Source: an optimization exercise on an open RTL-to-GDS flow (aim: small area). Production flows keep margins and buffers that such runs may drop.
Only simulation tests tie the RTL to the original design; equivalence was not proved.
The series may have gaps, and a smaller design here may also do less where the tests do not look.

File: flow/config.mk
export PLATFORM = sky130hd
export DESIGN_NAME = pid
export DESIGN_NICKNAME = pid
export VERILOG_FILES = /design/flow/design.v
export SDC_FILE = /design/flow/constraint.sdc
export NUM_CORES = 4
export LEC_CHECK = 0
export CAP_MARGIN = 20
export CORE_MARGIN = 2
export CORE_UTILIZATION = 40
export SLEW_MARGIN = 20
export SYNTH_HIERARCHICAL = 1
File: flow/design.v
module csa_fa(input a, input b, input c, output s, output co);
  assign s = a ^ b ^ c;
  assign co = (a & b) | (a & c) | (b & c);
endmodule
module csa_ha(input a, input b, output s, output co);
  assign s = a ^ b;
  assign co = a & b;
endmodule
module rca #(parameter W = 8) (input [W-1:0] a, input [W-1:0] b, input ci, output [W-1:0] s);
  wire [W:0] c;
  assign c[0] = ci;
  genvar i;
  generate for (i = 0; i < W; i = i + 1) begin : g
    csa_fa f (a[i], b[i], c[i], s[i], c[i+1]);
  end endgenerate
endmodule
module seg_dec(input [3:0] d, output reg [6:0] o);
  always @(*)
    case (d)
      4'd0: o = 7'b0000001;
      4'd1: o = 7'b1001111;
      4'd2: o = 7'b0010010;
      4'd3: o = 7'b0000110;
      4'd4: o = 7'b1001100;
      4'd5: o = 7'b0100100;
      4'd6: o = 7'b0100000;
      4'd7: o = 7'b0001111;
      4'd8: o = 7'b0000000;
      default: o = 7'b0000100;
    endcase
endmodule
module pid_mac(input [9:0] kp, input [9:0] ki, input [9:0] kd,
               input [14:0] d1, input [14:0] e0, input [14:0] d2, output [26:0] s);
  wire [26:0] sx;
  wire m1, m2; csa_fa u_m1 (~(kp[0] & d1[0]), ~(ki[0] & e0[0]), ~(kd[0] & d2[0]), m1, m2);
  wire m3, m4; csa_fa u_m3 (~(kp[0] & d1[1]), ~(kp[1] & d1[0]), ~(ki[0] & e0[1]), m3, m4);
  wire m5, m6; csa_fa u_m5 (~(ki[1] & e0[0]), ~(kd[0] & d2[1]), ~(kd[1] & d2[0]), m5, m6);
  wire m7, m8; csa_fa u_m7 (m2, m3, m5, m7, m8);
  wire m9, m10; csa_fa u_m9 (~(kp[0] & d1[2]), ~(kp[1] & d1[1]), ~(kp[2] & d1[0]), m9, m10);
  wire m11, m12; csa_fa u_m11 (~(ki[0] & e0[2]), ~(ki[1] & e0[1]), ~(ki[2] & e0[0]), m11, m12);
  wire m13, m14; csa_fa u_m13 (~(kd[0] & d2[2]), ~(kd[1] & d2[1]), ~(kd[2] & d2[0]), m13, m14);
  wire m15, m16; csa_fa u_m15 (m4, m6, m9, m15, m16);
  wire m17, m18; csa_fa u_m17 (m11, m13, m8, m17, m18);
  wire m19 = ~(m15 ^ m17); wire m20 = m15 | m17;
  wire m21, m22; csa_fa u_m21 (~(kp[0] & d1[3]), ~(kp[1] & d1[2]), ~(kp[2] & d1[1]), m21, m22);
  wire m23, m24; csa_fa u_m23 (~(kp[3] & d1[0]), ~(ki[0] & e0[3]), ~(ki[1] & e0[2]), m23, m24);
  wire m25, m26; csa_fa u_m25 (~(ki[2] & e0[1]), ~(ki[3] & e0[0]), ~(kd[0] & d2[3]), m25, m26);
  wire m27, m28; csa_fa u_m27 (~(kd[1] & d2[2]), ~(kd[2] & d2[1]), ~(kd[3] & d2[0]), m27, m28);
  wire m29, m30; csa_fa u_m29 (m10, m12, m14, m29, m30);
  wire m31, m32; csa_fa u_m31 (m21, m23, m25, m31, m32);
  wire m33, m34; csa_fa u_m33 (m27, m16, m29, m33, m34);
  wire m35, m36; csa_fa u_m35 (m31, m18, m33, m35, m36);
  wire m37 = ~(m20 ^ m35); wire m38 = m20 | m35;
  wire m39, m40; csa_fa u_m39 (~(kp[0] & d1[4]), ~(kp[1] & d1[3]), ~(kp[2] & d1[2]), m39, m40);
  wire m41, m42; csa_fa u_m41 (~(kp[3] & d1[1]), ~(kp[4] & d1[0]), ~(ki[0] & e0[4]), m41, m42);
  wire m43, m44; csa_fa u_m43 (~(ki[1] & e0[3]), ~(ki[2] & e0[2]), ~(ki[3] & e0[1]), m43, m44);
  wire m45, m46; csa_fa u_m45 (~(ki[4] & e0[0]), ~(kd[0] & d2[4]), ~(kd[1] & d2[3]), m45, m46);
  wire m47, m48; csa_fa u_m47 (~(kd[2] & d2[2]), ~(kd[3] & d2[1]), ~(kd[4] & d2[0]), m47, m48);
  wire m49, m50; csa_fa u_m49 (m22, m24, m26, m49, m50);
  wire m51, m52; csa_fa u_m51 (m28, m39, m41, m51, m52);
  wire m53, m54; csa_fa u_m53 (m43, m45, m47, m53, m54);
  wire m55, m56; csa_fa u_m55 (m30, m32, m49, m55, m56);
  wire m57, m58; csa_fa u_m57 (m51, m53, m34, m57, m58);
  wire m59, m60; csa_fa u_m59 (m55, m36, m57, m59, m60);
  wire m61 = ~(m38 ^ m59); wire m62 = m38 | m59;
  wire m63, m64; csa_fa u_m63 (~(kp[0] & d1[5]), ~(kp[1] & d1[4]), ~(kp[2] & d1[3]), m63, m64);
  wire m65, m66; csa_fa u_m65 (~(kp[3] & d1[2]), ~(kp[4] & d1[1]), ~(kp[5] & d1[0]), m65, m66);
  wire m67, m68; csa_fa u_m67 (~(ki[0] & e0[5]), ~(ki[1] & e0[4]), ~(ki[2] & e0[3]), m67, m68);
  wire m69, m70; csa_fa u_m69 (~(ki[3] & e0[2]), ~(ki[4] & e0[1]), ~(ki[5] & e0[0]), m69, m70);
  wire m71, m72; csa_fa u_m71 (~(kd[0] & d2[5]), ~(kd[1] & d2[4]), ~(kd[2] & d2[3]), m71, m72);
  wire m73, m74; csa_fa u_m73 (~(kd[3] & d2[2]), ~(kd[4] & d2[1]), ~(kd[5] & d2[0]), m73, m74);
  wire m75, m76; csa_fa u_m75 (m40, m42, m44, m75, m76);
  wire m77, m78; csa_fa u_m77 (m46, m48, m63, m77, m78);
  wire m79, m80; csa_fa u_m79 (m65, m67, m69, m79, m80);
  wire m81, m82; csa_fa u_m81 (m71, m73, m50, m81, m82);
  wire m83, m84; csa_fa u_m83 (m52, m54, m75, m83, m84);
  wire m85, m86; csa_fa u_m85 (m77, m79, m56, m85, m86);
  wire m87, m88; csa_fa u_m87 (m81, m83, m58, m87, m88);
  wire m89, m90; csa_fa u_m89 (m85, m60, m87, m89, m90);
  wire m91 = ~(m62 ^ m89); wire m92 = m62 | m89;
  wire m93, m94; csa_fa u_m93 (~(kp[0] & d1[6]), ~(kp[1] & d1[5]), ~(kp[2] & d1[4]), m93, m94);
  wire m95, m96; csa_fa u_m95 (~(kp[3] & d1[3]), ~(kp[4] & d1[2]), ~(kp[5] & d1[1]), m95, m96);
  wire m97, m98; csa_fa u_m97 (~(kp[6] & d1[0]), ~(ki[0] & e0[6]), ~(ki[1] & e0[5]), m97, m98);
  wire m99, m100; csa_fa u_m99 (~(ki[2] & e0[4]), ~(ki[3] & e0[3]), ~(ki[4] & e0[2]), m99, m100);
  wire m101, m102; csa_fa u_m101 (~(ki[5] & e0[1]), ~(ki[6] & e0[0]), ~(kd[0] & d2[6]), m101, m102);
  wire m103, m104; csa_fa u_m103 (~(kd[1] & d2[5]), ~(kd[2] & d2[4]), ~(kd[3] & d2[3]), m103, m104);
  wire m105, m106; csa_fa u_m105 (~(kd[4] & d2[2]), ~(kd[5] & d2[1]), ~(kd[6] & d2[0]), m105, m106);
  wire m107, m108; csa_fa u_m107 (m64, m66, m68, m107, m108);
  wire m109, m110; csa_fa u_m109 (m70, m72, m74, m109, m110);
  wire m111, m112; csa_fa u_m111 (m93, m95, m97, m111, m112);
  wire m113, m114; csa_fa u_m113 (m99, m101, m103, m113, m114);
  wire m115, m116; csa_fa u_m115 (m105, m76, m78, m115, m116);
  wire m117, m118; csa_fa u_m117 (m80, m107, m109, m117, m118);
  wire m119, m120; csa_fa u_m119 (m111, m113, m82, m119, m120);
  wire m121, m122; csa_fa u_m121 (m84, m115, m117, m121, m122);
  wire m123, m124; csa_fa u_m123 (m86, m119, m121, m123, m124);
  wire m125, m126; csa_fa u_m125 (m88, m123, m90, m125, m126);
  wire m127 = ~(m92 ^ m125); wire m128 = m92 | m125;
  wire m129, m130; csa_fa u_m129 (~(kp[0] & d1[7]), ~(kp[1] & d1[6]), ~(kp[2] & d1[5]), m129, m130);
  wire m131, m132; csa_fa u_m131 (~(kp[3] & d1[4]), ~(kp[4] & d1[3]), ~(kp[5] & d1[2]), m131, m132);
  wire m133, m134; csa_fa u_m133 (~(kp[6] & d1[1]), ~(kp[7] & d1[0]), ~(ki[0] & e0[7]), m133, m134);
  wire m135, m136; csa_fa u_m135 (~(ki[1] & e0[6]), ~(ki[2] & e0[5]), ~(ki[3] & e0[4]), m135, m136);
  wire m137, m138; csa_fa u_m137 (~(ki[4] & e0[3]), ~(ki[5] & e0[2]), ~(ki[6] & e0[1]), m137, m138);
  wire m139, m140; csa_fa u_m139 (~(ki[7] & e0[0]), ~(kd[0] & d2[7]), ~(kd[1] & d2[6]), m139, m140);
  wire m141, m142; csa_fa u_m141 (~(kd[2] & d2[5]), ~(kd[3] & d2[4]), ~(kd[4] & d2[3]), m141, m142);
  wire m143, m144; csa_fa u_m143 (~(kd[5] & d2[2]), ~(kd[6] & d2[1]), ~(kd[7] & d2[0]), m143, m144);
  wire m145, m146; csa_fa u_m145 (m94, m96, m98, m145, m146);
  wire m147, m148; csa_fa u_m147 (m100, m102, m104, m147, m148);
  wire m149, m150; csa_fa u_m149 (m106, m129, m131, m149, m150);
  wire m151, m152; csa_fa u_m151 (m133, m135, m137, m151, m152);
  wire m153, m154; csa_fa u_m153 (m139, m141, m143, m153, m154);
  wire m155, m156; csa_fa u_m155 (m108, m110, m112, m155, m156);
  wire m157, m158; csa_fa u_m157 (m114, m145, m147, m157, m158);
  wire m159, m160; csa_fa u_m159 (m149, m151, m153, m159, m160);
  wire m161, m162; csa_fa u_m161 (m116, m118, m155, m161, m162);
  wire m163, m164; csa_fa u_m163 (m157, m159, m120, m163, m164);
  wire m165, m166; csa_fa u_m165 (m122, m161, m124, m165, m166);
  wire m167, m168; csa_fa u_m167 (m163, m165, m126, m167, m168);
  wire m169 = ~(m128 ^ m167); wire m170 = m128 | m167;
  wire m171, m172; csa_fa u_m171 (~(kp[0] & d1[8]), ~(kp[1] & d1[7]), ~(kp[2] & d1[6]), m171, m172);
  wire m173, m174; csa_fa u_m173 (~(kp[3] & d1[5]), ~(kp[4] & d1[4]), ~(kp[5] & d1[3]), m173, m174);
  wire m175, m176; csa_fa u_m175 (~(kp[6] & d1[2]), ~(kp[7] & d1[1]), ~(kp[8] & d1[0]), m175, m176);
  wire m177, m178; csa_fa u_m177 (~(ki[0] & e0[8]), ~(ki[1] & e0[7]), ~(ki[2] & e0[6]), m177, m178);
  wire m179, m180; csa_fa u_m179 (~(ki[3] & e0[5]), ~(ki[4] & e0[4]), ~(ki[5] & e0[3]), m179, m180);
  wire m181, m182; csa_fa u_m181 (~(ki[6] & e0[2]), ~(ki[7] & e0[1]), ~(ki[8] & e0[0]), m181, m182);
  wire m183, m184; csa_fa u_m183 (~(kd[0] & d2[8]), ~(kd[1] & d2[7]), ~(kd[2] & d2[6]), m183, m184);
  wire m185, m186; csa_fa u_m185 (~(kd[3] & d2[5]), ~(kd[4] & d2[4]), ~(kd[5] & d2[3]), m185, m186);
  wire m187, m188; csa_fa u_m187 (~(kd[6] & d2[2]), ~(kd[7] & d2[1]), ~(kd[8] & d2[0]), m187, m188);
  wire m189, m190; csa_fa u_m189 (m130, m132, m134, m189, m190);
  wire m191, m192; csa_fa u_m191 (m136, m138, m140, m191, m192);
  wire m193, m194; csa_fa u_m193 (m142, m144, m171, m193, m194);
  wire m195, m196; csa_fa u_m195 (m173, m175, m177, m195, m196);
  wire m197, m198; csa_fa u_m197 (m179, m181, m183, m197, m198);
  wire m199, m200; csa_fa u_m199 (m185, m187, m146, m199, m200);
  wire m201, m202; csa_fa u_m201 (m148, m150, m152, m201, m202);
  wire m203, m204; csa_fa u_m203 (m154, m189, m191, m203, m204);
  wire m205, m206; csa_fa u_m205 (m193, m195, m197, m205, m206);
  wire m207, m208; csa_fa u_m207 (m156, m158, m160, m207, m208);
  wire m209, m210; csa_fa u_m209 (m199, m201, m203, m209, m210);
  wire m211, m212; csa_fa u_m211 (m205, m162, m207, m211, m212);
  wire m213, m214; csa_fa u_m213 (m209, m164, m211, m213, m214);
  wire m215, m216; csa_fa u_m215 (m166, m213, m168, m215, m216);
  wire m217 = ~(m170 ^ m215); wire m218 = m170 | m215;
  wire m219, m220; csa_fa u_m219 (~(kp[0] & d1[9]), ~(kp[1] & d1[8]), ~(kp[2] & d1[7]), m219, m220);
  wire m221, m222; csa_fa u_m221 (~(kp[3] & d1[6]), ~(kp[4] & d1[5]), ~(kp[5] & d1[4]), m221, m222);
  wire m223, m224; csa_fa u_m223 (~(kp[6] & d1[3]), ~(kp[7] & d1[2]), ~(kp[8] & d1[1]), m223, m224);
  wire m225, m226; csa_fa u_m225 (~(kp[9] & d1[0]), ~(ki[0] & e0[9]), ~(ki[1] & e0[8]), m225, m226);
  wire m227, m228; csa_fa u_m227 (~(ki[2] & e0[7]), ~(ki[3] & e0[6]), ~(ki[4] & e0[5]), m227, m228);
  wire m229, m230; csa_fa u_m229 (~(ki[5] & e0[4]), ~(ki[6] & e0[3]), ~(ki[7] & e0[2]), m229, m230);
  wire m231, m232; csa_fa u_m231 (~(ki[8] & e0[1]), ~(ki[9] & e0[0]), ~(kd[0] & d2[9]), m231, m232);
  wire m233, m234; csa_fa u_m233 (~(kd[1] & d2[8]), ~(kd[2] & d2[7]), ~(kd[3] & d2[6]), m233, m234);
  wire m235, m236; csa_fa u_m235 (~(kd[4] & d2[5]), ~(kd[5] & d2[4]), ~(kd[6] & d2[3]), m235, m236);
  wire m237, m238; csa_fa u_m237 (~(kd[7] & d2[2]), ~(kd[8] & d2[1]), ~(kd[9] & d2[0]), m237, m238);
  wire m239, m240; csa_fa u_m239 (m172, m174, m176, m239, m240);
  wire m241, m242; csa_fa u_m241 (m178, m180, m182, m241, m242);
  wire m243, m244; csa_fa u_m243 (m184, m186, m188, m243, m244);
  wire m245, m246; csa_fa u_m245 (m219, m221, m223, m245, m246);
  wire m247, m248; csa_fa u_m247 (m225, m227, m229, m247, m248);
  wire m249, m250; csa_fa u_m249 (m231, m233, m235, m249, m250);
  wire m251, m252; csa_fa u_m251 (m237, m190, m192, m251, m252);
  wire m253, m254; csa_fa u_m253 (m194, m196, m198, m253, m254);
  wire m255, m256; csa_fa u_m255 (m239, m241, m243, m255, m256);
  wire m257, m258; csa_fa u_m257 (m245, m247, m249, m257, m258);
  wire m259, m260; csa_fa u_m259 (m200, m202, m204, m259, m260);
  wire m261, m262; csa_fa u_m261 (m206, m251, m253, m261, m262);
  wire m263, m264; csa_fa u_m263 (m255, m257, m208, m263, m264);
  wire m265, m266; csa_fa u_m265 (m210, m259, m261, m265, m266);
  wire m267, m268; csa_fa u_m267 (m212, m263, m265, m267, m268);
  wire m269, m270; csa_fa u_m269 (m214, m267, m216, m269, m270);
  wire m271 = ~(m218 ^ m269); wire m272 = m218 | m269;
  wire m273, m274; csa_fa u_m273 (~(kp[0] & d1[10]), ~(kp[1] & d1[9]), ~(kp[2] & d1[8]), m273, m274);
  wire m275, m276; csa_fa u_m275 (~(kp[3] & d1[7]), ~(kp[4] & d1[6]), ~(kp[5] & d1[5]), m275, m276);
  wire m277, m278; csa_fa u_m277 (~(kp[6] & d1[4]), ~(kp[7] & d1[3]), ~(kp[8] & d1[2]), m277, m278);
  wire m279, m280; csa_fa u_m279 (~(kp[9] & d1[1]), ~(ki[0] & e0[10]), ~(ki[1] & e0[9]), m279, m280);
  wire m281, m282; csa_fa u_m281 (~(ki[2] & e0[8]), ~(ki[3] & e0[7]), ~(ki[4] & e0[6]), m281, m282);
  wire m283, m284; csa_fa u_m283 (~(ki[5] & e0[5]), ~(ki[6] & e0[4]), ~(ki[7] & e0[3]), m283, m284);
  wire m285, m286; csa_fa u_m285 (~(ki[8] & e0[2]), ~(ki[9] & e0[1]), ~(kd[0] & d2[10]), m285, m286);
  wire m287, m288; csa_fa u_m287 (~(kd[1] & d2[9]), ~(kd[2] & d2[8]), ~(kd[3] & d2[7]), m287, m288);
  wire m289, m290; csa_fa u_m289 (~(kd[4] & d2[6]), ~(kd[5] & d2[5]), ~(kd[6] & d2[4]), m289, m290);
  wire m291, m292; csa_fa u_m291 (~(kd[7] & d2[3]), ~(kd[8] & d2[2]), ~(kd[9] & d2[1]), m291, m292);
  wire m293, m294; csa_fa u_m293 (m220, m222, m224, m293, m294);
  wire m295, m296; csa_fa u_m295 (m226, m228, m230, m295, m296);
  wire m297, m298; csa_fa u_m297 (m232, m234, m236, m297, m298);
  wire m299, m300; csa_fa u_m299 (m238, m273, m275, m299, m300);
  wire m301, m302; csa_fa u_m301 (m277, m279, m281, m301, m302);
  wire m303, m304; csa_fa u_m303 (m283, m285, m287, m303, m304);
  wire m305, m306; csa_fa u_m305 (m289, m291, m240, m305, m306);
  wire m307, m308; csa_fa u_m307 (m242, m244, m246, m307, m308);
  wire m309, m310; csa_fa u_m309 (m248, m250, m293, m309, m310);
  wire m311, m312; csa_fa u_m311 (m295, m297, m299, m311, m312);
  wire m313, m314; csa_fa u_m313 (m301, m303, m252, m313, m314);
  wire m315, m316; csa_fa u_m315 (m254, m256, m258, m315, m316);
  wire m317, m318; csa_fa u_m317 (m305, m307, m309, m317, m318);
  wire m319, m320; csa_fa u_m319 (m311, m260, m262, m319, m320);
  wire m321, m322; csa_fa u_m321 (m313, m315, m317, m321, m322);
  wire m323, m324; csa_fa u_m323 (m264, m266, m319, m323, m324);
  wire m325, m326; csa_fa u_m325 (m321, m268, m323, m325, m326);
  wire m327, m328; csa_fa u_m327 (m325, m270, m272, m327, m328);
  wire m329, m330; csa_fa u_m329 (~(kp[0] & d1[11]), ~(kp[1] & d1[10]), ~(kp[2] & d1[9]), m329, m330);
  wire m331, m332; csa_fa u_m331 (~(kp[3] & d1[8]), ~(kp[4] & d1[7]), ~(kp[5] & d1[6]), m331, m332);
  wire m333, m334; csa_fa u_m333 (~(kp[6] & d1[5]), ~(kp[7] & d1[4]), ~(kp[8] & d1[3]), m333, m334);
  wire m335, m336; csa_fa u_m335 (~(kp[9] & d1[2]), ~(ki[0] & e0[11]), ~(ki[1] & e0[10]), m335, m336);
  wire m337, m338; csa_fa u_m337 (~(ki[2] & e0[9]), ~(ki[3] & e0[8]), ~(ki[4] & e0[7]), m337, m338);
  wire m339, m340; csa_fa u_m339 (~(ki[5] & e0[6]), ~(ki[6] & e0[5]), ~(ki[7] & e0[4]), m339, m340);
  wire m341, m342; csa_fa u_m341 (~(ki[8] & e0[3]), ~(ki[9] & e0[2]), ~(kd[0] & d2[11]), m341, m342);
  wire m343, m344; csa_fa u_m343 (~(kd[1] & d2[10]), ~(kd[2] & d2[9]), ~(kd[3] & d2[8]), m343, m344);
  wire m345, m346; csa_fa u_m345 (~(kd[4] & d2[7]), ~(kd[5] & d2[6]), ~(kd[6] & d2[5]), m345, m346);
  wire m347, m348; csa_fa u_m347 (~(kd[7] & d2[4]), ~(kd[8] & d2[3]), ~(kd[9] & d2[2]), m347, m348);
  wire m349, m350; csa_fa u_m349 (m274, m276, m278, m349, m350);
  wire m351, m352; csa_fa u_m351 (m280, m282, m284, m351, m352);
  wire m353, m354; csa_fa u_m353 (m286, m288, m290, m353, m354);
  wire m355, m356; csa_fa u_m355 (m292, m329, m331, m355, m356);
  wire m357, m358; csa_fa u_m357 (m333, m335, m337, m357, m358);
  wire m359, m360; csa_fa u_m359 (m339, m341, m343, m359, m360);
  wire m361, m362; csa_fa u_m361 (m345, m347, m294, m361, m362);
  wire m363, m364; csa_fa u_m363 (m296, m298, m300, m363, m364);
  wire m365, m366; csa_fa u_m365 (m302, m304, m349, m365, m366);
  wire m367, m368; csa_fa u_m367 (m351, m353, m355, m367, m368);
  wire m369, m370; csa_fa u_m369 (m357, m359, m306, m369, m370);
  wire m371, m372; csa_fa u_m371 (m308, m310, m312, m371, m372);
  wire m373, m374; csa_fa u_m373 (m361, m363, m365, m373, m374);
  wire m375, m376; csa_fa u_m375 (m367, m314, m316, m375, m376);
  wire m377, m378; csa_fa u_m377 (m318, m369, m371, m377, m378);
  wire m379, m380; csa_fa u_m379 (m373, m320, m322, m379, m380);
  wire m381, m382; csa_fa u_m381 (m375, m377, m324, m381, m382);
  wire m383, m384; csa_fa u_m383 (m379, m326, m381, m383, m384);
  wire m385 = ~(m383 ^ m328); wire m386 = m383 | m328;
  wire m387, m388; csa_fa u_m387 (~(kp[0] & d1[12]), ~(kp[1] & d1[11]), ~(kp[2] & d1[10]), m387, m388);
  wire m389, m390; csa_fa u_m389 (~(kp[3] & d1[9]), ~(kp[4] & d1[8]), ~(kp[5] & d1[7]), m389, m390);
  wire m391, m392; csa_fa u_m391 (~(kp[6] & d1[6]), ~(kp[7] & d1[5]), ~(kp[8] & d1[4]), m391, m392);
  wire m393, m394; csa_fa u_m393 (~(kp[9] & d1[3]), ~(ki[0] & e0[12]), ~(ki[1] & e0[11]), m393, m394);
  wire m395, m396; csa_fa u_m395 (~(ki[2] & e0[10]), ~(ki[3] & e0[9]), ~(ki[4] & e0[8]), m395, m396);
  wire m397, m398; csa_fa u_m397 (~(ki[5] & e0[7]), ~(ki[6] & e0[6]), ~(ki[7] & e0[5]), m397, m398);
  wire m399, m400; csa_fa u_m399 (~(ki[8] & e0[4]), ~(ki[9] & e0[3]), ~(kd[0] & d2[12]), m399, m400);
  wire m401, m402; csa_fa u_m401 (~(kd[1] & d2[11]), ~(kd[2] & d2[10]), ~(kd[3] & d2[9]), m401, m402);
  wire m403, m404; csa_fa u_m403 (~(kd[4] & d2[8]), ~(kd[5] & d2[7]), ~(kd[6] & d2[6]), m403, m404);
  wire m405, m406; csa_fa u_m405 (~(kd[7] & d2[5]), ~(kd[8] & d2[4]), ~(kd[9] & d2[3]), m405, m406);
  wire m407, m408; csa_fa u_m407 (m330, m332, m334, m407, m408);
  wire m409, m410; csa_fa u_m409 (m336, m338, m340, m409, m410);
  wire m411, m412; csa_fa u_m411 (m342, m344, m346, m411, m412);
  wire m413, m414; csa_fa u_m413 (m348, m387, m389, m413, m414);
  wire m415, m416; csa_fa u_m415 (m391, m393, m395, m415, m416);
  wire m417, m418; csa_fa u_m417 (m397, m399, m401, m417, m418);
  wire m419, m420; csa_fa u_m419 (m403, m405, m350, m419, m420);
  wire m421, m422; csa_fa u_m421 (m352, m354, m356, m421, m422);
  wire m423, m424; csa_fa u_m423 (m358, m360, m407, m423, m424);
  wire m425, m426; csa_fa u_m425 (m409, m411, m413, m425, m426);
  wire m427, m428; csa_fa u_m427 (m415, m417, m362, m427, m428);
  wire m429, m430; csa_fa u_m429 (m364, m366, m368, m429, m430);
  wire m431, m432; csa_fa u_m431 (m419, m421, m423, m431, m432);
  wire m433, m434; csa_fa u_m433 (m425, m370, m372, m433, m434);
  wire m435, m436; csa_fa u_m435 (m374, m427, m429, m435, m436);
  wire m437, m438; csa_fa u_m437 (m431, m376, m378, m437, m438);
  wire m439, m440; csa_fa u_m439 (m433, m435, m380, m439, m440);
  wire m441, m442; csa_fa u_m441 (m437, m382, m439, m441, m442);
  wire m443, m444; csa_fa u_m443 (m384, m441, m386, m443, m444);
  wire m445, m446; csa_fa u_m445 (~(kp[0] & d1[13]), ~(kp[1] & d1[12]), ~(kp[2] & d1[11]), m445, m446);
  wire m447, m448; csa_fa u_m447 (~(kp[3] & d1[10]), ~(kp[4] & d1[9]), ~(kp[5] & d1[8]), m447, m448);
  wire m449, m450; csa_fa u_m449 (~(kp[6] & d1[7]), ~(kp[7] & d1[6]), ~(kp[8] & d1[5]), m449, m450);
  wire m451, m452; csa_fa u_m451 (~(kp[9] & d1[4]), ~(ki[0] & e0[13]), ~(ki[1] & e0[12]), m451, m452);
  wire m453, m454; csa_fa u_m453 (~(ki[2] & e0[11]), ~(ki[3] & e0[10]), ~(ki[4] & e0[9]), m453, m454);
  wire m455, m456; csa_fa u_m455 (~(ki[5] & e0[8]), ~(ki[6] & e0[7]), ~(ki[7] & e0[6]), m455, m456);
  wire m457, m458; csa_fa u_m457 (~(ki[8] & e0[5]), ~(ki[9] & e0[4]), ~(kd[0] & d2[13]), m457, m458);
  wire m459, m460; csa_fa u_m459 (~(kd[1] & d2[12]), ~(kd[2] & d2[11]), ~(kd[3] & d2[10]), m459, m460);
  wire m461, m462; csa_fa u_m461 (~(kd[4] & d2[9]), ~(kd[5] & d2[8]), ~(kd[6] & d2[7]), m461, m462);
  wire m463, m464; csa_fa u_m463 (~(kd[7] & d2[6]), ~(kd[8] & d2[5]), ~(kd[9] & d2[4]), m463, m464);
  wire m465, m466; csa_fa u_m465 (m388, m390, m392, m465, m466);
  wire m467, m468; csa_fa u_m467 (m394, m396, m398, m467, m468);
  wire m469, m470; csa_fa u_m469 (m400, m402, m404, m469, m470);
  wire m471, m472; csa_fa u_m471 (m406, m445, m447, m471, m472);
  wire m473, m474; csa_fa u_m473 (m449, m451, m453, m473, m474);
  wire m475, m476; csa_fa u_m475 (m455, m457, m459, m475, m476);
  wire m477, m478; csa_fa u_m477 (m461, m463, m408, m477, m478);
  wire m479, m480; csa_fa u_m479 (m410, m412, m414, m479, m480);
  wire m481, m482; csa_fa u_m481 (m416, m418, m465, m481, m482);
  wire m483, m484; csa_fa u_m483 (m467, m469, m471, m483, m484);
  wire m485, m486; csa_fa u_m485 (m473, m475, m420, m485, m486);
  wire m487, m488; csa_fa u_m487 (m422, m424, m426, m487, m488);
  wire m489, m490; csa_fa u_m489 (m477, m479, m481, m489, m490);
  wire m491, m492; csa_fa u_m491 (m483, m428, m430, m491, m492);
  wire m493, m494; csa_fa u_m493 (m432, m485, m487, m493, m494);
  wire m495, m496; csa_fa u_m495 (m489, m434, m436, m495, m496);
  wire m497, m498; csa_fa u_m497 (m491, m493, m438, m497, m498);
  wire m499, m500; csa_fa u_m499 (m495, m440, m497, m499, m500);
  wire m501, m502; csa_fa u_m501 (m442, m499, m444, m501, m502);
  wire m503, m504; csa_ha u_m503 ((kp[0] & d1[14]), ~(kp[1] & d1[13]), m503, m504);
  wire m505, m506; csa_fa u_m505 (~(kp[2] & d1[12]), ~(kp[3] & d1[11]), ~(kp[4] & d1[10]), m505, m506);
  wire m507, m508; csa_fa u_m507 (~(kp[5] & d1[9]), ~(kp[6] & d1[8]), ~(kp[7] & d1[7]), m507, m508);
  wire m509, m510; csa_fa u_m509 (~(kp[8] & d1[6]), ~(kp[9] & d1[5]), (ki[0] & e0[14]), m509, m510);
  wire m511, m512; csa_fa u_m511 (~(ki[1] & e0[13]), ~(ki[2] & e0[12]), ~(ki[3] & e0[11]), m511, m512);
  wire m513, m514; csa_fa u_m513 (~(ki[4] & e0[10]), ~(ki[5] & e0[9]), ~(ki[6] & e0[8]), m513, m514);
  wire m515, m516; csa_fa u_m515 (~(ki[7] & e0[7]), ~(ki[8] & e0[6]), ~(ki[9] & e0[5]), m515, m516);
  wire m517, m518; csa_fa u_m517 ((kd[0] & d2[14]), ~(kd[1] & d2[13]), ~(kd[2] & d2[12]), m517, m518);
  wire m519, m520; csa_fa u_m519 (~(kd[3] & d2[11]), ~(kd[4] & d2[10]), ~(kd[5] & d2[9]), m519, m520);
  wire m521, m522; csa_fa u_m521 (~(kd[6] & d2[8]), ~(kd[7] & d2[7]), ~(kd[8] & d2[6]), m521, m522);
  wire m523, m524; csa_fa u_m523 (~(kd[9] & d2[5]), m446, m448, m523, m524);
  wire m525, m526; csa_fa u_m525 (m450, m452, m454, m525, m526);
  wire m527, m528; csa_fa u_m527 (m456, m458, m460, m527, m528);
  wire m529, m530; csa_fa u_m529 (m462, m464, m503, m529, m530);
  wire m531, m532; csa_fa u_m531 (m505, m507, m509, m531, m532);
  wire m533, m534; csa_fa u_m533 (m511, m513, m515, m533, m534);
  wire m535, m536; csa_fa u_m535 (m517, m519, m521, m535, m536);
  wire m537, m538; csa_fa u_m537 (m466, m468, m470, m537, m538);
  wire m539, m540; csa_fa u_m539 (m472, m474, m476, m539, m540);
  wire m541, m542; csa_fa u_m541 (m523, m525, m527, m541, m542);
  wire m543, m544; csa_fa u_m543 (m529, m531, m533, m543, m544);
  wire m545, m546; csa_fa u_m545 (m535, m478, m480, m545, m546);
  wire m547, m548; csa_fa u_m547 (m482, m484, m537, m547, m548);
  wire m549, m550; csa_fa u_m549 (m539, m541, m543, m549, m550);
  wire m551, m552; csa_fa u_m551 (m486, m488, m490, m551, m552);
  wire m553, m554; csa_fa u_m553 (m545, m547, m549, m553, m554);
  wire m555, m556; csa_fa u_m555 (m492, m494, m551, m555, m556);
  wire m557, m558; csa_fa u_m557 (m553, m496, m555, m557, m558);
  wire m559, m560; csa_fa u_m559 (m498, m557, m500, m559, m560);
  wire m561 = ~(m559 ^ m502); wire m562 = m559 | m502;
  wire m563, m564; csa_ha u_m563 ((kp[1] & d1[14]), ~(kp[2] & d1[13]), m563, m564);
  wire m565, m566; csa_fa u_m565 (~(kp[3] & d1[12]), ~(kp[4] & d1[11]), ~(kp[5] & d1[10]), m565, m566);
  wire m567, m568; csa_fa u_m567 (~(kp[6] & d1[9]), ~(kp[7] & d1[8]), ~(kp[8] & d1[7]), m567, m568);
  wire m569, m570; csa_fa u_m569 (~(kp[9] & d1[6]), (ki[1] & e0[14]), ~(ki[2] & e0[13]), m569, m570);
  wire m571, m572; csa_fa u_m571 (~(ki[3] & e0[12]), ~(ki[4] & e0[11]), ~(ki[5] & e0[10]), m571, m572);
  wire m573, m574; csa_fa u_m573 (~(ki[6] & e0[9]), ~(ki[7] & e0[8]), ~(ki[8] & e0[7]), m573, m574);
  wire m575, m576; csa_fa u_m575 (~(ki[9] & e0[6]), (kd[1] & d2[14]), ~(kd[2] & d2[13]), m575, m576);
  wire m577, m578; csa_fa u_m577 (~(kd[3] & d2[12]), ~(kd[4] & d2[11]), ~(kd[5] & d2[10]), m577, m578);
  wire m579, m580; csa_fa u_m579 (~(kd[6] & d2[9]), ~(kd[7] & d2[8]), ~(kd[8] & d2[7]), m579, m580);
  wire m581, m582; csa_fa u_m581 (~(kd[9] & d2[6]), m504, m506, m581, m582);
  wire m583, m584; csa_fa u_m583 (m508, m510, m512, m583, m584);
  wire m585, m586; csa_fa u_m585 (m514, m516, m518, m585, m586);
  wire m587, m588; csa_fa u_m587 (m520, m522, m563, m587, m588);
  wire m589, m590; csa_fa u_m589 (m565, m567, m569, m589, m590);
  wire m591, m592; csa_fa u_m591 (m571, m573, m575, m591, m592);
  wire m593, m594; csa_fa u_m593 (m577, m579, m524, m593, m594);
  wire m595, m596; csa_fa u_m595 (m526, m528, m530, m595, m596);
  wire m597, m598; csa_fa u_m597 (m532, m534, m536, m597, m598);
  wire m599, m600; csa_fa u_m599 (m581, m583, m585, m599, m600);
  wire m601, m602; csa_fa u_m601 (m587, m589, m591, m601, m602);
  wire m603, m604; csa_fa u_m603 (m538, m540, m542, m603, m604);
  wire m605, m606; csa_fa u_m605 (m544, m593, m595, m605, m606);
  wire m607, m608; csa_fa u_m607 (m597, m599, m601, m607, m608);
  wire m609, m610; csa_fa u_m609 (m546, m548, m550, m609, m610);
  wire m611, m612; csa_fa u_m611 (m603, m605, m607, m611, m612);
  wire m613, m614; csa_fa u_m613 (m552, m554, m609, m613, m614);
  wire m615, m616; csa_fa u_m615 (m611, m556, m613, m615, m616);
  wire m617, m618; csa_fa u_m617 (m558, m615, m560, m617, m618);
  wire m619 = ~(m617 ^ m562); wire m620 = m617 | m562;
  wire m621, m622; csa_fa u_m621 ((kp[2] & d1[14]), ~(kp[3] & d1[13]), ~(kp[4] & d1[12]), m621, m622);
  wire m623, m624; csa_fa u_m623 (~(kp[5] & d1[11]), ~(kp[6] & d1[10]), ~(kp[7] & d1[9]), m623, m624);
  wire m625, m626; csa_fa u_m625 (~(kp[8] & d1[8]), ~(kp[9] & d1[7]), (ki[2] & e0[14]), m625, m626);
  wire m627, m628; csa_fa u_m627 (~(ki[3] & e0[13]), ~(ki[4] & e0[12]), ~(ki[5] & e0[11]), m627, m628);
  wire m629, m630; csa_fa u_m629 (~(ki[6] & e0[10]), ~(ki[7] & e0[9]), ~(ki[8] & e0[8]), m629, m630);
  wire m631, m632; csa_fa u_m631 (~(ki[9] & e0[7]), (kd[2] & d2[14]), ~(kd[3] & d2[13]), m631, m632);
  wire m633, m634; csa_fa u_m633 (~(kd[4] & d2[12]), ~(kd[5] & d2[11]), ~(kd[6] & d2[10]), m633, m634);
  wire m635, m636; csa_fa u_m635 (~(kd[7] & d2[9]), ~(kd[8] & d2[8]), ~(kd[9] & d2[7]), m635, m636);
  wire m637, m638; csa_fa u_m637 (m564, m566, m568, m637, m638);
  wire m639, m640; csa_fa u_m639 (m570, m572, m574, m639, m640);
  wire m641, m642; csa_fa u_m641 (m576, m578, m580, m641, m642);
  wire m643, m644; csa_fa u_m643 (m621, m623, m625, m643, m644);
  wire m645, m646; csa_fa u_m645 (m627, m629, m631, m645, m646);
  wire m647, m648; csa_fa u_m647 (m633, m635, m582, m647, m648);
  wire m649, m650; csa_fa u_m649 (m584, m586, m588, m649, m650);
  wire m651, m652; csa_fa u_m651 (m590, m592, m637, m651, m652);
  wire m653, m654; csa_fa u_m653 (m639, m641, m643, m653, m654);
  wire m655, m656; csa_fa u_m655 (m645, m594, m596, m655, m656);
  wire m657, m658; csa_fa u_m657 (m598, m600, m602, m657, m658);
  wire m659, m660; csa_fa u_m659 (m647, m649, m651, m659, m660);
  wire m661, m662; csa_fa u_m661 (m653, m604, m606, m661, m662);
  wire m663, m664; csa_fa u_m663 (m608, m655, m657, m663, m664);
  wire m665, m666; csa_fa u_m665 (m659, m610, m612, m665, m666);
  wire m667, m668; csa_fa u_m667 (m661, m663, m614, m667, m668);
  wire m669, m670; csa_fa u_m669 (m665, m616, m667, m669, m670);
  wire m671, m672; csa_fa u_m671 (m669, m618, m620, m671, m672);
  wire m673, m674; csa_fa u_m673 ((kp[3] & d1[14]), ~(kp[4] & d1[13]), ~(kp[5] & d1[12]), m673, m674);
  wire m675, m676; csa_fa u_m675 (~(kp[6] & d1[11]), ~(kp[7] & d1[10]), ~(kp[8] & d1[9]), m675, m676);
  wire m677, m678; csa_fa u_m677 (~(kp[9] & d1[8]), (ki[3] & e0[14]), ~(ki[4] & e0[13]), m677, m678);
  wire m679, m680; csa_fa u_m679 (~(ki[5] & e0[12]), ~(ki[6] & e0[11]), ~(ki[7] & e0[10]), m679, m680);
  wire m681, m682; csa_fa u_m681 (~(ki[8] & e0[9]), ~(ki[9] & e0[8]), (kd[3] & d2[14]), m681, m682);
  wire m683, m684; csa_fa u_m683 (~(kd[4] & d2[13]), ~(kd[5] & d2[12]), ~(kd[6] & d2[11]), m683, m684);
  wire m685, m686; csa_fa u_m685 (~(kd[7] & d2[10]), ~(kd[8] & d2[9]), ~(kd[9] & d2[8]), m685, m686);
  wire m687, m688; csa_fa u_m687 (m622, m624, m626, m687, m688);
  wire m689, m690; csa_fa u_m689 (m628, m630, m632, m689, m690);
  wire m691, m692; csa_fa u_m691 (m634, m636, m673, m691, m692);
  wire m693, m694; csa_fa u_m693 (m675, m677, m679, m693, m694);
  wire m695, m696; csa_fa u_m695 (m681, m683, m685, m695, m696);
  wire m697, m698; csa_fa u_m697 (m638, m640, m642, m697, m698);
  wire m699, m700; csa_fa u_m699 (m644, m646, m687, m699, m700);
  wire m701, m702; csa_fa u_m701 (m689, m691, m693, m701, m702);
  wire m703, m704; csa_fa u_m703 (m695, m648, m650, m703, m704);
  wire m705, m706; csa_fa u_m705 (m652, m654, m697, m705, m706);
  wire m707, m708; csa_fa u_m707 (m699, m701, m656, m707, m708);
  wire m709, m710; csa_fa u_m709 (m658, m660, m703, m709, m710);
  wire m711, m712; csa_fa u_m711 (m705, m662, m664, m711, m712);
  wire m713, m714; csa_fa u_m713 (m707, m709, m666, m713, m714);
  wire m715, m716; csa_fa u_m715 (m711, m668, m713, m715, m716);
  wire m717, m718; csa_fa u_m717 (m670, m715, m672, m717, m718);
  wire m719, m720; csa_fa u_m719 ((kp[4] & d1[14]), ~(kp[5] & d1[13]), ~(kp[6] & d1[12]), m719, m720);
  wire m721, m722; csa_fa u_m721 (~(kp[7] & d1[11]), ~(kp[8] & d1[10]), ~(kp[9] & d1[9]), m721, m722);
  wire m723, m724; csa_fa u_m723 ((ki[4] & e0[14]), ~(ki[5] & e0[13]), ~(ki[6] & e0[12]), m723, m724);
  wire m725, m726; csa_fa u_m725 (~(ki[7] & e0[11]), ~(ki[8] & e0[10]), ~(ki[9] & e0[9]), m725, m726);
  wire m727, m728; csa_fa u_m727 ((kd[4] & d2[14]), ~(kd[5] & d2[13]), ~(kd[6] & d2[12]), m727, m728);
  wire m729, m730; csa_fa u_m729 (~(kd[7] & d2[11]), ~(kd[8] & d2[10]), ~(kd[9] & d2[9]), m729, m730);
  wire m731, m732; csa_fa u_m731 (m674, m676, m678, m731, m732);
  wire m733, m734; csa_fa u_m733 (m680, m682, m684, m733, m734);
  wire m735, m736; csa_fa u_m735 (m686, m719, m721, m735, m736);
  wire m737, m738; csa_fa u_m737 (m723, m725, m727, m737, m738);
  wire m739, m740; csa_fa u_m739 (m729, m688, m690, m739, m740);
  wire m741, m742; csa_fa u_m741 (m692, m694, m696, m741, m742);
  wire m743, m744; csa_fa u_m743 (m731, m733, m735, m743, m744);
  wire m745, m746; csa_fa u_m745 (m737, m698, m700, m745, m746);
  wire m747, m748; csa_fa u_m747 (m702, m739, m741, m747, m748);
  wire m749, m750; csa_fa u_m749 (m743, m704, m706, m749, m750);
  wire m751, m752; csa_fa u_m751 (m745, m747, m708, m751, m752);
  wire m753, m754; csa_fa u_m753 (m710, m749, m712, m753, m754);
  wire m755, m756; csa_fa u_m755 (m751, m714, m753, m755, m756);
  wire m757, m758; csa_fa u_m757 (m716, m755, m718, m757, m758);
  wire m759, m760; csa_fa u_m759 ((kp[5] & d1[14]), ~(kp[6] & d1[13]), ~(kp[7] & d1[12]), m759, m760);
  wire m761, m762; csa_fa u_m761 (~(kp[8] & d1[11]), ~(kp[9] & d1[10]), (ki[5] & e0[14]), m761, m762);
  wire m763, m764; csa_fa u_m763 (~(ki[6] & e0[13]), ~(ki[7] & e0[12]), ~(ki[8] & e0[11]), m763, m764);
  wire m765, m766; csa_fa u_m765 (~(ki[9] & e0[10]), (kd[5] & d2[14]), ~(kd[6] & d2[13]), m765, m766);
  wire m767, m768; csa_fa u_m767 (~(kd[7] & d2[12]), ~(kd[8] & d2[11]), ~(kd[9] & d2[10]), m767, m768);
  wire m769, m770; csa_fa u_m769 (m720, m722, m724, m769, m770);
  wire m771, m772; csa_fa u_m771 (m726, m728, m730, m771, m772);
  wire m773, m774; csa_fa u_m773 (m759, m761, m763, m773, m774);
  wire m775, m776; csa_fa u_m775 (m765, m767, m732, m775, m776);
  wire m777, m778; csa_fa u_m777 (m734, m736, m738, m777, m778);
  wire m779, m780; csa_fa u_m779 (m769, m771, m773, m779, m780);
  wire m781, m782; csa_fa u_m781 (m740, m742, m744, m781, m782);
  wire m783, m784; csa_fa u_m783 (m775, m777, m779, m783, m784);
  wire m785, m786; csa_fa u_m785 (m746, m748, m781, m785, m786);
  wire m787, m788; csa_fa u_m787 (m783, m750, m785, m787, m788);
  wire m789, m790; csa_fa u_m789 (m752, m787, m754, m789, m790);
  wire m791, m792; csa_fa u_m791 (m756, m789, m758, m791, m792);
  wire m793, m794; csa_fa u_m793 ((kp[6] & d1[14]), ~(kp[7] & d1[13]), ~(kp[8] & d1[12]), m793, m794);
  wire m795, m796; csa_fa u_m795 (~(kp[9] & d1[11]), (ki[6] & e0[14]), ~(ki[7] & e0[13]), m795, m796);
  wire m797, m798; csa_fa u_m797 (~(ki[8] & e0[12]), ~(ki[9] & e0[11]), (kd[6] & d2[14]), m797, m798);
  wire m799, m800; csa_fa u_m799 (~(kd[7] & d2[13]), ~(kd[8] & d2[12]), ~(kd[9] & d2[11]), m799, m800);
  wire m801, m802; csa_fa u_m801 (m760, m762, m764, m801, m802);
  wire m803, m804; csa_fa u_m803 (m766, m768, m793, m803, m804);
  wire m805, m806; csa_fa u_m805 (m795, m797, m799, m805, m806);
  wire m807, m808; csa_fa u_m807 (m770, m772, m774, m807, m808);
  wire m809, m810; csa_fa u_m809 (m801, m803, m805, m809, m810);
  wire m811, m812; csa_fa u_m811 (m776, m778, m780, m811, m812);
  wire m813, m814; csa_fa u_m813 (m807, m809, m782, m813, m814);
  wire m815, m816; csa_fa u_m815 (m784, m811, m786, m815, m816);
  wire m817, m818; csa_fa u_m817 (m813, m788, m815, m817, m818);
  wire m819, m820; csa_fa u_m819 (m817, m790, m792, m819, m820);
  wire m821, m822; csa_fa u_m821 ((kp[7] & d1[14]), ~(kp[8] & d1[13]), ~(kp[9] & d1[12]), m821, m822);
  wire m823, m824; csa_fa u_m823 ((ki[7] & e0[14]), ~(ki[8] & e0[13]), ~(ki[9] & e0[12]), m823, m824);
  wire m825, m826; csa_fa u_m825 ((kd[7] & d2[14]), ~(kd[8] & d2[13]), ~(kd[9] & d2[12]), m825, m826);
  wire m827, m828; csa_fa u_m827 (m794, m796, m798, m827, m828);
  wire m829, m830; csa_fa u_m829 (m800, m821, m823, m829, m830);
  wire m831, m832; csa_fa u_m831 (m825, m802, m804, m831, m832);
  wire m833, m834; csa_fa u_m833 (m806, m827, m829, m833, m834);
  wire m835, m836; csa_fa u_m835 (m808, m810, m831, m835, m836);
  wire m837, m838; csa_fa u_m837 (m833, m812, m835, m837, m838);
  wire m839, m840; csa_fa u_m839 (m814, m837, m816, m839, m840);
  wire m841, m842; csa_fa u_m841 (m818, m839, m820, m841, m842);
  wire m843, m844; csa_fa u_m843 ((kp[8] & d1[14]), ~(kp[9] & d1[13]), (ki[8] & e0[14]), m843, m844);
  wire m845, m846; csa_fa u_m845 (~(ki[9] & e0[13]), (kd[8] & d2[14]), ~(kd[9] & d2[13]), m845, m846);
  wire m847, m848; csa_fa u_m847 (m822, m824, m826, m847, m848);
  wire m849, m850; csa_fa u_m849 (m843, m845, m828, m849, m850);
  wire m851, m852; csa_fa u_m851 (m830, m847, m832, m851, m852);
  wire m853, m854; csa_fa u_m853 (m834, m849, m836, m853, m854);
  wire m855, m856; csa_fa u_m855 (m851, m838, m853, m855, m856);
  wire m857, m858; csa_fa u_m857 (m855, m840, m842, m857, m858);
  wire m859, m860; csa_fa u_m859 ((kp[9] & d1[14]), (ki[9] & e0[14]), (kd[9] & d2[14]), m859, m860);
  wire m861, m862; csa_fa u_m861 (m844, m846, m859, m861, m862);
  wire m863, m864; csa_fa u_m863 (m848, m861, m850, m863, m864);
  wire m865, m866; csa_fa u_m865 (m852, m863, m854, m865, m866);
  wire m867, m868; csa_fa u_m867 (m856, m865, m858, m867, m868);
  wire m869, m870; csa_ha u_m869 (m860, m862, m869, m870);
  wire m871, m872; csa_fa u_m871 (m869, m864, m866, m871, m872);
  wire m873 = ~(m871 ^ m868); wire m874 = m871 | m868;
  wire m875, m876; csa_fa u_m875 (m870, m872, m874, m875, m876);
  wire m877 = ~m876; wire m878 = m876;
  assign sx = {m877, m875, m873, m867, m857, m841, m819, m791, m757, m717, m671, m619, m561, m501, m443, m385, m327, m271, m217, m169, m127, m91, m61, m37, m19, m7, m1};
  assign s = ~sx;
endmodule
module pid (
	input clk,
	input res,
	input c_active,
	input kp_active,
	input ki_active,
	input kd_active,
	input inc_up,
	input inc_dn,
	input motor_rot_pulse,
	output disp_rs,
	output disp_rw,
	output disp_en,
	output display_on,
	output [7:0]disp_data,
	output [6:0]seg7_k,
	output [6:0]seg7_eq,
	output [6:0]seg7_thousands,
	output [6:0]seg7_hundreds,
	output [6:0]seg7_tens,
	output [6:0]seg7_ones,
	output velocity_command_pulse,
	output [15:0]command_speed_out
);
  function [4:0] bcd_step(input [3:0] d, input up);
    begin
      if (up) bcd_step = (d == 4'd9) ? {1'b1, 4'd0} : {1'b0, d + 4'd1};
      else    bcd_step = (d == 4'd0) ? {1'b1, 4'd9} : {1'b0, d - 4'd1};
    end
  endfunction
  reg [4:0] ui_cnt;
  wire ui_tick = (ui_cnt == 5'd15);
  reg [2:0] lc;
  reg lp;
  wire lcd_tick = lc[2] & ~lp;
  reg [9:0] lrc;
  reg lrp;
  reg [7:0] win;
  wire win_end = (win == 8'd0) & (lc == 3'd0) & ~lp;
  reg [13:0] pq;
  reg [2:0] pr;
  wire pq_end = pq[13] & pq[10] & pq[9] & pq[8] & pq[4];
  always @(posedge clk) begin
    if (!res) begin
      ui_cnt <= 5'd0;
      lc <= 3'd0; lp <= 1'b0;
      lrc <= 10'd0; lrp <= 1'b0;
      win <= 8'd0;
      pq <= 14'd0; pr <= 3'd0;
    end else begin
      ui_cnt <= ui_cnt + 5'd1;
      if (lc[2]) begin lc <= 3'd0; lp <= ~lp; end
      else lc <= lc + 3'd1;
      if (lrc == 10'd0) begin lrc <= 10'd1000; lrp <= ~lrp; end
      else lrc <= lrc - 10'd1;
      if (lc[2] & lp) win <= (win == 8'd199) ? 8'd0 : win + 8'd1;
      if (pq_end) begin pq <= 14'd0; pr <= 3'd0; end
      else if (pr[2]) begin pr <= 3'd0; pq <= pq + 14'd1; end
      else pr <= pr + 3'd1;
    end
  end
  reg [3:0] act;                   
  reg [15:0] ucs;                  
  reg [11:0] kp, ki, kd;           
  reg [13:0] ucs_b;                
  wire up = ~inc_up & inc_dn;
  wire dn = inc_up & ~inc_dn;
  wire selc = (act == 4'b1000);
  wire selp = (act == 4'b0100);
  wire seli = (act == 4'b0010);
  wire seld = (act == 4'b0001);
  wire step = ui_tick & (up | dn);
  wire [11:0] ksel = selp ? kp : seli ? ki : kd;
  wire [4:0] k0 = bcd_step(ksel[3:0], up);
  wire [4:0] k1 = bcd_step(ksel[7:4], up);
  wire [4:0] k2 = bcd_step(ksel[11:8], up);
  wire [11:0] knext = {k0[4] & k1[4] ? k2[3:0] : ksel[11:8],
                       k0[4] ? k1[3:0] : ksel[7:4], k0[3:0]};
  wire [4:0] u0 = bcd_step(ucs[3:0], up);
  wire [4:0] u1 = bcd_step(ucs[7:4], up);
  wire [4:0] u2 = bcd_step(ucs[11:8], up);
  wire [4:0] u3 = bcd_step(ucs[15:12], up);
  wire [15:0] unext = {u0[4] & u1[4] & u2[4] ? u3[3:0] : ucs[15:12],
                       u0[4] & u1[4] ? u2[3:0] : ucs[11:8],
                       u0[4] ? u1[3:0] : ucs[7:4], u0[3:0]};
  wire [13:0] ucs_bn = up ? ((ucs_b == 14'd9999) ? 14'd0 : ucs_b + 14'd1)
                          : ((ucs_b == 14'd0) ? 14'd9999 : ucs_b - 14'd1);
  reg [11:0] kold;
  reg [1:0] ktag;                  
  reg pend;
  reg pend_up;
  reg [1:0] pend_sel;              
  reg [9:0] kp_d, ki_d, kd_d;      
  wire [9:0] kb = (pend_sel == 2'd1) ? kp_d : (pend_sel == 2'd2) ? ki_d : kd_d;
  wire [9:0] kbn = pend_up ? ((kb == 10'd999) ? 10'd0 : kb + 10'd1)
                           : ((kb == 10'd0) ? 10'd999 : kb - 10'd1);
  always @(posedge clk) begin
    if (!res) begin
      act <= 4'd0;
      ucs <= 16'h1000; ucs_b <= 14'd1000;
      kp <= 12'd0; ki <= 12'd0; kd <= 12'd0;
      kold <= 12'd0; ktag <= 2'd0;
      pend <= 1'b0; pend_up <= 1'b0; pend_sel <= 2'd0;
      kp_d <= 10'd0; ki_d <= 10'd0; kd_d <= 10'd0;
    end else begin
      pend <= 1'b0;
      if (ui_tick) begin
        act <= {c_active, kp_active, ki_active, kd_active};
        ktag <= 2'd0;
        if (step & selc) begin ucs <= unext; ucs_b <= ucs_bn; end
        if (step & (selp | seli | seld)) begin
          kold <= ksel;
          ktag <= selp ? 2'd1 : seli ? 2'd2 : 2'd3;
          pend <= 1'b1; pend_up <= up;
          pend_sel <= selp ? 2'd1 : seli ? 2'd2 : 2'd3;
        end
        if (step & selp) kp <= knext;
        if (step & seli) ki <= knext;
        if (step & seld) kd <= knext;
      end
      if (pend) begin
        if (pend_sel == 2'd1) kp_d <= kbn;
        if (pend_sel == 2'd2) ki_d <= kbn;
        if (pend_sel == 2'd3) kd_d <= kbn;
      end
    end
  end
  reg last_pulse;
  reg [9:0] pcq;                   
  reg [9:0] fb;                    
  always @(posedge clk) begin
    last_pulse <= motor_rot_pulse;
    if (!res) begin
      pcq <= 10'd0; fb <= 10'd0;
    end else if (win_end) begin
      fb <= pcq; pcq <= 10'd0;
    end else if (~last_pulse & motor_rot_pulse)
      pcq <= pcq + 10'd1;
  end
  reg [14:0] e0, d1, d2;           
  reg [15:0] cmd, prv;
  wire [14:0] e0n, d1n, d2n;
  rca #(15) sub_e (.a({1'b0, ucs_b}), .b(~{5'd0, fb}), .ci(1'b1), .s(e0n));
  rca #(15) sub_1 (.a(e0n), .b(~e0), .ci(1'b1), .s(d1n));
  rca #(15) sub_2 (.a(d1n), .b(~d1), .ci(1'b1), .s(d2n));
  wire [26:0] sacc;                
  pid_mac mac (.kp(kp_d), .ki(ki_d), .kd(kd_d), .d1(d1), .e0(e0), .d2(d2), .s(sacc));
  wire sgn = sacc[26];
  wire [25:0] am = sacc[25:0] ^ {26{sgn}};
  reg [12:0] quo;
  reg [10:0] rr;
  reg [10:0] rd;
  reg bw;
  integer i, j;
  localparam [10:0] D625 = 11'd625;
  always @(*) begin
    rr = 11'd0;
    quo = 13'd0;
    for (i = 21; i >= 0; i = i - 1) begin
      rr = {rr[9:0], am[i + 4]};
      bw = 1'b0;
      for (j = 0; j < 11; j = j + 1) begin
        rd[j] = rr[j] ^ D625[j] ^ bw;
        bw = D625[j] ? (~rr[j] | bw) : (~rr[j] & bw);
      end
      if (!bw) rr = rd;
      if (i < 13) quo[i] = ~bw;
    end
  end
  wire bump = (rr[9:0] == 10'd624) & (&am[3:0]);
  wire [15:0] cmdn;
  rca #(16) add_c (.a(prv), .b({{3{sgn}}, quo ^ {13{sgn}}}), .ci(sgn & ~bump), .s(cmdn));
  always @(posedge clk) begin
    if (!res) begin
      e0 <= 15'd0; d1 <= 15'd0; d2 <= 15'd0;
      cmd <= 16'd0; prv <= 16'd0;
    end else begin
      e0 <= e0n; d1 <= d1n; d2 <= d2n;
      prv <= cmd;
      cmd <= cmdn;
    end
  end
  assign command_speed_out = cmd;
  assign velocity_command_pulse = ({2'b00, pq} < cmd);
  wire anysel = selc | selp | seli | seld;
  wire [15:0] dsel = selc ? ucs : {4'd0, selp ? kp : seli ? ki : kd};
  wire [6:0] s3, s2, s1, s0;
  seg_dec dec3 (dsel[15:12], s3);
  seg_dec dec2 (dsel[11:8], s2);
  seg_dec dec1 (dsel[7:4], s1);
  seg_dec dec0 (dsel[3:0], s0);
  assign seg7_thousands = anysel ? s3 : 7'b1111111;
  assign seg7_hundreds  = anysel ? s2 : 7'b1111111;
  assign seg7_tens      = anysel ? s1 : 7'b1111111;
  assign seg7_ones      = anysel ? s0 : 7'b1111111;
  assign seg7_k  = selc ? 7'b0110001 : selp ? 7'b0011000 : seli ? 7'b1111001 :
                   seld ? 7'b1000010 : 7'b1111111;
  assign seg7_eq = anysel ? 7'b1110110 : 7'b1111111;
  reg [5:0] idx;
  reg [1:0] st;                    
  always @(posedge clk) begin
    if (!res || !lrp) begin
      idx <= 6'd0; st <= 2'd0;
    end else if (lcd_tick) begin
      case (st)
        2'd0: begin idx <= 6'd0; st <= 2'd1; end
        2'd1: st <= (idx[5] & idx[2] & idx[0]) ? 2'd3 : 2'd2;
        2'd2: begin idx <= idx + 6'd1; st <= 2'd1; end
        default: st <= 2'd3;
      endcase
    end
  end
  assign disp_en = (st == 2'd2);
  assign disp_rw = 1'b0;
  assign display_on = 1'b1;
  reg [15:0] vcmd;
  reg [9:0] vfb;
  always @(posedge clk) begin
    if (!res) begin
      vcmd <= 16'd0; vfb <= 10'd0;
    end else if (ui_tick) begin
      vcmd <= cmd; vfb <= fb;
    end
  end
  wire vsel_fb = idx[5];           
  wire vneg = ~vsel_fb & vcmd[15];
  wire [15:0] vval = vsel_fb ? {6'd0, vfb} : vcmd;
  wire [15:0] vmag = vneg ? (~vval + 16'd1) : vval;
  reg [35:0] z;
  integer bi;
  always @(*) begin
    z = {20'd0, vmag};
    for (bi = 0; bi < 16; bi = bi + 1) begin
      if (z[19:16] > 4'd4) z[19:16] = z[19:16] + 4'd3;
      if (z[23:20] > 4'd4) z[23:20] = z[23:20] + 4'd3;
      if (z[27:24] > 4'd4) z[27:24] = z[27:24] + 4'd3;
      if (z[31:28] > 4'd4) z[31:28] = z[31:28] + 4'd3;
      z = z << 1;
    end
  end
  wire [3:0] thou4 = {z[32], 3'b000} + {1'b0, z[33:32], 1'b0} + z[31:28];  
  wire [3:0] vdig = (idx == 6'd15 || idx == 6'd32) ? thou4 :
                    (idx == 6'd16 || idx == 6'd33) ? z[27:24] :
                    (idx == 6'd17 || idx == 6'd34) ? z[23:20] : z[19:16];
  wire [3:0] vdig_s = vneg ? (4'd0 - vdig) : vdig;
  wire [7:0] vchar = (vdig_s <= 4'd9) ? {4'h3, vdig_s} : 8'd3;
  wire [11:0] kpl = (ktag == 2'd1) ? kold : kp;
  wire [11:0] kil = (ktag == 2'd2) ? kold : ki;
  wire [11:0] kdl = (ktag == 2'd3) ? kold : kd;
  reg [8:0] lcd_out;
  always @(*) begin
    case (idx)
      6'd0: lcd_out = {1'b0, 8'b0011_1000};
      6'd1: lcd_out = {1'b0, 8'b0000_0110};
      6'd2: lcd_out = {1'b0, 8'b0000_0001};
      6'd3: lcd_out = {1'b1, "K"};
      6'd4: lcd_out = {1'b1, "p"};
      6'd5: lcd_out = {1'b1, " "};
      6'd6: lcd_out = {1'b1, " "};
      6'd7: lcd_out = {1'b1, "K"};
      6'd8: lcd_out = {1'b1, "i"};
      6'd9: lcd_out = {1'b1, " "};
      6'd10: lcd_out = {1'b1, " "};
      6'd11: lcd_out = {1'b1, "K"};
      6'd12: lcd_out = {1'b1, "d"};
      6'd13: lcd_out = {1'b1, " "};
      6'd14: lcd_out = {1'b1, " "};
      6'd15, 6'd16, 6'd17, 6'd18: lcd_out = {1'b1, vchar};
      6'd19: lcd_out = {1'b0, 8'b1100_0000};
      6'd20: lcd_out = {1'b1, 4'h3, kpl[11:8]};
      6'd21: lcd_out = {1'b1, 4'h3, kpl[7:4]};
      6'd22: lcd_out = {1'b1, 4'h3, kpl[3:0]};
      6'd23: lcd_out = {1'b1, " "};
      6'd24: lcd_out = {1'b1, 4'h3, kil[11:8]};
      6'd25: lcd_out = {1'b1, 4'h3, kil[7:4]};
      6'd26: lcd_out = {1'b1, 4'h3, kil[3:0]};
      6'd27: lcd_out = {1'b1, " "};
      6'd28: lcd_out = {1'b1, 4'h3, kdl[11:8]};
      6'd29: lcd_out = {1'b1, 4'h3, kdl[7:4]};
      6'd30: lcd_out = {1'b1, 4'h3, kdl[3:0]};
      6'd31: lcd_out = {1'b1, " "};
      6'd32, 6'd33, 6'd34, 6'd35: lcd_out = {1'b1, vchar};
      default: lcd_out = {1'b0, 8'b1000_0000};
    endcase
  end
  assign disp_rs = lcd_out[8];
  assign disp_data = lcd_out[7:0];
endmodule
File: flow/run.sh
#!/bin/bash
# synth_recipe.tcl (not shown) runs the flow's synth.tcl, then flattens the netlist and writes it again
# the make line also repeats each setting of config.mk as NAME=value (left out here)
make -C /OpenROAD-flow-scripts/flow DESIGN_CONFIG=/design/flow/config.mk WORK_HOME=/design/flow/orfs CLKGATE_MAP_FILE= SYNTH_SCRIPT=/design/flow/synth_recipe.tcl finish
File: flow/constraint.sdc
create_clock -name core_clock -period 60.0 [get_ports {clk}]
set_input_delay 12.0000 -clock core_clock [delete_from_list [all_inputs] [get_ports {clk}]]
set_output_delay 12.0000 -clock core_clock [all_outputs]
set_load 0.01 [all_outputs]
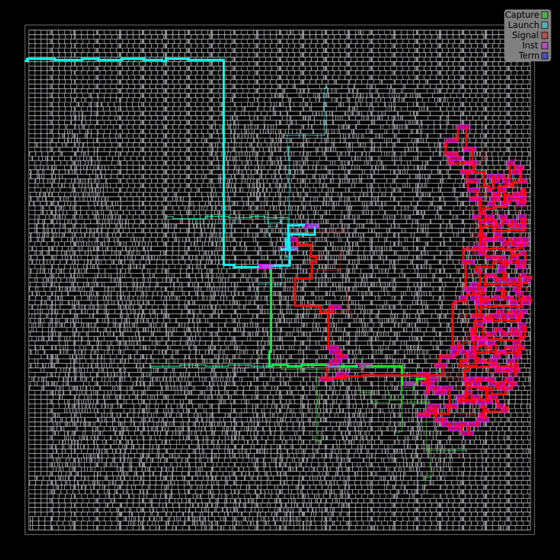
run_1/worst_path.png
PnR worst setup slack: 11.89 ns
fin util: 43.2%
final setup TNS: 0 ns
min cycle time layout: 48.11 ns

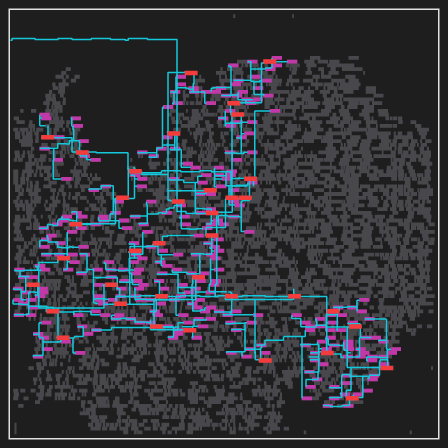
run_1/clk_routes.png
clock drivers: marked red, count 37. clock wires: marked cyan, length 4810 microns. flip-flops: marked magenta, count 295.
There are 38 routed clock nets.
clock latency (worst-skew pair): 0.57 ns
skew final: 0.0277 ns

==> flow_summary_export.csv, run 1 <==
group,metric,value,unit
grt,grt_pass1_vias,29335,
synth,dominantRegCellSynth,"dfxtp_1",
synth,synth_adder_area_share,35.1,%
sta,tightest_slew,1.08,ns
synth,ys_types,110,
synth,synth_area,36900,sq um
cells_and_area,multi_input_area,28900,sq um
synth,seq_area_frac_synth,16.0,%
critical_path,worstReg2RegEnd,"cmd[15]",
floorplan,core_area,91500,sq um
synth,yosys.area.top_type_share,26.3,%
critical_path,cp_top_family,"adder cells",
drt,drtIter0Drc,2183,
synth,async_flop_share,0,%
sta,worst_hold_slack,0.433,ns
critical_path,cp_num_cells,236,
sta,max-slew-margin-rel,27.7,%
cells_and_area,seq_area,5910,sq um
placed_design,hpwl,78.0,mm
grt,grt_pass1_wl,160,mm
cells_and_area,fillers,9084,
synth,post-synth-top-area-cell,"fa_1",
synth,ys_warn_count,8,
critical_path,max_stage_delay,0.80,ns
floorplan,die_w,308,microns
critical_path,critPathMaxFanout,40,
cells_and_area,clk_share,3.18,%
synth,syn_avg_cell_area,8.82,sq um
synth,synth-compound-area-share,12.8,%
synth,synthXorXnorAreaFrac,3.65,%
clock_network,clock_path_buffers,3,
cells_and_area,final_cell_mix,"nand2_1, fa_1, nor2_1, dfxtp_1, ha_1",
hold_path,hold_path_depth,1,
drt,routed.top_layer,"met4",
critical_path,crit_arrival,48.57,ns
cells_and_area,buf_share,2.68,%
synth,yosys-top-cells-area,"fa_1, dfxtp_1, ha_1, nand2_1, mux2i_1",
clock_network,clk_pin_slew,0.06,ns
grt,grt_max_degree,93,
clock_network,cts_setup_buffers,0,
grt,grt.overflow.total,0,
floorplan,die_h,308,microns
drt,met1_length,45.7,mm
grt,grt.total_usage,21.0,%
grt,antenna_found_initial,1,
floorplan,die-area,94700,sq um
run_status,status,"complete, no violations",
critical_path,reg2reg_depth,236,
sta,setup_violations,0,
cells_and_area,fin_area,39500,sq um
cells_and_area,drive_gt1_share,6.83,%
synth,synth-seq-cells,295,
placed_design,pre_cts_ws,11.06,ns
critical_path,rrSetupSlack,11.89,ns
cells_and_area,area_dominant_class,"multi-input combinational cells",
drt,firstDrtPassIters,6,
hold_path,worstHoldEndpoint,"pr[0]",
clock_network,cts_buffers,37,
sta,rsz0062_at_grt,"no",
critical_path,setup.worst_path.start,"kp_d[0]",
hold_path,hp-start,"pr[0]",
hold_path,hp-class,"reg -> reg",
critical_path,crit_top_cell,"ha_1",
drt,ant_nets,0,
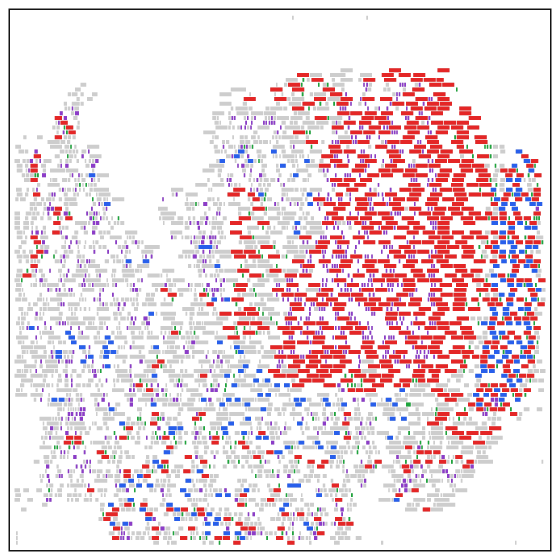
run_1/logic_types.png
inverters: marked green, cells 242, most used inv_1. NAND gates: marked purple, cells 823, most used nand2_1. adder and majority cells: marked red, cells 743, most used fa_1. multiplexers: marked blue, cells 233, most used mux2i_1.
share of cell area taken by multi-input logic gates: 73.1%
fin cells: 5331
commonest non-fill, non-tap cell in the layout: nand2_1

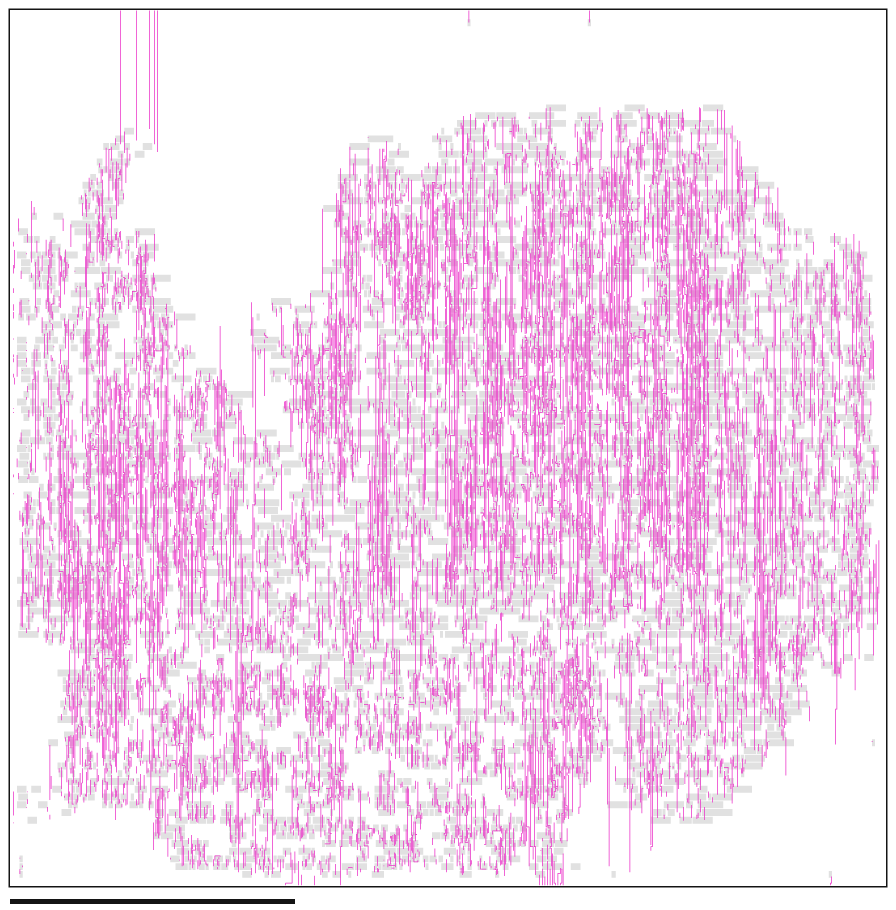
run_1/layer_met2.png
The bar under the picture is 100 microns long. Cells faint in the background.
The layer carries 45.6 mm of wire. The longest straight run is 84.3 microns. The layer holds 46% of the routed length. 4057 nets have wire on it.
routing usage on met2: 34.3%
via count: 29573
drt total wl: 99.4 mm

run 1: worst reg2reg max path: cells and delay by family (launching register included):
kind                       cells  cell delay, ns
and+or+nand+nor                5            1.67
buffers and inverters         48            2.53
adders and majority gates    157           33.92
DFF                            1            0.76
AOI/OAI and AO/OA             13            5.73
xor gates and xnor gates      11            2.71
muxes                          2            0.72
run 1: synthesized netlist by cell type (all sizes together), types with 17 or more instances:
master,number
a211o,17
a211oi,62
a21oi,209
a31oi,32
and2,125
and3,30
buf,111
clkbuf,125
dfxtp,295
fa,485
ha,258
inv,239
mux2,87
mux2i,145
nand2,677
nand2b,45
nand3,66
nand4,22
nor2,335
nor2b,43
nor3,68
nor4,25
o211ai,18
o21ai,126
o22ai,31
o31ai,27
or2,48
or3,32
xnor2,94
xor2,59
run 1: modules after synthesis, one instance, submodules excluded, a selection:
module   flip-flops and latches  copies in the design
csa_ha                        0                     3
seg_dec                       0                     4
pid_mac                       0                     1
pid                         295                     1
csa_fa                        0                   484
run 1: routing by layer:
| metal | global-route usage (%) | up-vias |
|---|---|---|
| li1 | - | 14049 |
| met2 | 34.3 | 887 |
| met5 | 0 | - |
| met4 | 4.96 | 0 |
| met3 | 2.99 | 125 |
| met1 | 29.4 | 14512 |
## Run 2: what changed since run 1
--- a/flow/design.v
+++ b/flow/design.v
@@ -625,8 +625,8 @@
   wire [25:0] am = sacc[25:0] ^ {26{sgn}};
   reg [12:0] quo;
   reg [10:0] rr;
-  reg [10:0] rd;
-  reg bw;
+  reg [11:0] bw;
+  reg ge;
   integer i, j;
   localparam [10:0] D625 = 11'd625;
   always @(*) begin
@@ -634,13 +634,13 @@
     quo = 13'd0;
     for (i = 21; i >= 0; i = i - 1) begin
       rr = {rr[9:0], am[i + 4]};
-      bw = 1'b0;
-      for (j = 0; j < 11; j = j + 1) begin
-        rd[j] = rr[j] ^ D625[j] ^ bw;
-        bw = D625[j] ? (~rr[j] | bw) : (~rr[j] & bw);
-      end
-      if (!bw) rr = rd;
-      if (i < 13) quo[i] = ~bw;
+      bw[0] = 1'b0;
+      for (j = 0; j < 11; j = j + 1)
+        bw[j+1] = D625[j] ? (~rr[j] | bw[j]) : (~rr[j] & bw[j]);
+      ge = ~bw[11];
+      for (j = 0; j < 11; j = j + 1)
+        rr[j] = rr[j] ^ (ge & (D625[j] ^ bw[j]));
+      if (i < 13) quo[i] = ge;
     end
   end
   wire bump = (rr[9:0] == 10'd624) & (&am[3:0]);
@@ -701,16 +701,24 @@
   wire vsel_fb = idx[5];           
   wire vneg = ~vsel_fb & vcmd[15];
   wire [15:0] vval = vsel_fb ? {6'd0, vfb} : vcmd;
-  wire [15:0] vmag = vneg ? (~vval + 16'd1) : vval;
+  wire [15:0] vmag = (vval ^ {16{vneg}}) + {15'd0, vneg};
+  function [3:0] add3(input [3:0] d);
+    begin
+      add3[3] = d[3] | (d[2] & (d[1] | d[0]));
+      add3[2] = (d[2] & ~d[1] & ~d[0]) | (d[3] & d[0]);
+      add3[1] = (~d[2] & d[1]) | (d[1] & d[0]) | (d[3] & ~d[0]);
+      add3[0] = (~d[3] & ~d[2] & d[0]) | (d[2] & d[1] & ~d[0]) | (d[3] & ~d[0]);
+    end
+  endfunction
   reg [35:0] z;
   integer bi;
   always @(*) begin
     z = {20'd0, vmag};
     for (bi = 0; bi < 16; bi = bi + 1) begin
-      if (z[19:16] > 4'd4) z[19:16] = z[19:16] + 4'd3;
-      if (z[23:20] > 4'd4) z[23:20] = z[23:20] + 4'd3;
-      if (z[27:24] > 4'd4) z[27:24] = z[27:24] + 4'd3;
-      if (z[31:28] > 4'd4) z[31:28] = z[31:28] + 4'd3;
+      z[19:16] = add3(z[19:16]);
+      z[23:20] = add3(z[23:20]);
+      z[27:24] = add3(z[27:24]);
+      z[31:28] = add3(z[31:28]);
       z = z << 1;
     end
   end
--- a/flow/config.mk
+++ b/flow/config.mk
@@ -5,6 +5,8 @@
 export SDC_FILE = /design/flow/constraint.sdc
 export NUM_CORES = 4
 export LEC_CHECK = 0
+export ABC_AREA = 1
+export ABC_CLOCK_PERIOD_IN_PS = 60000
 export CAP_MARGIN = 20
 export CORE_MARGIN = 2
 export CORE_UTILIZATION = 40
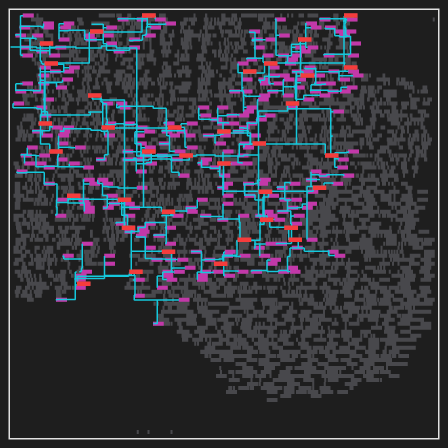
run_2/clk_routes.png
clock wires: marked cyan, length 4500 microns. clock drivers: marked red, count 36. flip-flops: marked magenta, count 295.
There are 37 routed clock nets.
clock latency (worst-skew pair): 0.56 ns
skew final: 0.0275 ns

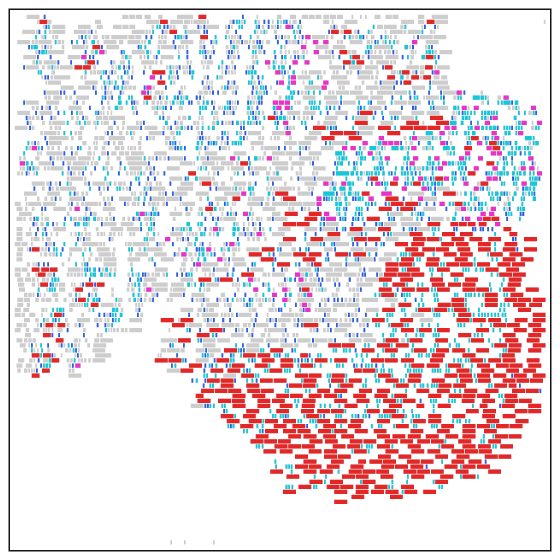
run_2/logic_types.png
XOR/XNOR gates: marked magenta, cells 131, most used xor2_1. inverters: marked blue, cells 756, most used inv_1. NAND gates: marked cyan, cells 1272, most used nand2_1. adder and majority cells: marked red, cells 568, most used fa_1.
share of cell area taken by multi-input logic gates: 65.3%
fin cells: 5483

==> run 2 against run 1 <==
  * Count of clock-buffer cells in the layout is 6 higher
  * First-iteration DRC count is 4.3% lower
  * Register-to-register slack better by 14 ns
  * Via count is 6.4% lower
  * Routed wire length is 9.0% lower
  * Sequential cell count stayed put
  * Sequential share of layout area is 1.7 points higher
==> flow_summary_export.csv, run 2 <==
group,metric,value,unit
floorplan,die_w,291,microns
grt,grt_pass1_wl,146,mm
synth,yosys.area.top_type_share,29.5,%
synth,yosys-top-cells-area,"fa_1, dfxtp_1, nand2_1, inv_1, o21ai_0",
synth,synth_edf_count,0,
floorplan,num_io_pins,80,
sta,min_period,34.22,ns
cells_and_area,area_dominant_class,"multi-input combinational cells",
cells_and_area,clk_share,3.53,%
grt,grt_max_degree,90,
placed_design,pre_cts_ws,25.85,ns
sta,setup_slack,25.78,ns
synth,synth_adder_area_share,32.7,%
synth,ys_types,65,
clock_network,clkSinkCount,295,
synth,yosysMostFrequentCell,"nand2_1",
synth,dominantRegCellSynth,"dfxtp_1",
drt,vias_per_cell,5.05,
synth,ys_warn_count,8,
critical_path,critPathMaxFanout,38,
grt,grtUsageMet1,29.2,%
cells_and_area,seq_area,5910,sq um
critical_path,crit_arrival,34.71,ns
synth,synthTopCellsByCount,"nand2_1, inv_1, fa_1",
sta,setup-tns-final,0,ns
synth,synth_area,32900,sq um
cells_and_area,flops_and_latches,295,
sta,period_share,57.0,%
floorplan,die-area,84500,sq um
sta,rsz0062_at_grt,"no",
sta,max-slew-margin-rel,28.5,%
floorplan,core_area,81700,sq um
cells_and_area,buf_share,2.78,%
drt,routed.top_layer,"met4",
cells_and_area,final_cell_mix,"nand2_1, inv_1, fa_1, nor2_1, o21ai_0",
placed_design,hpwl,70.6,mm
critical_path,max_stage_delay,0.99,ns
synth,post-synth-top-area-cell,"fa_1",
grt,antenna_found_initial,0,
cells_and_area,fillers,8279,
synth,async_flop_share,0,%
sta,setup_violations,0,
cells_and_area,multi_input_area,23200,sq um
synth,syn_avg_cell_area,7.48,sq um
hold_path,hp-class,"reg -> reg",
grt,grt.total_usage,21.4,%
grt,grt.overflow.total,0,
cells_and_area,layout_commonest_cell,"nand2_1",
sta,maxSlewViolCount,0,
critical_path,crit_top_cell,"fa_1",
floorplan,die_h,291,microns
grt,grt_pass1_vias,27137,
synth,synth-compound-area-share,12.3,%
drt,drtIter0Drc,2090,
drt,ant_nets,0,
drt,firstDrtPassIters,5,
clock_network,root_buffer,"clkbuf_16",
grt,use_met3,2.62,%
run,cap_violations,0,
cells_and_area,area_growth,8.09,%
clock_network,clock_path_buffers,3,
synth,synth_top_family_by_area,"adder cells",
critical_path,slowest_stage,"dfxtp_1",
clock_network,clk_pin_slew,0.06,ns
clock_network,cts_buffers,36,
synth,synthXorXnorAreaFrac,3.54,%
synth,synthMuxAreaShare,0,%
grt,busiest_layer,"met2",
run_status,status,"complete, no violations",
drt,met1_length,40.7,mm
critical_path,critPathLaunchType,"flop",
drt,route.met3.wl,4.81,mm
synth,seq_area_frac_synth,18.0,%
sta,tightest_slew,1.07,ns
placed_design,gp_congestion,0.933,
synth,yosys.area_share.simple,21.8,%
cells_and_area,drive_gt1_share,4.51,%
synth,synth-seq-cells,295,
cells_and_area,clock_buffers,51,
clock_network,cts_setup_buffers,0,
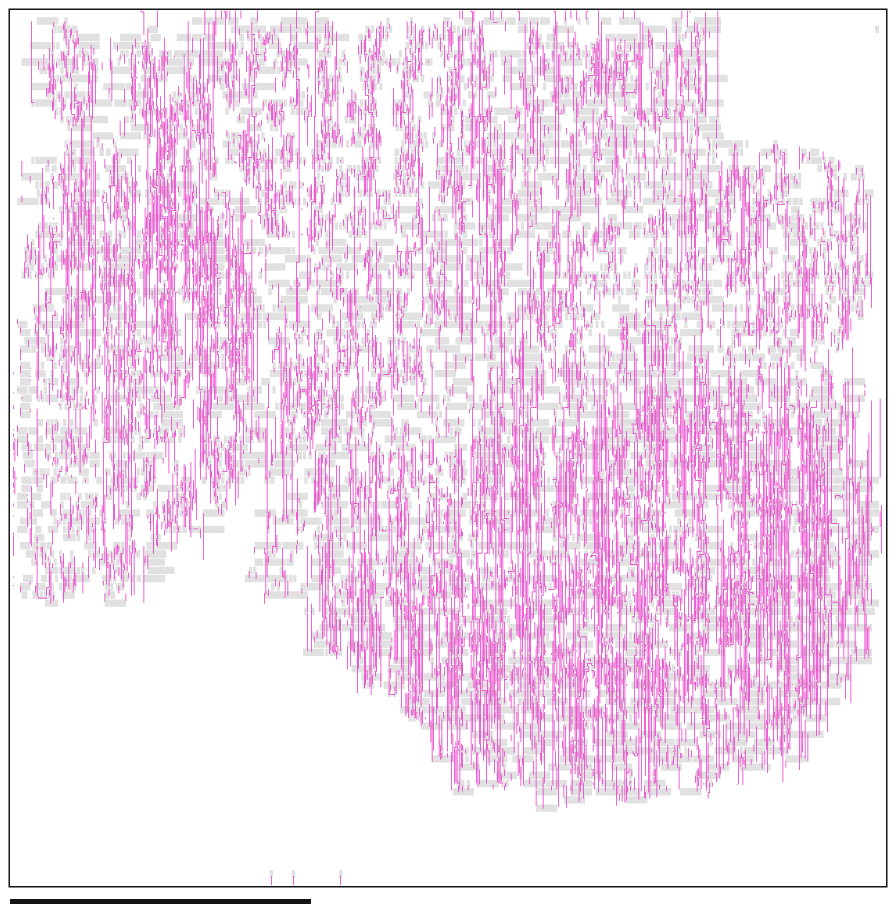
run_2/layer_met2.png
The bar under the picture is 100 microns long. Cells faint in the background.
routing usage on met2: 35.6%
drt total wl: 90.5 mm
via count: 27690

==> run 2: final timing paths <==
path / start / to / slack, ns / cells after the start
min: pr[0] / pr[0] / 0.43 / 1
max reg2reg: kd_d[2] / cmd[15] / 25.78 / 166
max: kd_d[2] / cmd[15] / 25.78 / 166
min reg2reg: pr[0] / pr[0] / 0.43 / 1
==> run 2: worst max-delay path, delay by kind of cell (launching register included) <==
family	cells	cell delay [ns]
fa+ha+maj	56	20.25
simple gates	96	11.36
buf+inv	12	1.18
flops	1	0.99
xor+xnor	1	0.15
compound gates	1	0.12
==> run 2: stage by stage <==
| stage | util, % | hold WS, ns | cell area (sq um) |
|---|---|---|---|
| finish | 43.5 | 0.428 | 35500 |
| detailed placement | 41.9 | 0.414 | 34300 |
| CTS | 43.5 | 0.428 | 35500 |
| floorplan | - | 0.399 | 32900 |
| global placement | 41.9 | 0.409 | 34300 |
| global route | 43.5 | 0.471 | 35500 |
==> run 2: cells by family after synthesis <==
kind of cell / count (synthesis)
compound gates: 737
xor+xnor: 131
fa+ha+maj: 568
buf+inv: 925
flops: 295
other cells: 2
simple gates: 1737
## Run 3: what changed since run 2
==> flow/flow/run.sh (new file) <==
#!/bin/bash
# Layout flow: the standard synthesis, then the combinational logic of the
# synthesized netlist is re-mapped by ABC for area (registers, full/half adders and
# tie cells are kept as they are), then the standard layout from the netlist on.
set -euo pipefail
HERE=$(pwd)
RES=$HERE/orfs/results/$FLOW_PLATFORM/pid/base
LIB=$FLOW_HOME/platforms/$FLOW_PLATFORM/lib/sky130_fd_sc_hd__tt_025C_1v80.lib

# 1. standard synthesis up to the Yosys netlist
bash standard.sh "$RES/1_2_yosys.v" > synth.log 2>&1
cp "$RES/1_2_yosys.v" "$HERE/1_2_yosys_standard.v"

# 2. area re-mapping of the combinational logic
DONT_USE=""
for c in $(sed -n '/^export DONT_USE_CELLS/,/^$/p' "$FLOW_HOME/platforms/$FLOW_PLATFORM/config.mk" | grep -o 'sky130_fd_sc_hd__[a-z0-9_]*'); do
  DONT_USE="$DONT_USE -dont_use $c"
done
cat > remap.abc <<'A'
strash
&get -n
&deepsyn -T 120
&put
dch -f
amap
topo
A
cat > remap.ys <<Y
read_liberty -ignore_miss_func $LIB
blackbox sky130_fd_sc_hd__dfxtp_1 sky130_fd_sc_hd__fa_1 sky130_fd_sc_hd__ha_1 sky130_fd_sc_hd__conb_1
read_verilog $HERE/1_2_yosys_standard.v
hierarchy -top $FLOW_TOP
flatten
opt_clean
abc -liberty $LIB -script $HERE/remap.abc $DONT_USE
opt_clean -purge
read_liberty -lib -ignore_miss_func $LIB
splitnets
opt_clean -purge
hilomap -singleton -hicell sky130_fd_sc_hd__conb_1 HI -locell sky130_fd_sc_hd__conb_1 LO
insbuf -buf sky130_fd_sc_hd__buf_4 A X
check -assert
tee -o $HERE/remap_stat.txt stat -liberty $LIB
write_verilog -noattr -nohex -nodec $HERE/1_2_yosys_remap.v
Y
YOSYS=$FLOW_HOME/../tools/install/yosys/bin/yosys
if "$YOSYS" -s remap.ys > remap.log 2>&1 && [[ -s "$HERE/1_2_yosys_remap.v" ]]; then
  cp "$HERE/1_2_yosys_remap.v" "$RES/1_2_yosys.v"
  touch "$RES/1_2_yosys.v"
else
  echo "remap failed; keeping the standard netlist" >> remap.log
fi

# 3. standard layout from the re-mapped netlist
bash standard.sh finish > layout.log 2>&1
==> flow/standard.sh (new file) <==
#!/bin/bash
# synth_recipe.tcl (not shown) runs the flow's synth.tcl, then flattens the netlist and writes it again
# the make line also repeats each setting of config.mk as NAME=value (left out here)
make -C /OpenROAD-flow-scripts/flow DESIGN_CONFIG=/design/flow/config.mk WORK_HOME=/design/flow/orfs CLKGATE_MAP_FILE= SYNTH_SCRIPT=/design/flow/synth_recipe.tcl "${@:-finish}"
removed: flow/run.sh
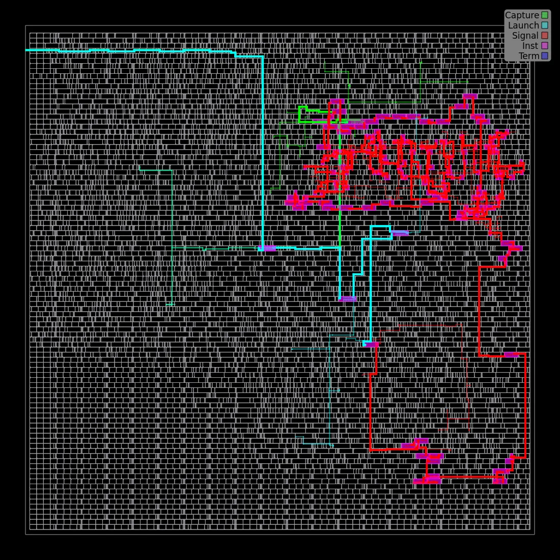
run_3/worst_path.png
PnR worst setup slack: 17.47 ns
fin util: 45.0%
min cycle time layout: 42.53 ns
fin cells: 4547

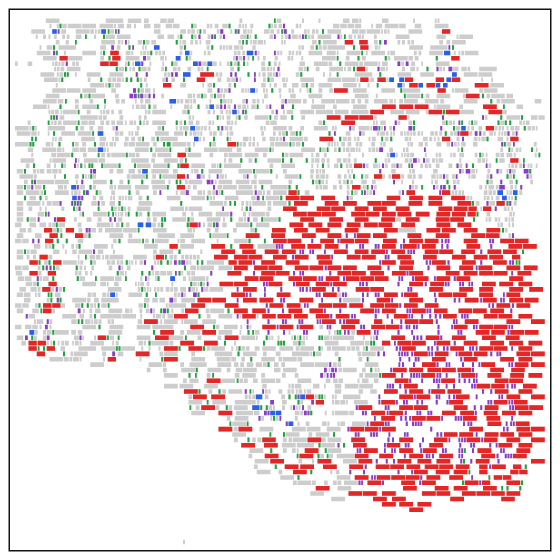
run_3/logic_types.png
share of cell area taken by multi-input logic gates: 66.0%

==> run 3 against run 2 <==
  * Still clean
  * Non-clock buffer count fell by 3
  * Count of clock-buffer cells in the layout fell by 2
  * Sequential cell count did not move
  * Sequential share of layout area rose by 1.7 points
  * Register-to-register slack got worse by 8.3 ns
  * Final area fell by 9.3%
  * Clock skew fell by 0.0081 ns
  * Critical path type unchanged
  * Largest cell class unchanged
==> flow_summary_export.csv, run 3 <==
group,metric,value,unit
grt,grt_pass1_wl,137,mm
drt,firstDrtPassIters,5,
hold_path,hp-class,"reg -> reg",
floorplan,die_w,273,microns
placed_design,postPlaceCellArea,31100,sq um
critical_path,critPathMaxFanout,41,
synth,synth_area,29000,sq um
grt,grt.total_usage,23.4,%
critical_path,critPathKind,"reg -> reg",
cells_and_area,antenna_cells,0,
critical_path,r2r-start,"kd_d[0]",
sta,finalClockSkew,0.0194,ns
drt,ant_nets,0,
critical_path,cp_num_buf_inv,26,
critical_path,crit_arrival,42.94,ns
run,cap_violations,0,
clock_network,root_buffer,"clkbuf_16",
hold_path,hold_path_depth,1,
clock_network,cts_tree,"built",
sta,hold_violations,0,
placed_design,io_buffers,72,
grt,grt_pass1_vias,24887,
synth,synth_cells,3444,
critical_path,cp_num_cells,165,
drt,drtIter0Drc,2046,
sta,max_freq,23.5,MHz
floorplan,start_util,40.5,%
placed_design,gp_congestion,0.926,
clock_network,clk_pin_slew,0.07,ns
critical_path,setup.worst_path.start,"kd_d[0]",
sta,rsz0062_at_grt,"no",
critical_path,cp_top_family,"adder cells",
clock_network,cts_buffers,35,
drt,routedWlPerCell,18.9,microns
clock_network,cts_hold_buffers,0,
clock_network,cts_resized,0,
floorplan,num_io_pins,80,
sta,maxSlewViolCount,0,
clock_network,clkSinkCount,295,
sta,setup_violations,0,
grt,antenna_found_initial,0,
floorplan,die-area,74700,sq um
placed_design,dp_cells,4489,
sta,period_share,70.9,%
cells_and_area,drive_gt1_share,2.39,%
placed_design,hpwl,68.4,mm
clock_network,htree_levels,2,
grt,grt_max_degree,70,
cells_and_area,area_growth,11.0,%
critical_path,end_kind,"flop",
clock_network,clock_path_buffers,3,
synth,ys_warn_count,8,
cells_and_area,fillers,7110,
clock_network,clk_latency,0.56,ns
drt,vias_per_cell,5.47,
cells_and_area,layout.nets,4153,
floorplan,die_h,273,microns
cells_and_area,final_cell_mix,"nand2_1, fa_1, clkinv_1, nor2_1, dfxtp_1",
floorplan,num_rows,98,
run_status,status,"complete, no violations",
critical_path,worstReg2RegEnd,"cmd[15]",
floorplan,core_area,71600,sq um
sta,max-slew-margin-rel,29.5,%
cells_and_area,layout_commonest_cell,"nand2_1",
critical_path,reg2reg_depth,165,
critical_path,critPathLaunchType,"flop",
cells_and_area,fin_area,32200,sq um
grt,grt.overflow.total,0,
critical_path,worstPathRequired,60.41,ns
critical_path,crit_top_cell,"fa_1",
synth,syn_avg_cell_area,8.43,sq um
sta,tightest_slew,1.04,ns
clock_network,cts_setup_buffers,0,
critical_path,setup.worst_path.end,"cmd[15]",
critical_path,max_stage_delay,0.83,ns
critical_path,rrSetupSlack,17.47,ns
drt,drc,0,
sta,worst_hold_slack,0.427,ns
sta,setup-tns-final,0,ns
placed_design,pre_cts_ws,17.94,ns
critical_path,slowest_stage,"dfxtp_1",
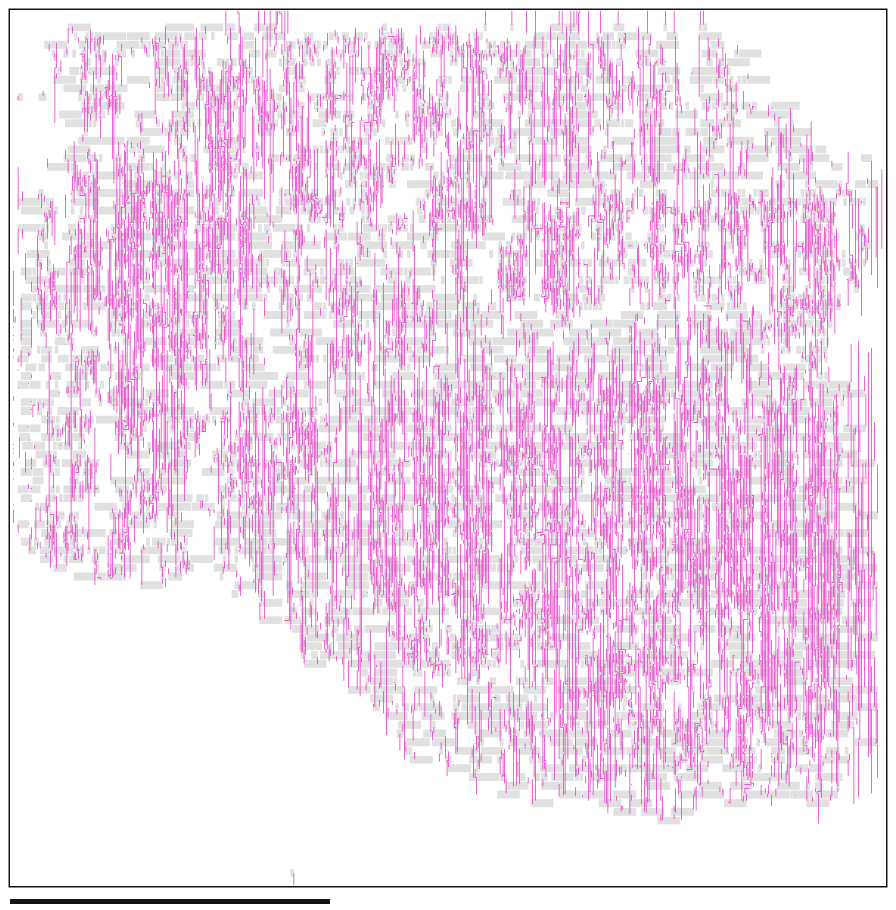
run_3/layer_met2.png
The bar under the picture is 100 microns long. Cells faint in the background.
drt total wl: 86.1 mm
routing usage on met2: 38.6%
via count: 24890

==> run 3: worst min-delay path by stage <==
stage                   start        end
floorplan               pr[0]      pr[0]
global placement    ui_cnt[0]  ui_cnt[0]
detailed placement      pr[0]      pr[0]
CTS                     pr[0]      pr[0]
global route           lrc[0]     lrc[0]
finish                  pr[0]      pr[0]
==> run 3: cell type report <==
type,instances,area (sq um),share of cell area [%]
tap,950,1190,3.69
timing repair buffer,105,963,2.99
multi-input combinational,2680,21300,66.0
inverter,459,1730,5.36
sequential,295,5910,18.3
clock inverter,9,166,0.517
clock buffer,49,988,3.07
==> run 3: routing by layer <==
| metal | vias up | track usage (%) | wire (microns) |
|---|---|---|---|
| met5 | - | 0 | 0 |
| met4 | 0 | 9.13 | 3510 |
| met3 | 186 | 3.95 | 5890 |
| met2 | 820 | 38.6 | 40000 |
| met1 | 12001 | 30.6 | 36600 |
| li1 | 11883 | - | - |
==> run 4: too many edits to list; what changed since run 3 <==
flow/design.v: 772 -> 580 lines; modules unchanged: 3
  seg_dec: edited, 15 -> 9 lines
  pid_upd: new, 198 lines
  pid_qupd: new, 44 lines
  pid: edited, 296 -> 313 lines
  removed: pid_mac
==> module seg_dec as of run 4 <==
module seg_dec(input [3:0] d, output [6:0] o);
  assign o[6] = (~d[3] & ~d[2] & ~d[1] & d[0]) | (d[2] & ~d[1] & ~d[0]);
  assign o[5] = (d[2] & ~d[1] & d[0]) | (d[2] & d[1] & ~d[0]);
  assign o[4] = ~d[2] & d[1] & ~d[0];
  assign o[3] = (~d[3] & ~d[2] & ~d[1] & d[0]) | (d[2] & ~d[1] & ~d[0]) | (d[2] & d[1] & d[0]);
  assign o[2] = (d[2] & ~d[1]) | d[0];
  assign o[1] = (~d[3] & ~d[2] & d[0]) | (~d[2] & d[1]) | (d[1] & d[0]);
  assign o[0] = (~d[3] & ~d[2] & ~d[1]) | (d[2] & d[1] & d[0]);
endmodule
==> module pid_qupd as of run 4 <==
module pid_qupd(input [13:0] q, input [10:0] d, input [11:0] w, input wn, output [13:0] o);
  wire [13:0] ox;
  wire n1, n2; csa_fa u_n1 (~q[0], ~d[0], ~w[0], n1, n2);
  wire n3 = ~(~wn ^ n1); wire n4 = ~wn | n1;
  wire n5, n6; csa_fa u_n5 (~q[1], ~d[1], ~w[1], n5, n6);
  wire n7, n8; csa_fa u_n7 (n2, n5, n4, n7, n8);
  wire n9, n10; csa_fa u_n9 (~q[2], ~d[2], ~w[2], n9, n10);
  wire n11, n12; csa_fa u_n11 (n6, n9, n8, n11, n12);
  wire n13, n14; csa_fa u_n13 (~q[3], ~d[3], ~w[3], n13, n14);
  wire n15, n16; csa_ha u_n15 (n10, n13, n15, n16);
  wire n17 = ~(n15 ^ n12); wire n18 = n15 | n12;
  wire n19, n20; csa_fa u_n19 (~q[4], ~d[4], ~w[4], n19, n20);
  wire n21, n22; csa_ha u_n21 (n14, n19, n21, n22);
  wire n23, n24; csa_fa u_n23 (n16, n21, n18, n23, n24);
  wire n25, n26; csa_fa u_n25 (~q[5], ~d[5], ~w[5], n25, n26);
  wire n27, n28; csa_fa u_n27 (n20, n25, n22, n27, n28);
  wire n29 = ~(n27 ^ n24); wire n30 = n27 | n24;
  wire n31, n32; csa_fa u_n31 (~q[6], ~d[6], ~w[6], n31, n32);
  wire n33, n34; csa_fa u_n33 (n26, n31, n28, n33, n34);
  wire n35 = ~(n33 ^ n30); wire n36 = n33 | n30;
  wire n37, n38; csa_fa u_n37 (~q[7], ~d[7], ~w[7], n37, n38);
  wire n39, n40; csa_fa u_n39 (n32, n37, n34, n39, n40);
  wire n41 = ~(n39 ^ n36); wire n42 = n39 | n36;
  wire n43, n44; csa_fa u_n43 (~q[8], ~d[8], ~w[8], n43, n44);
  wire n45, n46; csa_fa u_n45 (n38, n43, n40, n45, n46);
  wire n47 = ~(n45 ^ n42); wire n48 = n45 | n42;
  wire n49, n50; csa_fa u_n49 (~q[9], ~d[9], ~w[9], n49, n50);
  wire n51, n52; csa_fa u_n51 (n44, n49, n46, n51, n52);
  wire n53 = ~(n51 ^ n48); wire n54 = n51 | n48;
  wire n55, n56; csa_fa u_n55 (~q[10], ~d[10], ~w[10], n55, n56);
  wire n57, n58; csa_ha u_n57 (n50, n55, n57, n58);
  wire n59, n60; csa_fa u_n59 (n57, n52, n54, n59, n60);
  wire n61, n62; csa_ha u_n61 (~q[11], ~w[11], n61, n62);
  wire n63, n64; csa_fa u_n63 (n56, n61, n58, n63, n64);
  wire n65 = ~(n63 ^ n60); wire n66 = n63 | n60;
  wire n67, n68; csa_ha u_n67 (~q[12], ~wn, n67, n68);
  wire n69, n70; csa_fa u_n69 (n62, n67, n64, n69, n70);
  wire n71 = ~(n69 ^ n66); wire n72 = n69 | n66;
  wire n73, n74; csa_ha u_n73 (~q[13], ~wn, n73, n74);
  wire n75, n76; csa_fa u_n75 (n68, n73, n70, n75, n76);
  wire n77 = ~(n75 ^ n72); wire n78 = n75 | n72;
  assign ox = {n77, n71, n65, n59, n53, n47, n41, n35, n29, n23, n17, n11, n7, n3};
  assign o = ~ox;
endmodule
==> flow/flow/run.sh (replaced) <==
#!/bin/bash
# Layout flow: the standard synthesis; the combinational logic of the synthesized
# netlist is then re-mapped by ABC for area (registers, full/half adders and tie cells
# are kept as they are); then the standard layout from the netlist on, with the
# ports buffered by the smallest buffer and a clock tree of small buffers without
# dummy loads. Each tool's output goes to its own log here.
set -euo pipefail
HERE=$(pwd)
RES=$HERE/orfs/results/$FLOW_PLATFORM/pid/base
LIB=$FLOW_HOME/platforms/$FLOW_PLATFORM/lib/sky130_fd_sc_hd__tt_025C_1v80.lib
YOSYS=$FLOW_HOME/../tools/install/yosys/bin/yosys

# 1. standard synthesis up to the Yosys netlist
bash standard.sh "$RES/1_2_yosys.v" > synth.log 2>&1
cp "$RES/1_2_yosys.v" "$HERE/1_2_yosys_standard.v"

# 2. area re-mapping of the combinational logic
DONT_USE=""
for c in $(sed -n '/^export DONT_USE_CELLS/,/^$/p' "$FLOW_HOME/platforms/$FLOW_PLATFORM/config.mk" | grep -o 'sky130_fd_sc_hd__[a-z0-9_]*'); do
  DONT_USE="$DONT_USE -dont_use $c"
done
cat > remap.abc <<'A'
strash
&get -n
&deepsyn -T 120
&nf -R 1000
&put
topo
A
cat > remap.ys <<Y
read_liberty -ignore_miss_func $LIB
blackbox sky130_fd_sc_hd__*df* sky130_fd_sc_hd__*dl* sky130_fd_sc_hd__*sdf* sky130_fd_sc_hd__fa_* sky130_fd_sc_hd__ha_* sky130_fd_sc_hd__conb_*
read_verilog $HERE/1_2_yosys_standard.v
hierarchy -top $FLOW_TOP
flatten
opt_clean
abc -liberty $LIB -script $HERE/remap.abc $DONT_USE
opt_clean -purge
read_liberty -lib -ignore_miss_func $LIB
splitnets
opt_clean -purge
hilomap -singleton -hicell sky130_fd_sc_hd__conb_1 HI -locell sky130_fd_sc_hd__conb_1 LO
insbuf -buf sky130_fd_sc_hd__buf_1 A X
check -assert
select -assert-none t:\$*
tee -o $HERE/remap_stat.txt stat -liberty $LIB
write_verilog -noattr -nohex -nodec $HERE/1_2_yosys_remap.v
Y
# keep the re-mapped netlist only if it has the same registers (names and cell types)
regs() { grep -oE '^ *sky130_fd_sc_hd__[a-z0-9_]*(df|dl)[a-z0-9_]* +[^ ]+' "$1" | sed 's/^ *//' | sort; }
if "$YOSYS" -s remap.ys > remap.log 2>&1 && [[ -s "$HERE/1_2_yosys_remap.v" ]] \
   && [[ "$(regs "$HERE/1_2_yosys_standard.v")" == "$(regs "$HERE/1_2_yosys_remap.v")" ]]; then
  cp "$HERE/1_2_yosys_remap.v" "$RES/1_2_yosys.v"
  touch "$RES/1_2_yosys.v"
  echo "re-mapped netlist in use" >> remap.log
else
  echo "re-mapping failed or changed the registers; keeping the standard netlist" >> remap.log
fi

# 3. standard layout from the netlist
export BUFFER_PORTS_ARGS="-buffer_cell sky130_fd_sc_hd__buf_1"
export CTS_ARGS="-sink_clustering_enable -repair_clock_nets -dont_use_dummy_load -buf_list sky130_fd_sc_hd__clkbuf_4"
bash standard.sh finish > layout.log 2>&1
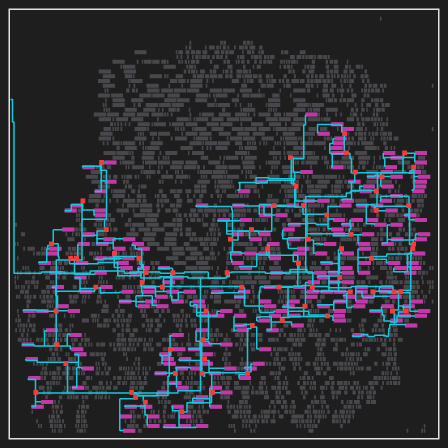
run_4/clk_routes.png
flip-flops: marked magenta, count 253. clock drivers: marked red, count 68. clock wires: marked cyan, length 4010 microns.
There are 69 routed clock nets.
skew final: 0.0688 ns

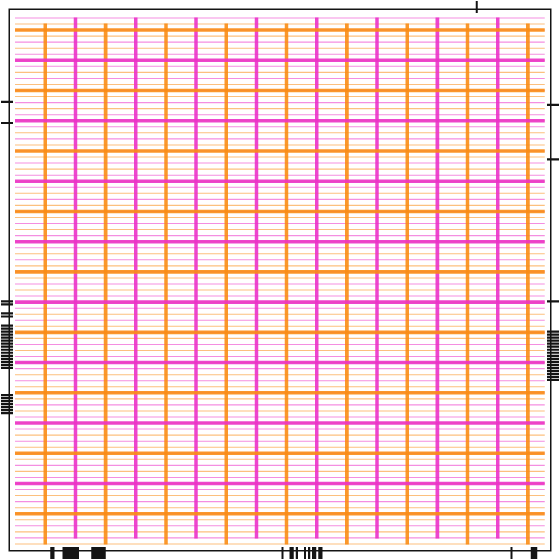
run_4/power_grid.png
Pins as bars on the die edge.
VSS: marked orange. VDD: marked magenta.
The core has 87 rows. 80 signal pins sit on the boundary.
Core Region: 56400 sq um
chip height: 243 microns
die width: 243 microns

==> run 4 against run 3 <==
  * Global-route usage down 1.7 points
  * Routed wire length is 26% lower
  * Die area decreased by 21%
  * Register-to-register slack better by 7.4 ns
==> flow_summary_export.csv, run 4 <==
group,metric,value,unit
clock_network,clk_pin_slew,0.06,ns
sta,maxSlewViolCount,0,
cells_and_area,buf_share,1.74,%
sta,setup-tns-final,0,ns
critical_path,critPathLaunchType,"flop",
placed_design,io_buffers,72,
synth,synth_cells,2685,
grt,busiest_layer,"met2",
critical_path,critPathMaxFanout,8,
cells_and_area,area_growth,8.20,%
sta,rsz0062_at_grt,"no",
clock_network,cts_resized,0,
grt,grt.total_usage,21.7,%
synth,synth_area,22800,sq um
critical_path,slowest_stage,"a21boi_0",
cells_and_area,antenna_cells,1,
grt,antenna_found_initial,1,
cells_and_area,inverters_excl_clock,212,
clock_network,cts_tree,"built",
cells_and_area,clk_share,2.07,%
cells_and_area,nNonClkBuffers,93,
cells_and_area,utilization,43.8,%
critical_path,crit_arrival,35.78,ns
cells_and_area,seq_area,5060,sq um
drt,firstDrtPassIters,6,
cells_and_area,layout_commonest_cell,"nand2_1",
critical_path,reg2reg_depth,150,
drt,vias_per_cell,5.56,
cells_and_area,multi_input_area,17000,sq um
sta,period_share,58.6,%
grt,grt_pass1_vias,19986,
run,cap_violations,0,
critical_path,max_stage_delay,0.70,ns
drt,routedWlPerCell,17.7,microns
drt,drtIter0Drc,1570,
cells_and_area,multi_input_area_share,68.6,%
floorplan,die-area,59000,sq um
critical_path,end_kind,"flop",
grt,use_met3,3.96,%
clock_network,cts_hold_buffers,0,
cells_and_area,nMultiInputCombCells,2213,
clock_network,clock_path_buffers,3,
cells_and_area,fin_area,24700,sq um
placed_design,pre_cts_ws,24.78,ns
cells_and_area,fillers,5643,
cells_and_area,flops_and_latches,253,
placed_design,gp_congestion,0.907,
run_status,status,"complete, no violations",
grt,use_met2,35.1,%
synth,ys_warn_count,7,
hold_path,hp-class,"reg -> reg",
placed_design,dp_cells,3527,
sta,worst_hold_slack,0.433,ns
cells_and_area,seq_area_share,20.5,%
sta,setup_violations,0,
placed_design,hpwl,49.6,mm
floorplan,start_util,40.5,%
clock_network,root_buffer,"clkbuf_4",
critical_path,crit_top_cell,"fa_1",
grt,grt.overflow.total,0,
cells_and_area,layout.nets,3211,
synth,syn_avg_cell_area,8.51,sq um
clock_network,clk_latency,0.74,ns
placed_design,postPlaceCellArea,24200,sq um
drt,vias,19999,
cells_and_area,final_cell_mix,"nand2_1, nor2_1, fa_1, dfxtp_1, clkinv_1",
clock_network,cts_buffers,68,
cells_and_area,clock_buffers,68,
clock_network,clkSinkCount,253,
floorplan,taps,756,
clock_network,htree_levels,3,
grt,grt_pass1_wl,104,mm
sta,max-slew-margin-rel,28.6,%
drt,drc,0,
clock_network,cts_setup_buffers,0,
floorplan,num_io_pins,80,
hold_path,hold_path_depth,1,
sta,hold_violations,0,
sta,max_freq,28.4,MHz
drt,wl,63.5,mm
critical_path,critPathKind,"reg -> reg",
cells_and_area,drive_gt1_share,3.28,%
cells_and_area,area_dominant_class,"multi-input combinational cells",
grt,grtUsageMet1,29.5,%
sta,tightest_slew,1.07,ns
critical_path,worstPathRequired,60.61,ns
grt,grt_max_degree,61,
floorplan,num_rows,87,
drt,ant_nets,0,
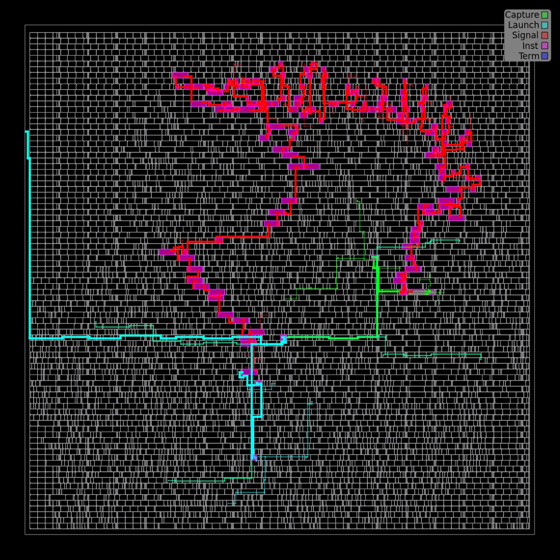
run_4/worst_path.png
PnR worst setup slack: 24.83 ns
min cycle time layout: 35.17 ns
fin cells: 3596

run 4: changes by cell type in the layout (fill, tap and decap cells not counted), moves of 82 or more:
cell      before  now
nor2_1       452  282
clkinv_1     458  212
a22o_1         0   82
o22ai_1      177   30
nand2_1      594  379
fa_1         485  268
run 4: final timing paths:
check	from	to	slack [ns]
max	kdb[0]	Q[13]	24.83
min	pr[0]	pr[0]	0.43
max reg2reg	kdb[0]	Q[13]	24.83
min reg2reg	pr[0]	pr[0]	0.43
run 4: critical path, delay by kind of cell (launching register included):
kind | cells | cell delay (ns)
flops | 1 | 0.49
mux | 1 | 0.39
simple gates | 50 | 9.41
xor+xnor | 7 | 1.27
fa+ha+maj | 53 | 16.44
buf+inv | 24 | 2.09
compound gates | 15 | 4.99
run 4: metal layers:
layer,vias up,wire length (microns)
li1,9544,-
met5,-,0
met2,645,29300
met4,0,1310
met1,9703,29000
met3,107,3880
## Run 5: what changed since run 4
--- a/flow/flow/run.sh
+++ b/flow/flow/run.sh
@@ -59,5 +59,5 @@
 
 # 3. standard layout from the netlist
 export BUFFER_PORTS_ARGS="-buffer_cell sky130_fd_sc_hd__buf_1"
-export CTS_ARGS="-sink_clustering_enable -repair_clock_nets -dont_use_dummy_load -buf_list sky130_fd_sc_hd__clkbuf_4"
+export CTS_ARGS="-sink_clustering_enable -repair_clock_nets -dont_use_dummy_load -buf_list sky130_fd_sc_hd__clkbuf_8 -sink_clustering_size 12 -sink_clustering_max_diameter 50"
 bash standard.sh finish > layout.log 2>&1
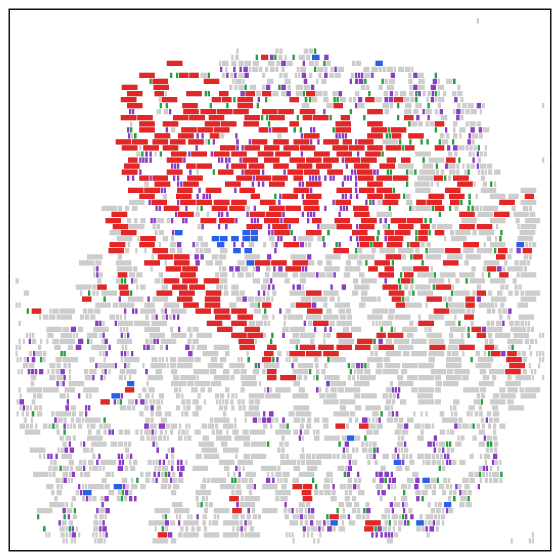
run_5/logic_types.png
fin cells: 3555
share of cell area taken by multi-input logic gates: 69.0%

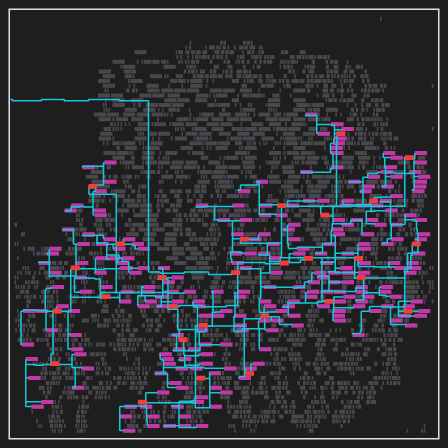
run_5/clk_routes.png
clock latency (worst-skew pair): 0.60 ns
skew final: 0.0434 ns

==> run 5 against run 4 <==
  * Still clean
  * Final area fell by 0.52%
  * Critical path depth stayed put
  * Cell count down 1.1%
  * Routed wire length shrank 1.1%
  * Sequential cell count stayed put
  * Register-to-register slack lost 0.07 ns
  * Die area unchanged
  * Maximum frequency decreased by 0.19%
  * Largest cell class unchanged
==> flow_summary_export.csv, run 5 <==
group,metric,value,unit
run_status,status,"complete, no violations",
critical_path,worstPathRequired,60.47,ns
sta,setup_slack,24.76,ns
grt,use_met3,2.92,%
critical_path,slowest_stage,"a21boi_0",
drt,firstDrtPassIters,6,
grt,grtUsageMet1,29.3,%
cells_and_area,drive_gt1_share,1.89,%
sta,min_period,35.24,ns
cells_and_area,fin_area,24600,sq um
drt,vias_per_cell,5.56,
synth,syn_avg_cell_area,8.51,sq um
clock_network,cts_setup_buffers,0,
floorplan,die_h,243,microns
placed_design,pre_cts_ws,24.78,ns
critical_path,reg2reg_depth,150,
drt,ant_nets,0,
floorplan,num_io_pins,80,
drt,met1_length,28.5,mm
grt,grt_pass1_wl,103,mm
floorplan,start_util,40.5,%
sta,tightest_slew,1.06,ns
critical_path,setup.worst_path.end,"Q[13]",
drt,routed.top_layer,"met4",
critical_path,end_kind,"flop",
critical_path,cp_num_buf_inv,24,
clock_network,cts_buffers,28,
grt,grt_max_degree,61,
clock_network,clk_pin_slew,0.08,ns
drt,vias,19777,
sta,period_share,58.7,%
clock_network,htree_levels,1,
cells_and_area,layout.nets,3171,
floorplan,die_w,243,microns
cells_and_area,final_cell_mix,"nand2_1, nor2_1, fa_1, dfxtp_1, clkinv_1",
critical_path,max_stage_delay,0.70,ns
clock_network,root_buffer,"clkbuf_8",
clock_network,cts_hold_buffers,0,
synth,synth_cells,2685,
grt,grt.overflow.total,0,
critical_path,setup.worst_path.start,"kdb[0]",
critical_path,critPathKind,"reg -> reg",
placed_design,dp_cells,3527,
synth,ys_warn_count,7,
floorplan,core_area,56400,sq um
synth,synth_area,22800,sq um
critical_path,worstReg2RegEnd,"Q[13]",
cells_and_area,layout_commonest_cell,"nand2_1",
sta,setup_violations,0,
placed_design,hpwl,49.6,mm
sta,hold_violations,0,
drt,route.met3.wl,3.88,mm
sta,max-slew-margin-rel,29.2,%
run,cap_violations,0,
cells_and_area,utilization,43.6,%
drt,drc,0,
grt,grt.total_usage,21.2,%
sta,rsz0062_at_grt,"no",
sta,setup-tns-final,0,ns
hold_path,hp-start,"pr[0]",
cells_and_area,area_growth,7.64,%
placed_design,postPlaceCellArea,24200,sq um
drt,drtIter0Drc,1417,
clock_network,clock_path_buffers,3,
placed_design,gp_congestion,0.907,
critical_path,critPathLaunchType,"flop",
placed_design,io_buffers,72,
sta,maxSlewViolCount,0,
hold_path,worstHoldEndpoint,"pr[0]",
clock_network,clkSinkCount,253,
critical_path,crit_top_cell,"fa_1",
sta,max_freq,28.4,MHz
critical_path,critPathMaxFanout,8,
grt,antenna_found_initial,0,
floorplan,num_rows,87,
critical_path,cp_top_family,"adder cells",
floorplan,die-area,59000,sq um
critical_path,crit_arrival,35.70,ns
critical_path,r2r-start,"kdb[0]",
critical_path,rrSetupSlack,24.76,ns
hold_path,hp-class,"reg -> reg",
hold_path,hold_path_depth,1,
drt,routedWlPerCell,17.7,microns
cells_and_area,fillers,5640,
clock_network,cts_tree,"built",
clock_network,cts_resized,0,
grt,busiest_layer,"met2",
drt,wl_met2,29.0,mm
grt,grt_pass1_vias,19665,
cells_and_area,antenna_cells,0,
sta,worst_hold_slack,0.435,ns
critical_path,cp_num_cells,150,
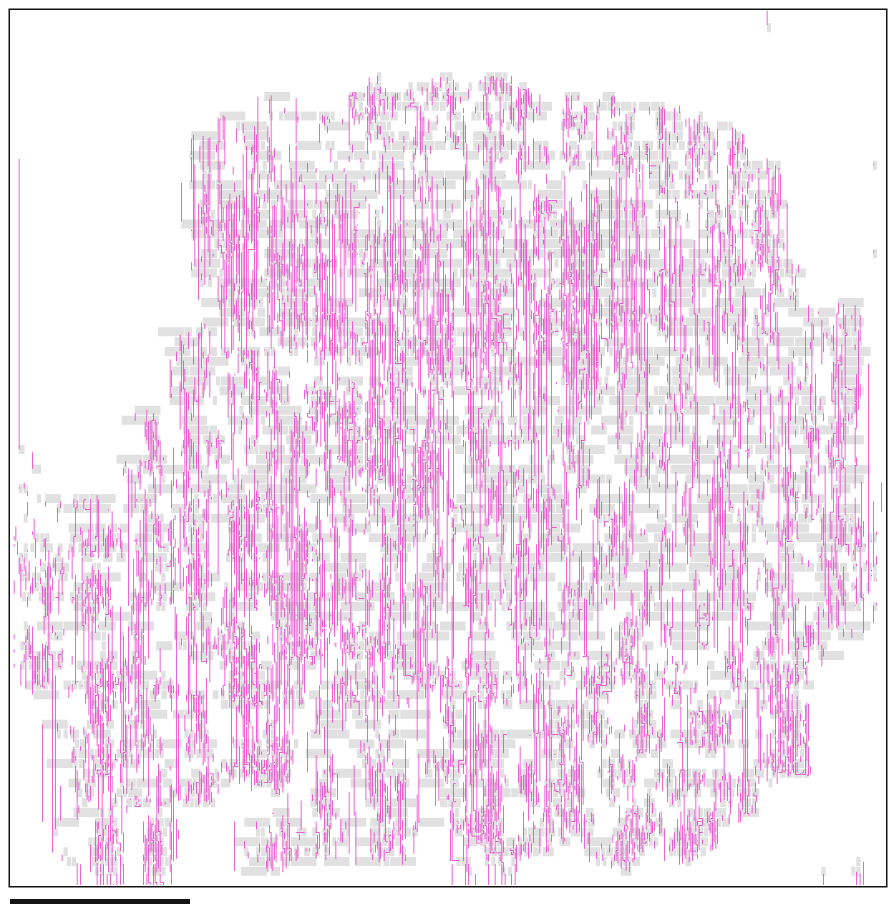
run_5/layer_met2.png
The bar under the picture is 50 microns long. Cells faint in the background.
The layer holds 46% of the routed length. 2704 nets have wire on it. The wires run mostly vertical. The longest straight run is 80.4 microns. The layer carries 29.0 mm of wire.
drt total wl: 62.8 mm
routing usage on met2: 35.2%

## run 5: worst register-to-register path: cells and delay by family (launching register included)
family,cells,cell delay [ns]
multiplexers,1,0.42
XOR/XNOR,7,1.27
buffers and inverters,24,2.09
flip-flops,1,0.50
AND/OR/NAND/NOR,50,9.42
adder cells (fa/ha/maj),53,16.44
AO/OA/AOI/OAI,15,5.00
## run 5: layout make-up
type | instances | area (sq um) | share of cell area [%]
flip-flops and latches | 253 | 5060 | 20.6
inverters | 212 | 796 | 3.24
repair buffers | 93 | 429 | 1.75
multi-input cells | 2213 | 17000 | 69.0
clock buffers | 28 | 385 | 1.57
well taps | 756 | 946 | 3.85

## Gallery

Supply network.
Pins as bars on the die edge.
image #1
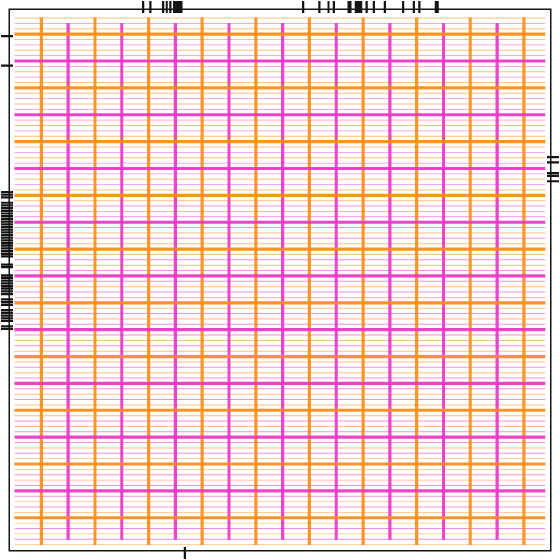
image #2
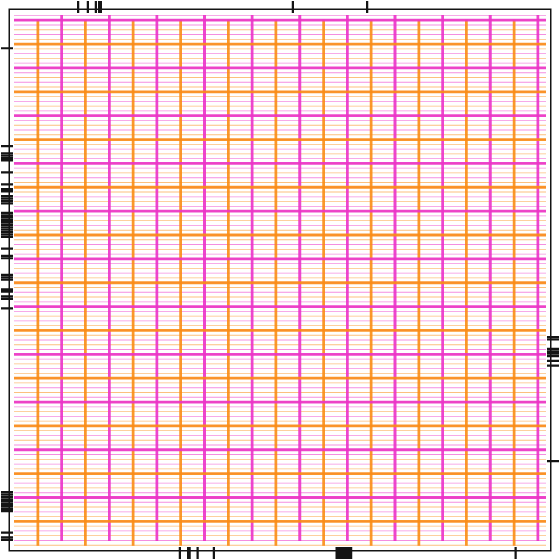
image #3
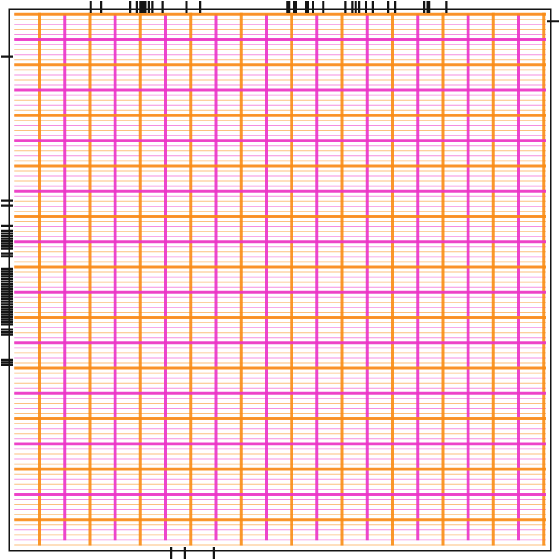
- run 2 = image #3
- run 3 = image #1
- run 1 = image #2

Key to image #2:
VSS: marked orange. VDD: marked magenta.
112 met1 rails follow the rows. 80 signal pins sit on the boundary. 22 straps on met4.

-- afterwards: timing with drivers on the ports --
How much do the figures lean on ideal ports? The routed layouts below were timed once more, with nothing changed but the port constraints.
Step 1, drivers: a clkbuf_16 drives clk and a buf_2 each remaining input, both assumed.
Step 2, shift: input delay + t, output delay - t, t = (earliest + latest rising clock arrival at the registers) / 2. This alone moves slack from input paths to output paths.
Three values: ideal, step 1, step 2; two values: the first two.
run	t (ns)	setup slack, ns	worst setup path after step 2
run 1	0.625	11.892 / 11.891 / 11.891	register to register
run 2	0.600	25.782 / 25.782 / 25.782	register to register
run 3	0.615	17.471 / 17.471 / 17.471	register to register
run 4	0.762	24.831 / 24.831 / 24.831	register to register
run 5	0.635	24.764 / 24.764 / 24.764	register to register
After both steps every run listed still meets setup and hold. The setup slack of run 1, which loses most, moves by -0.001 ns with the drivers and by -0.001 ns with both steps.
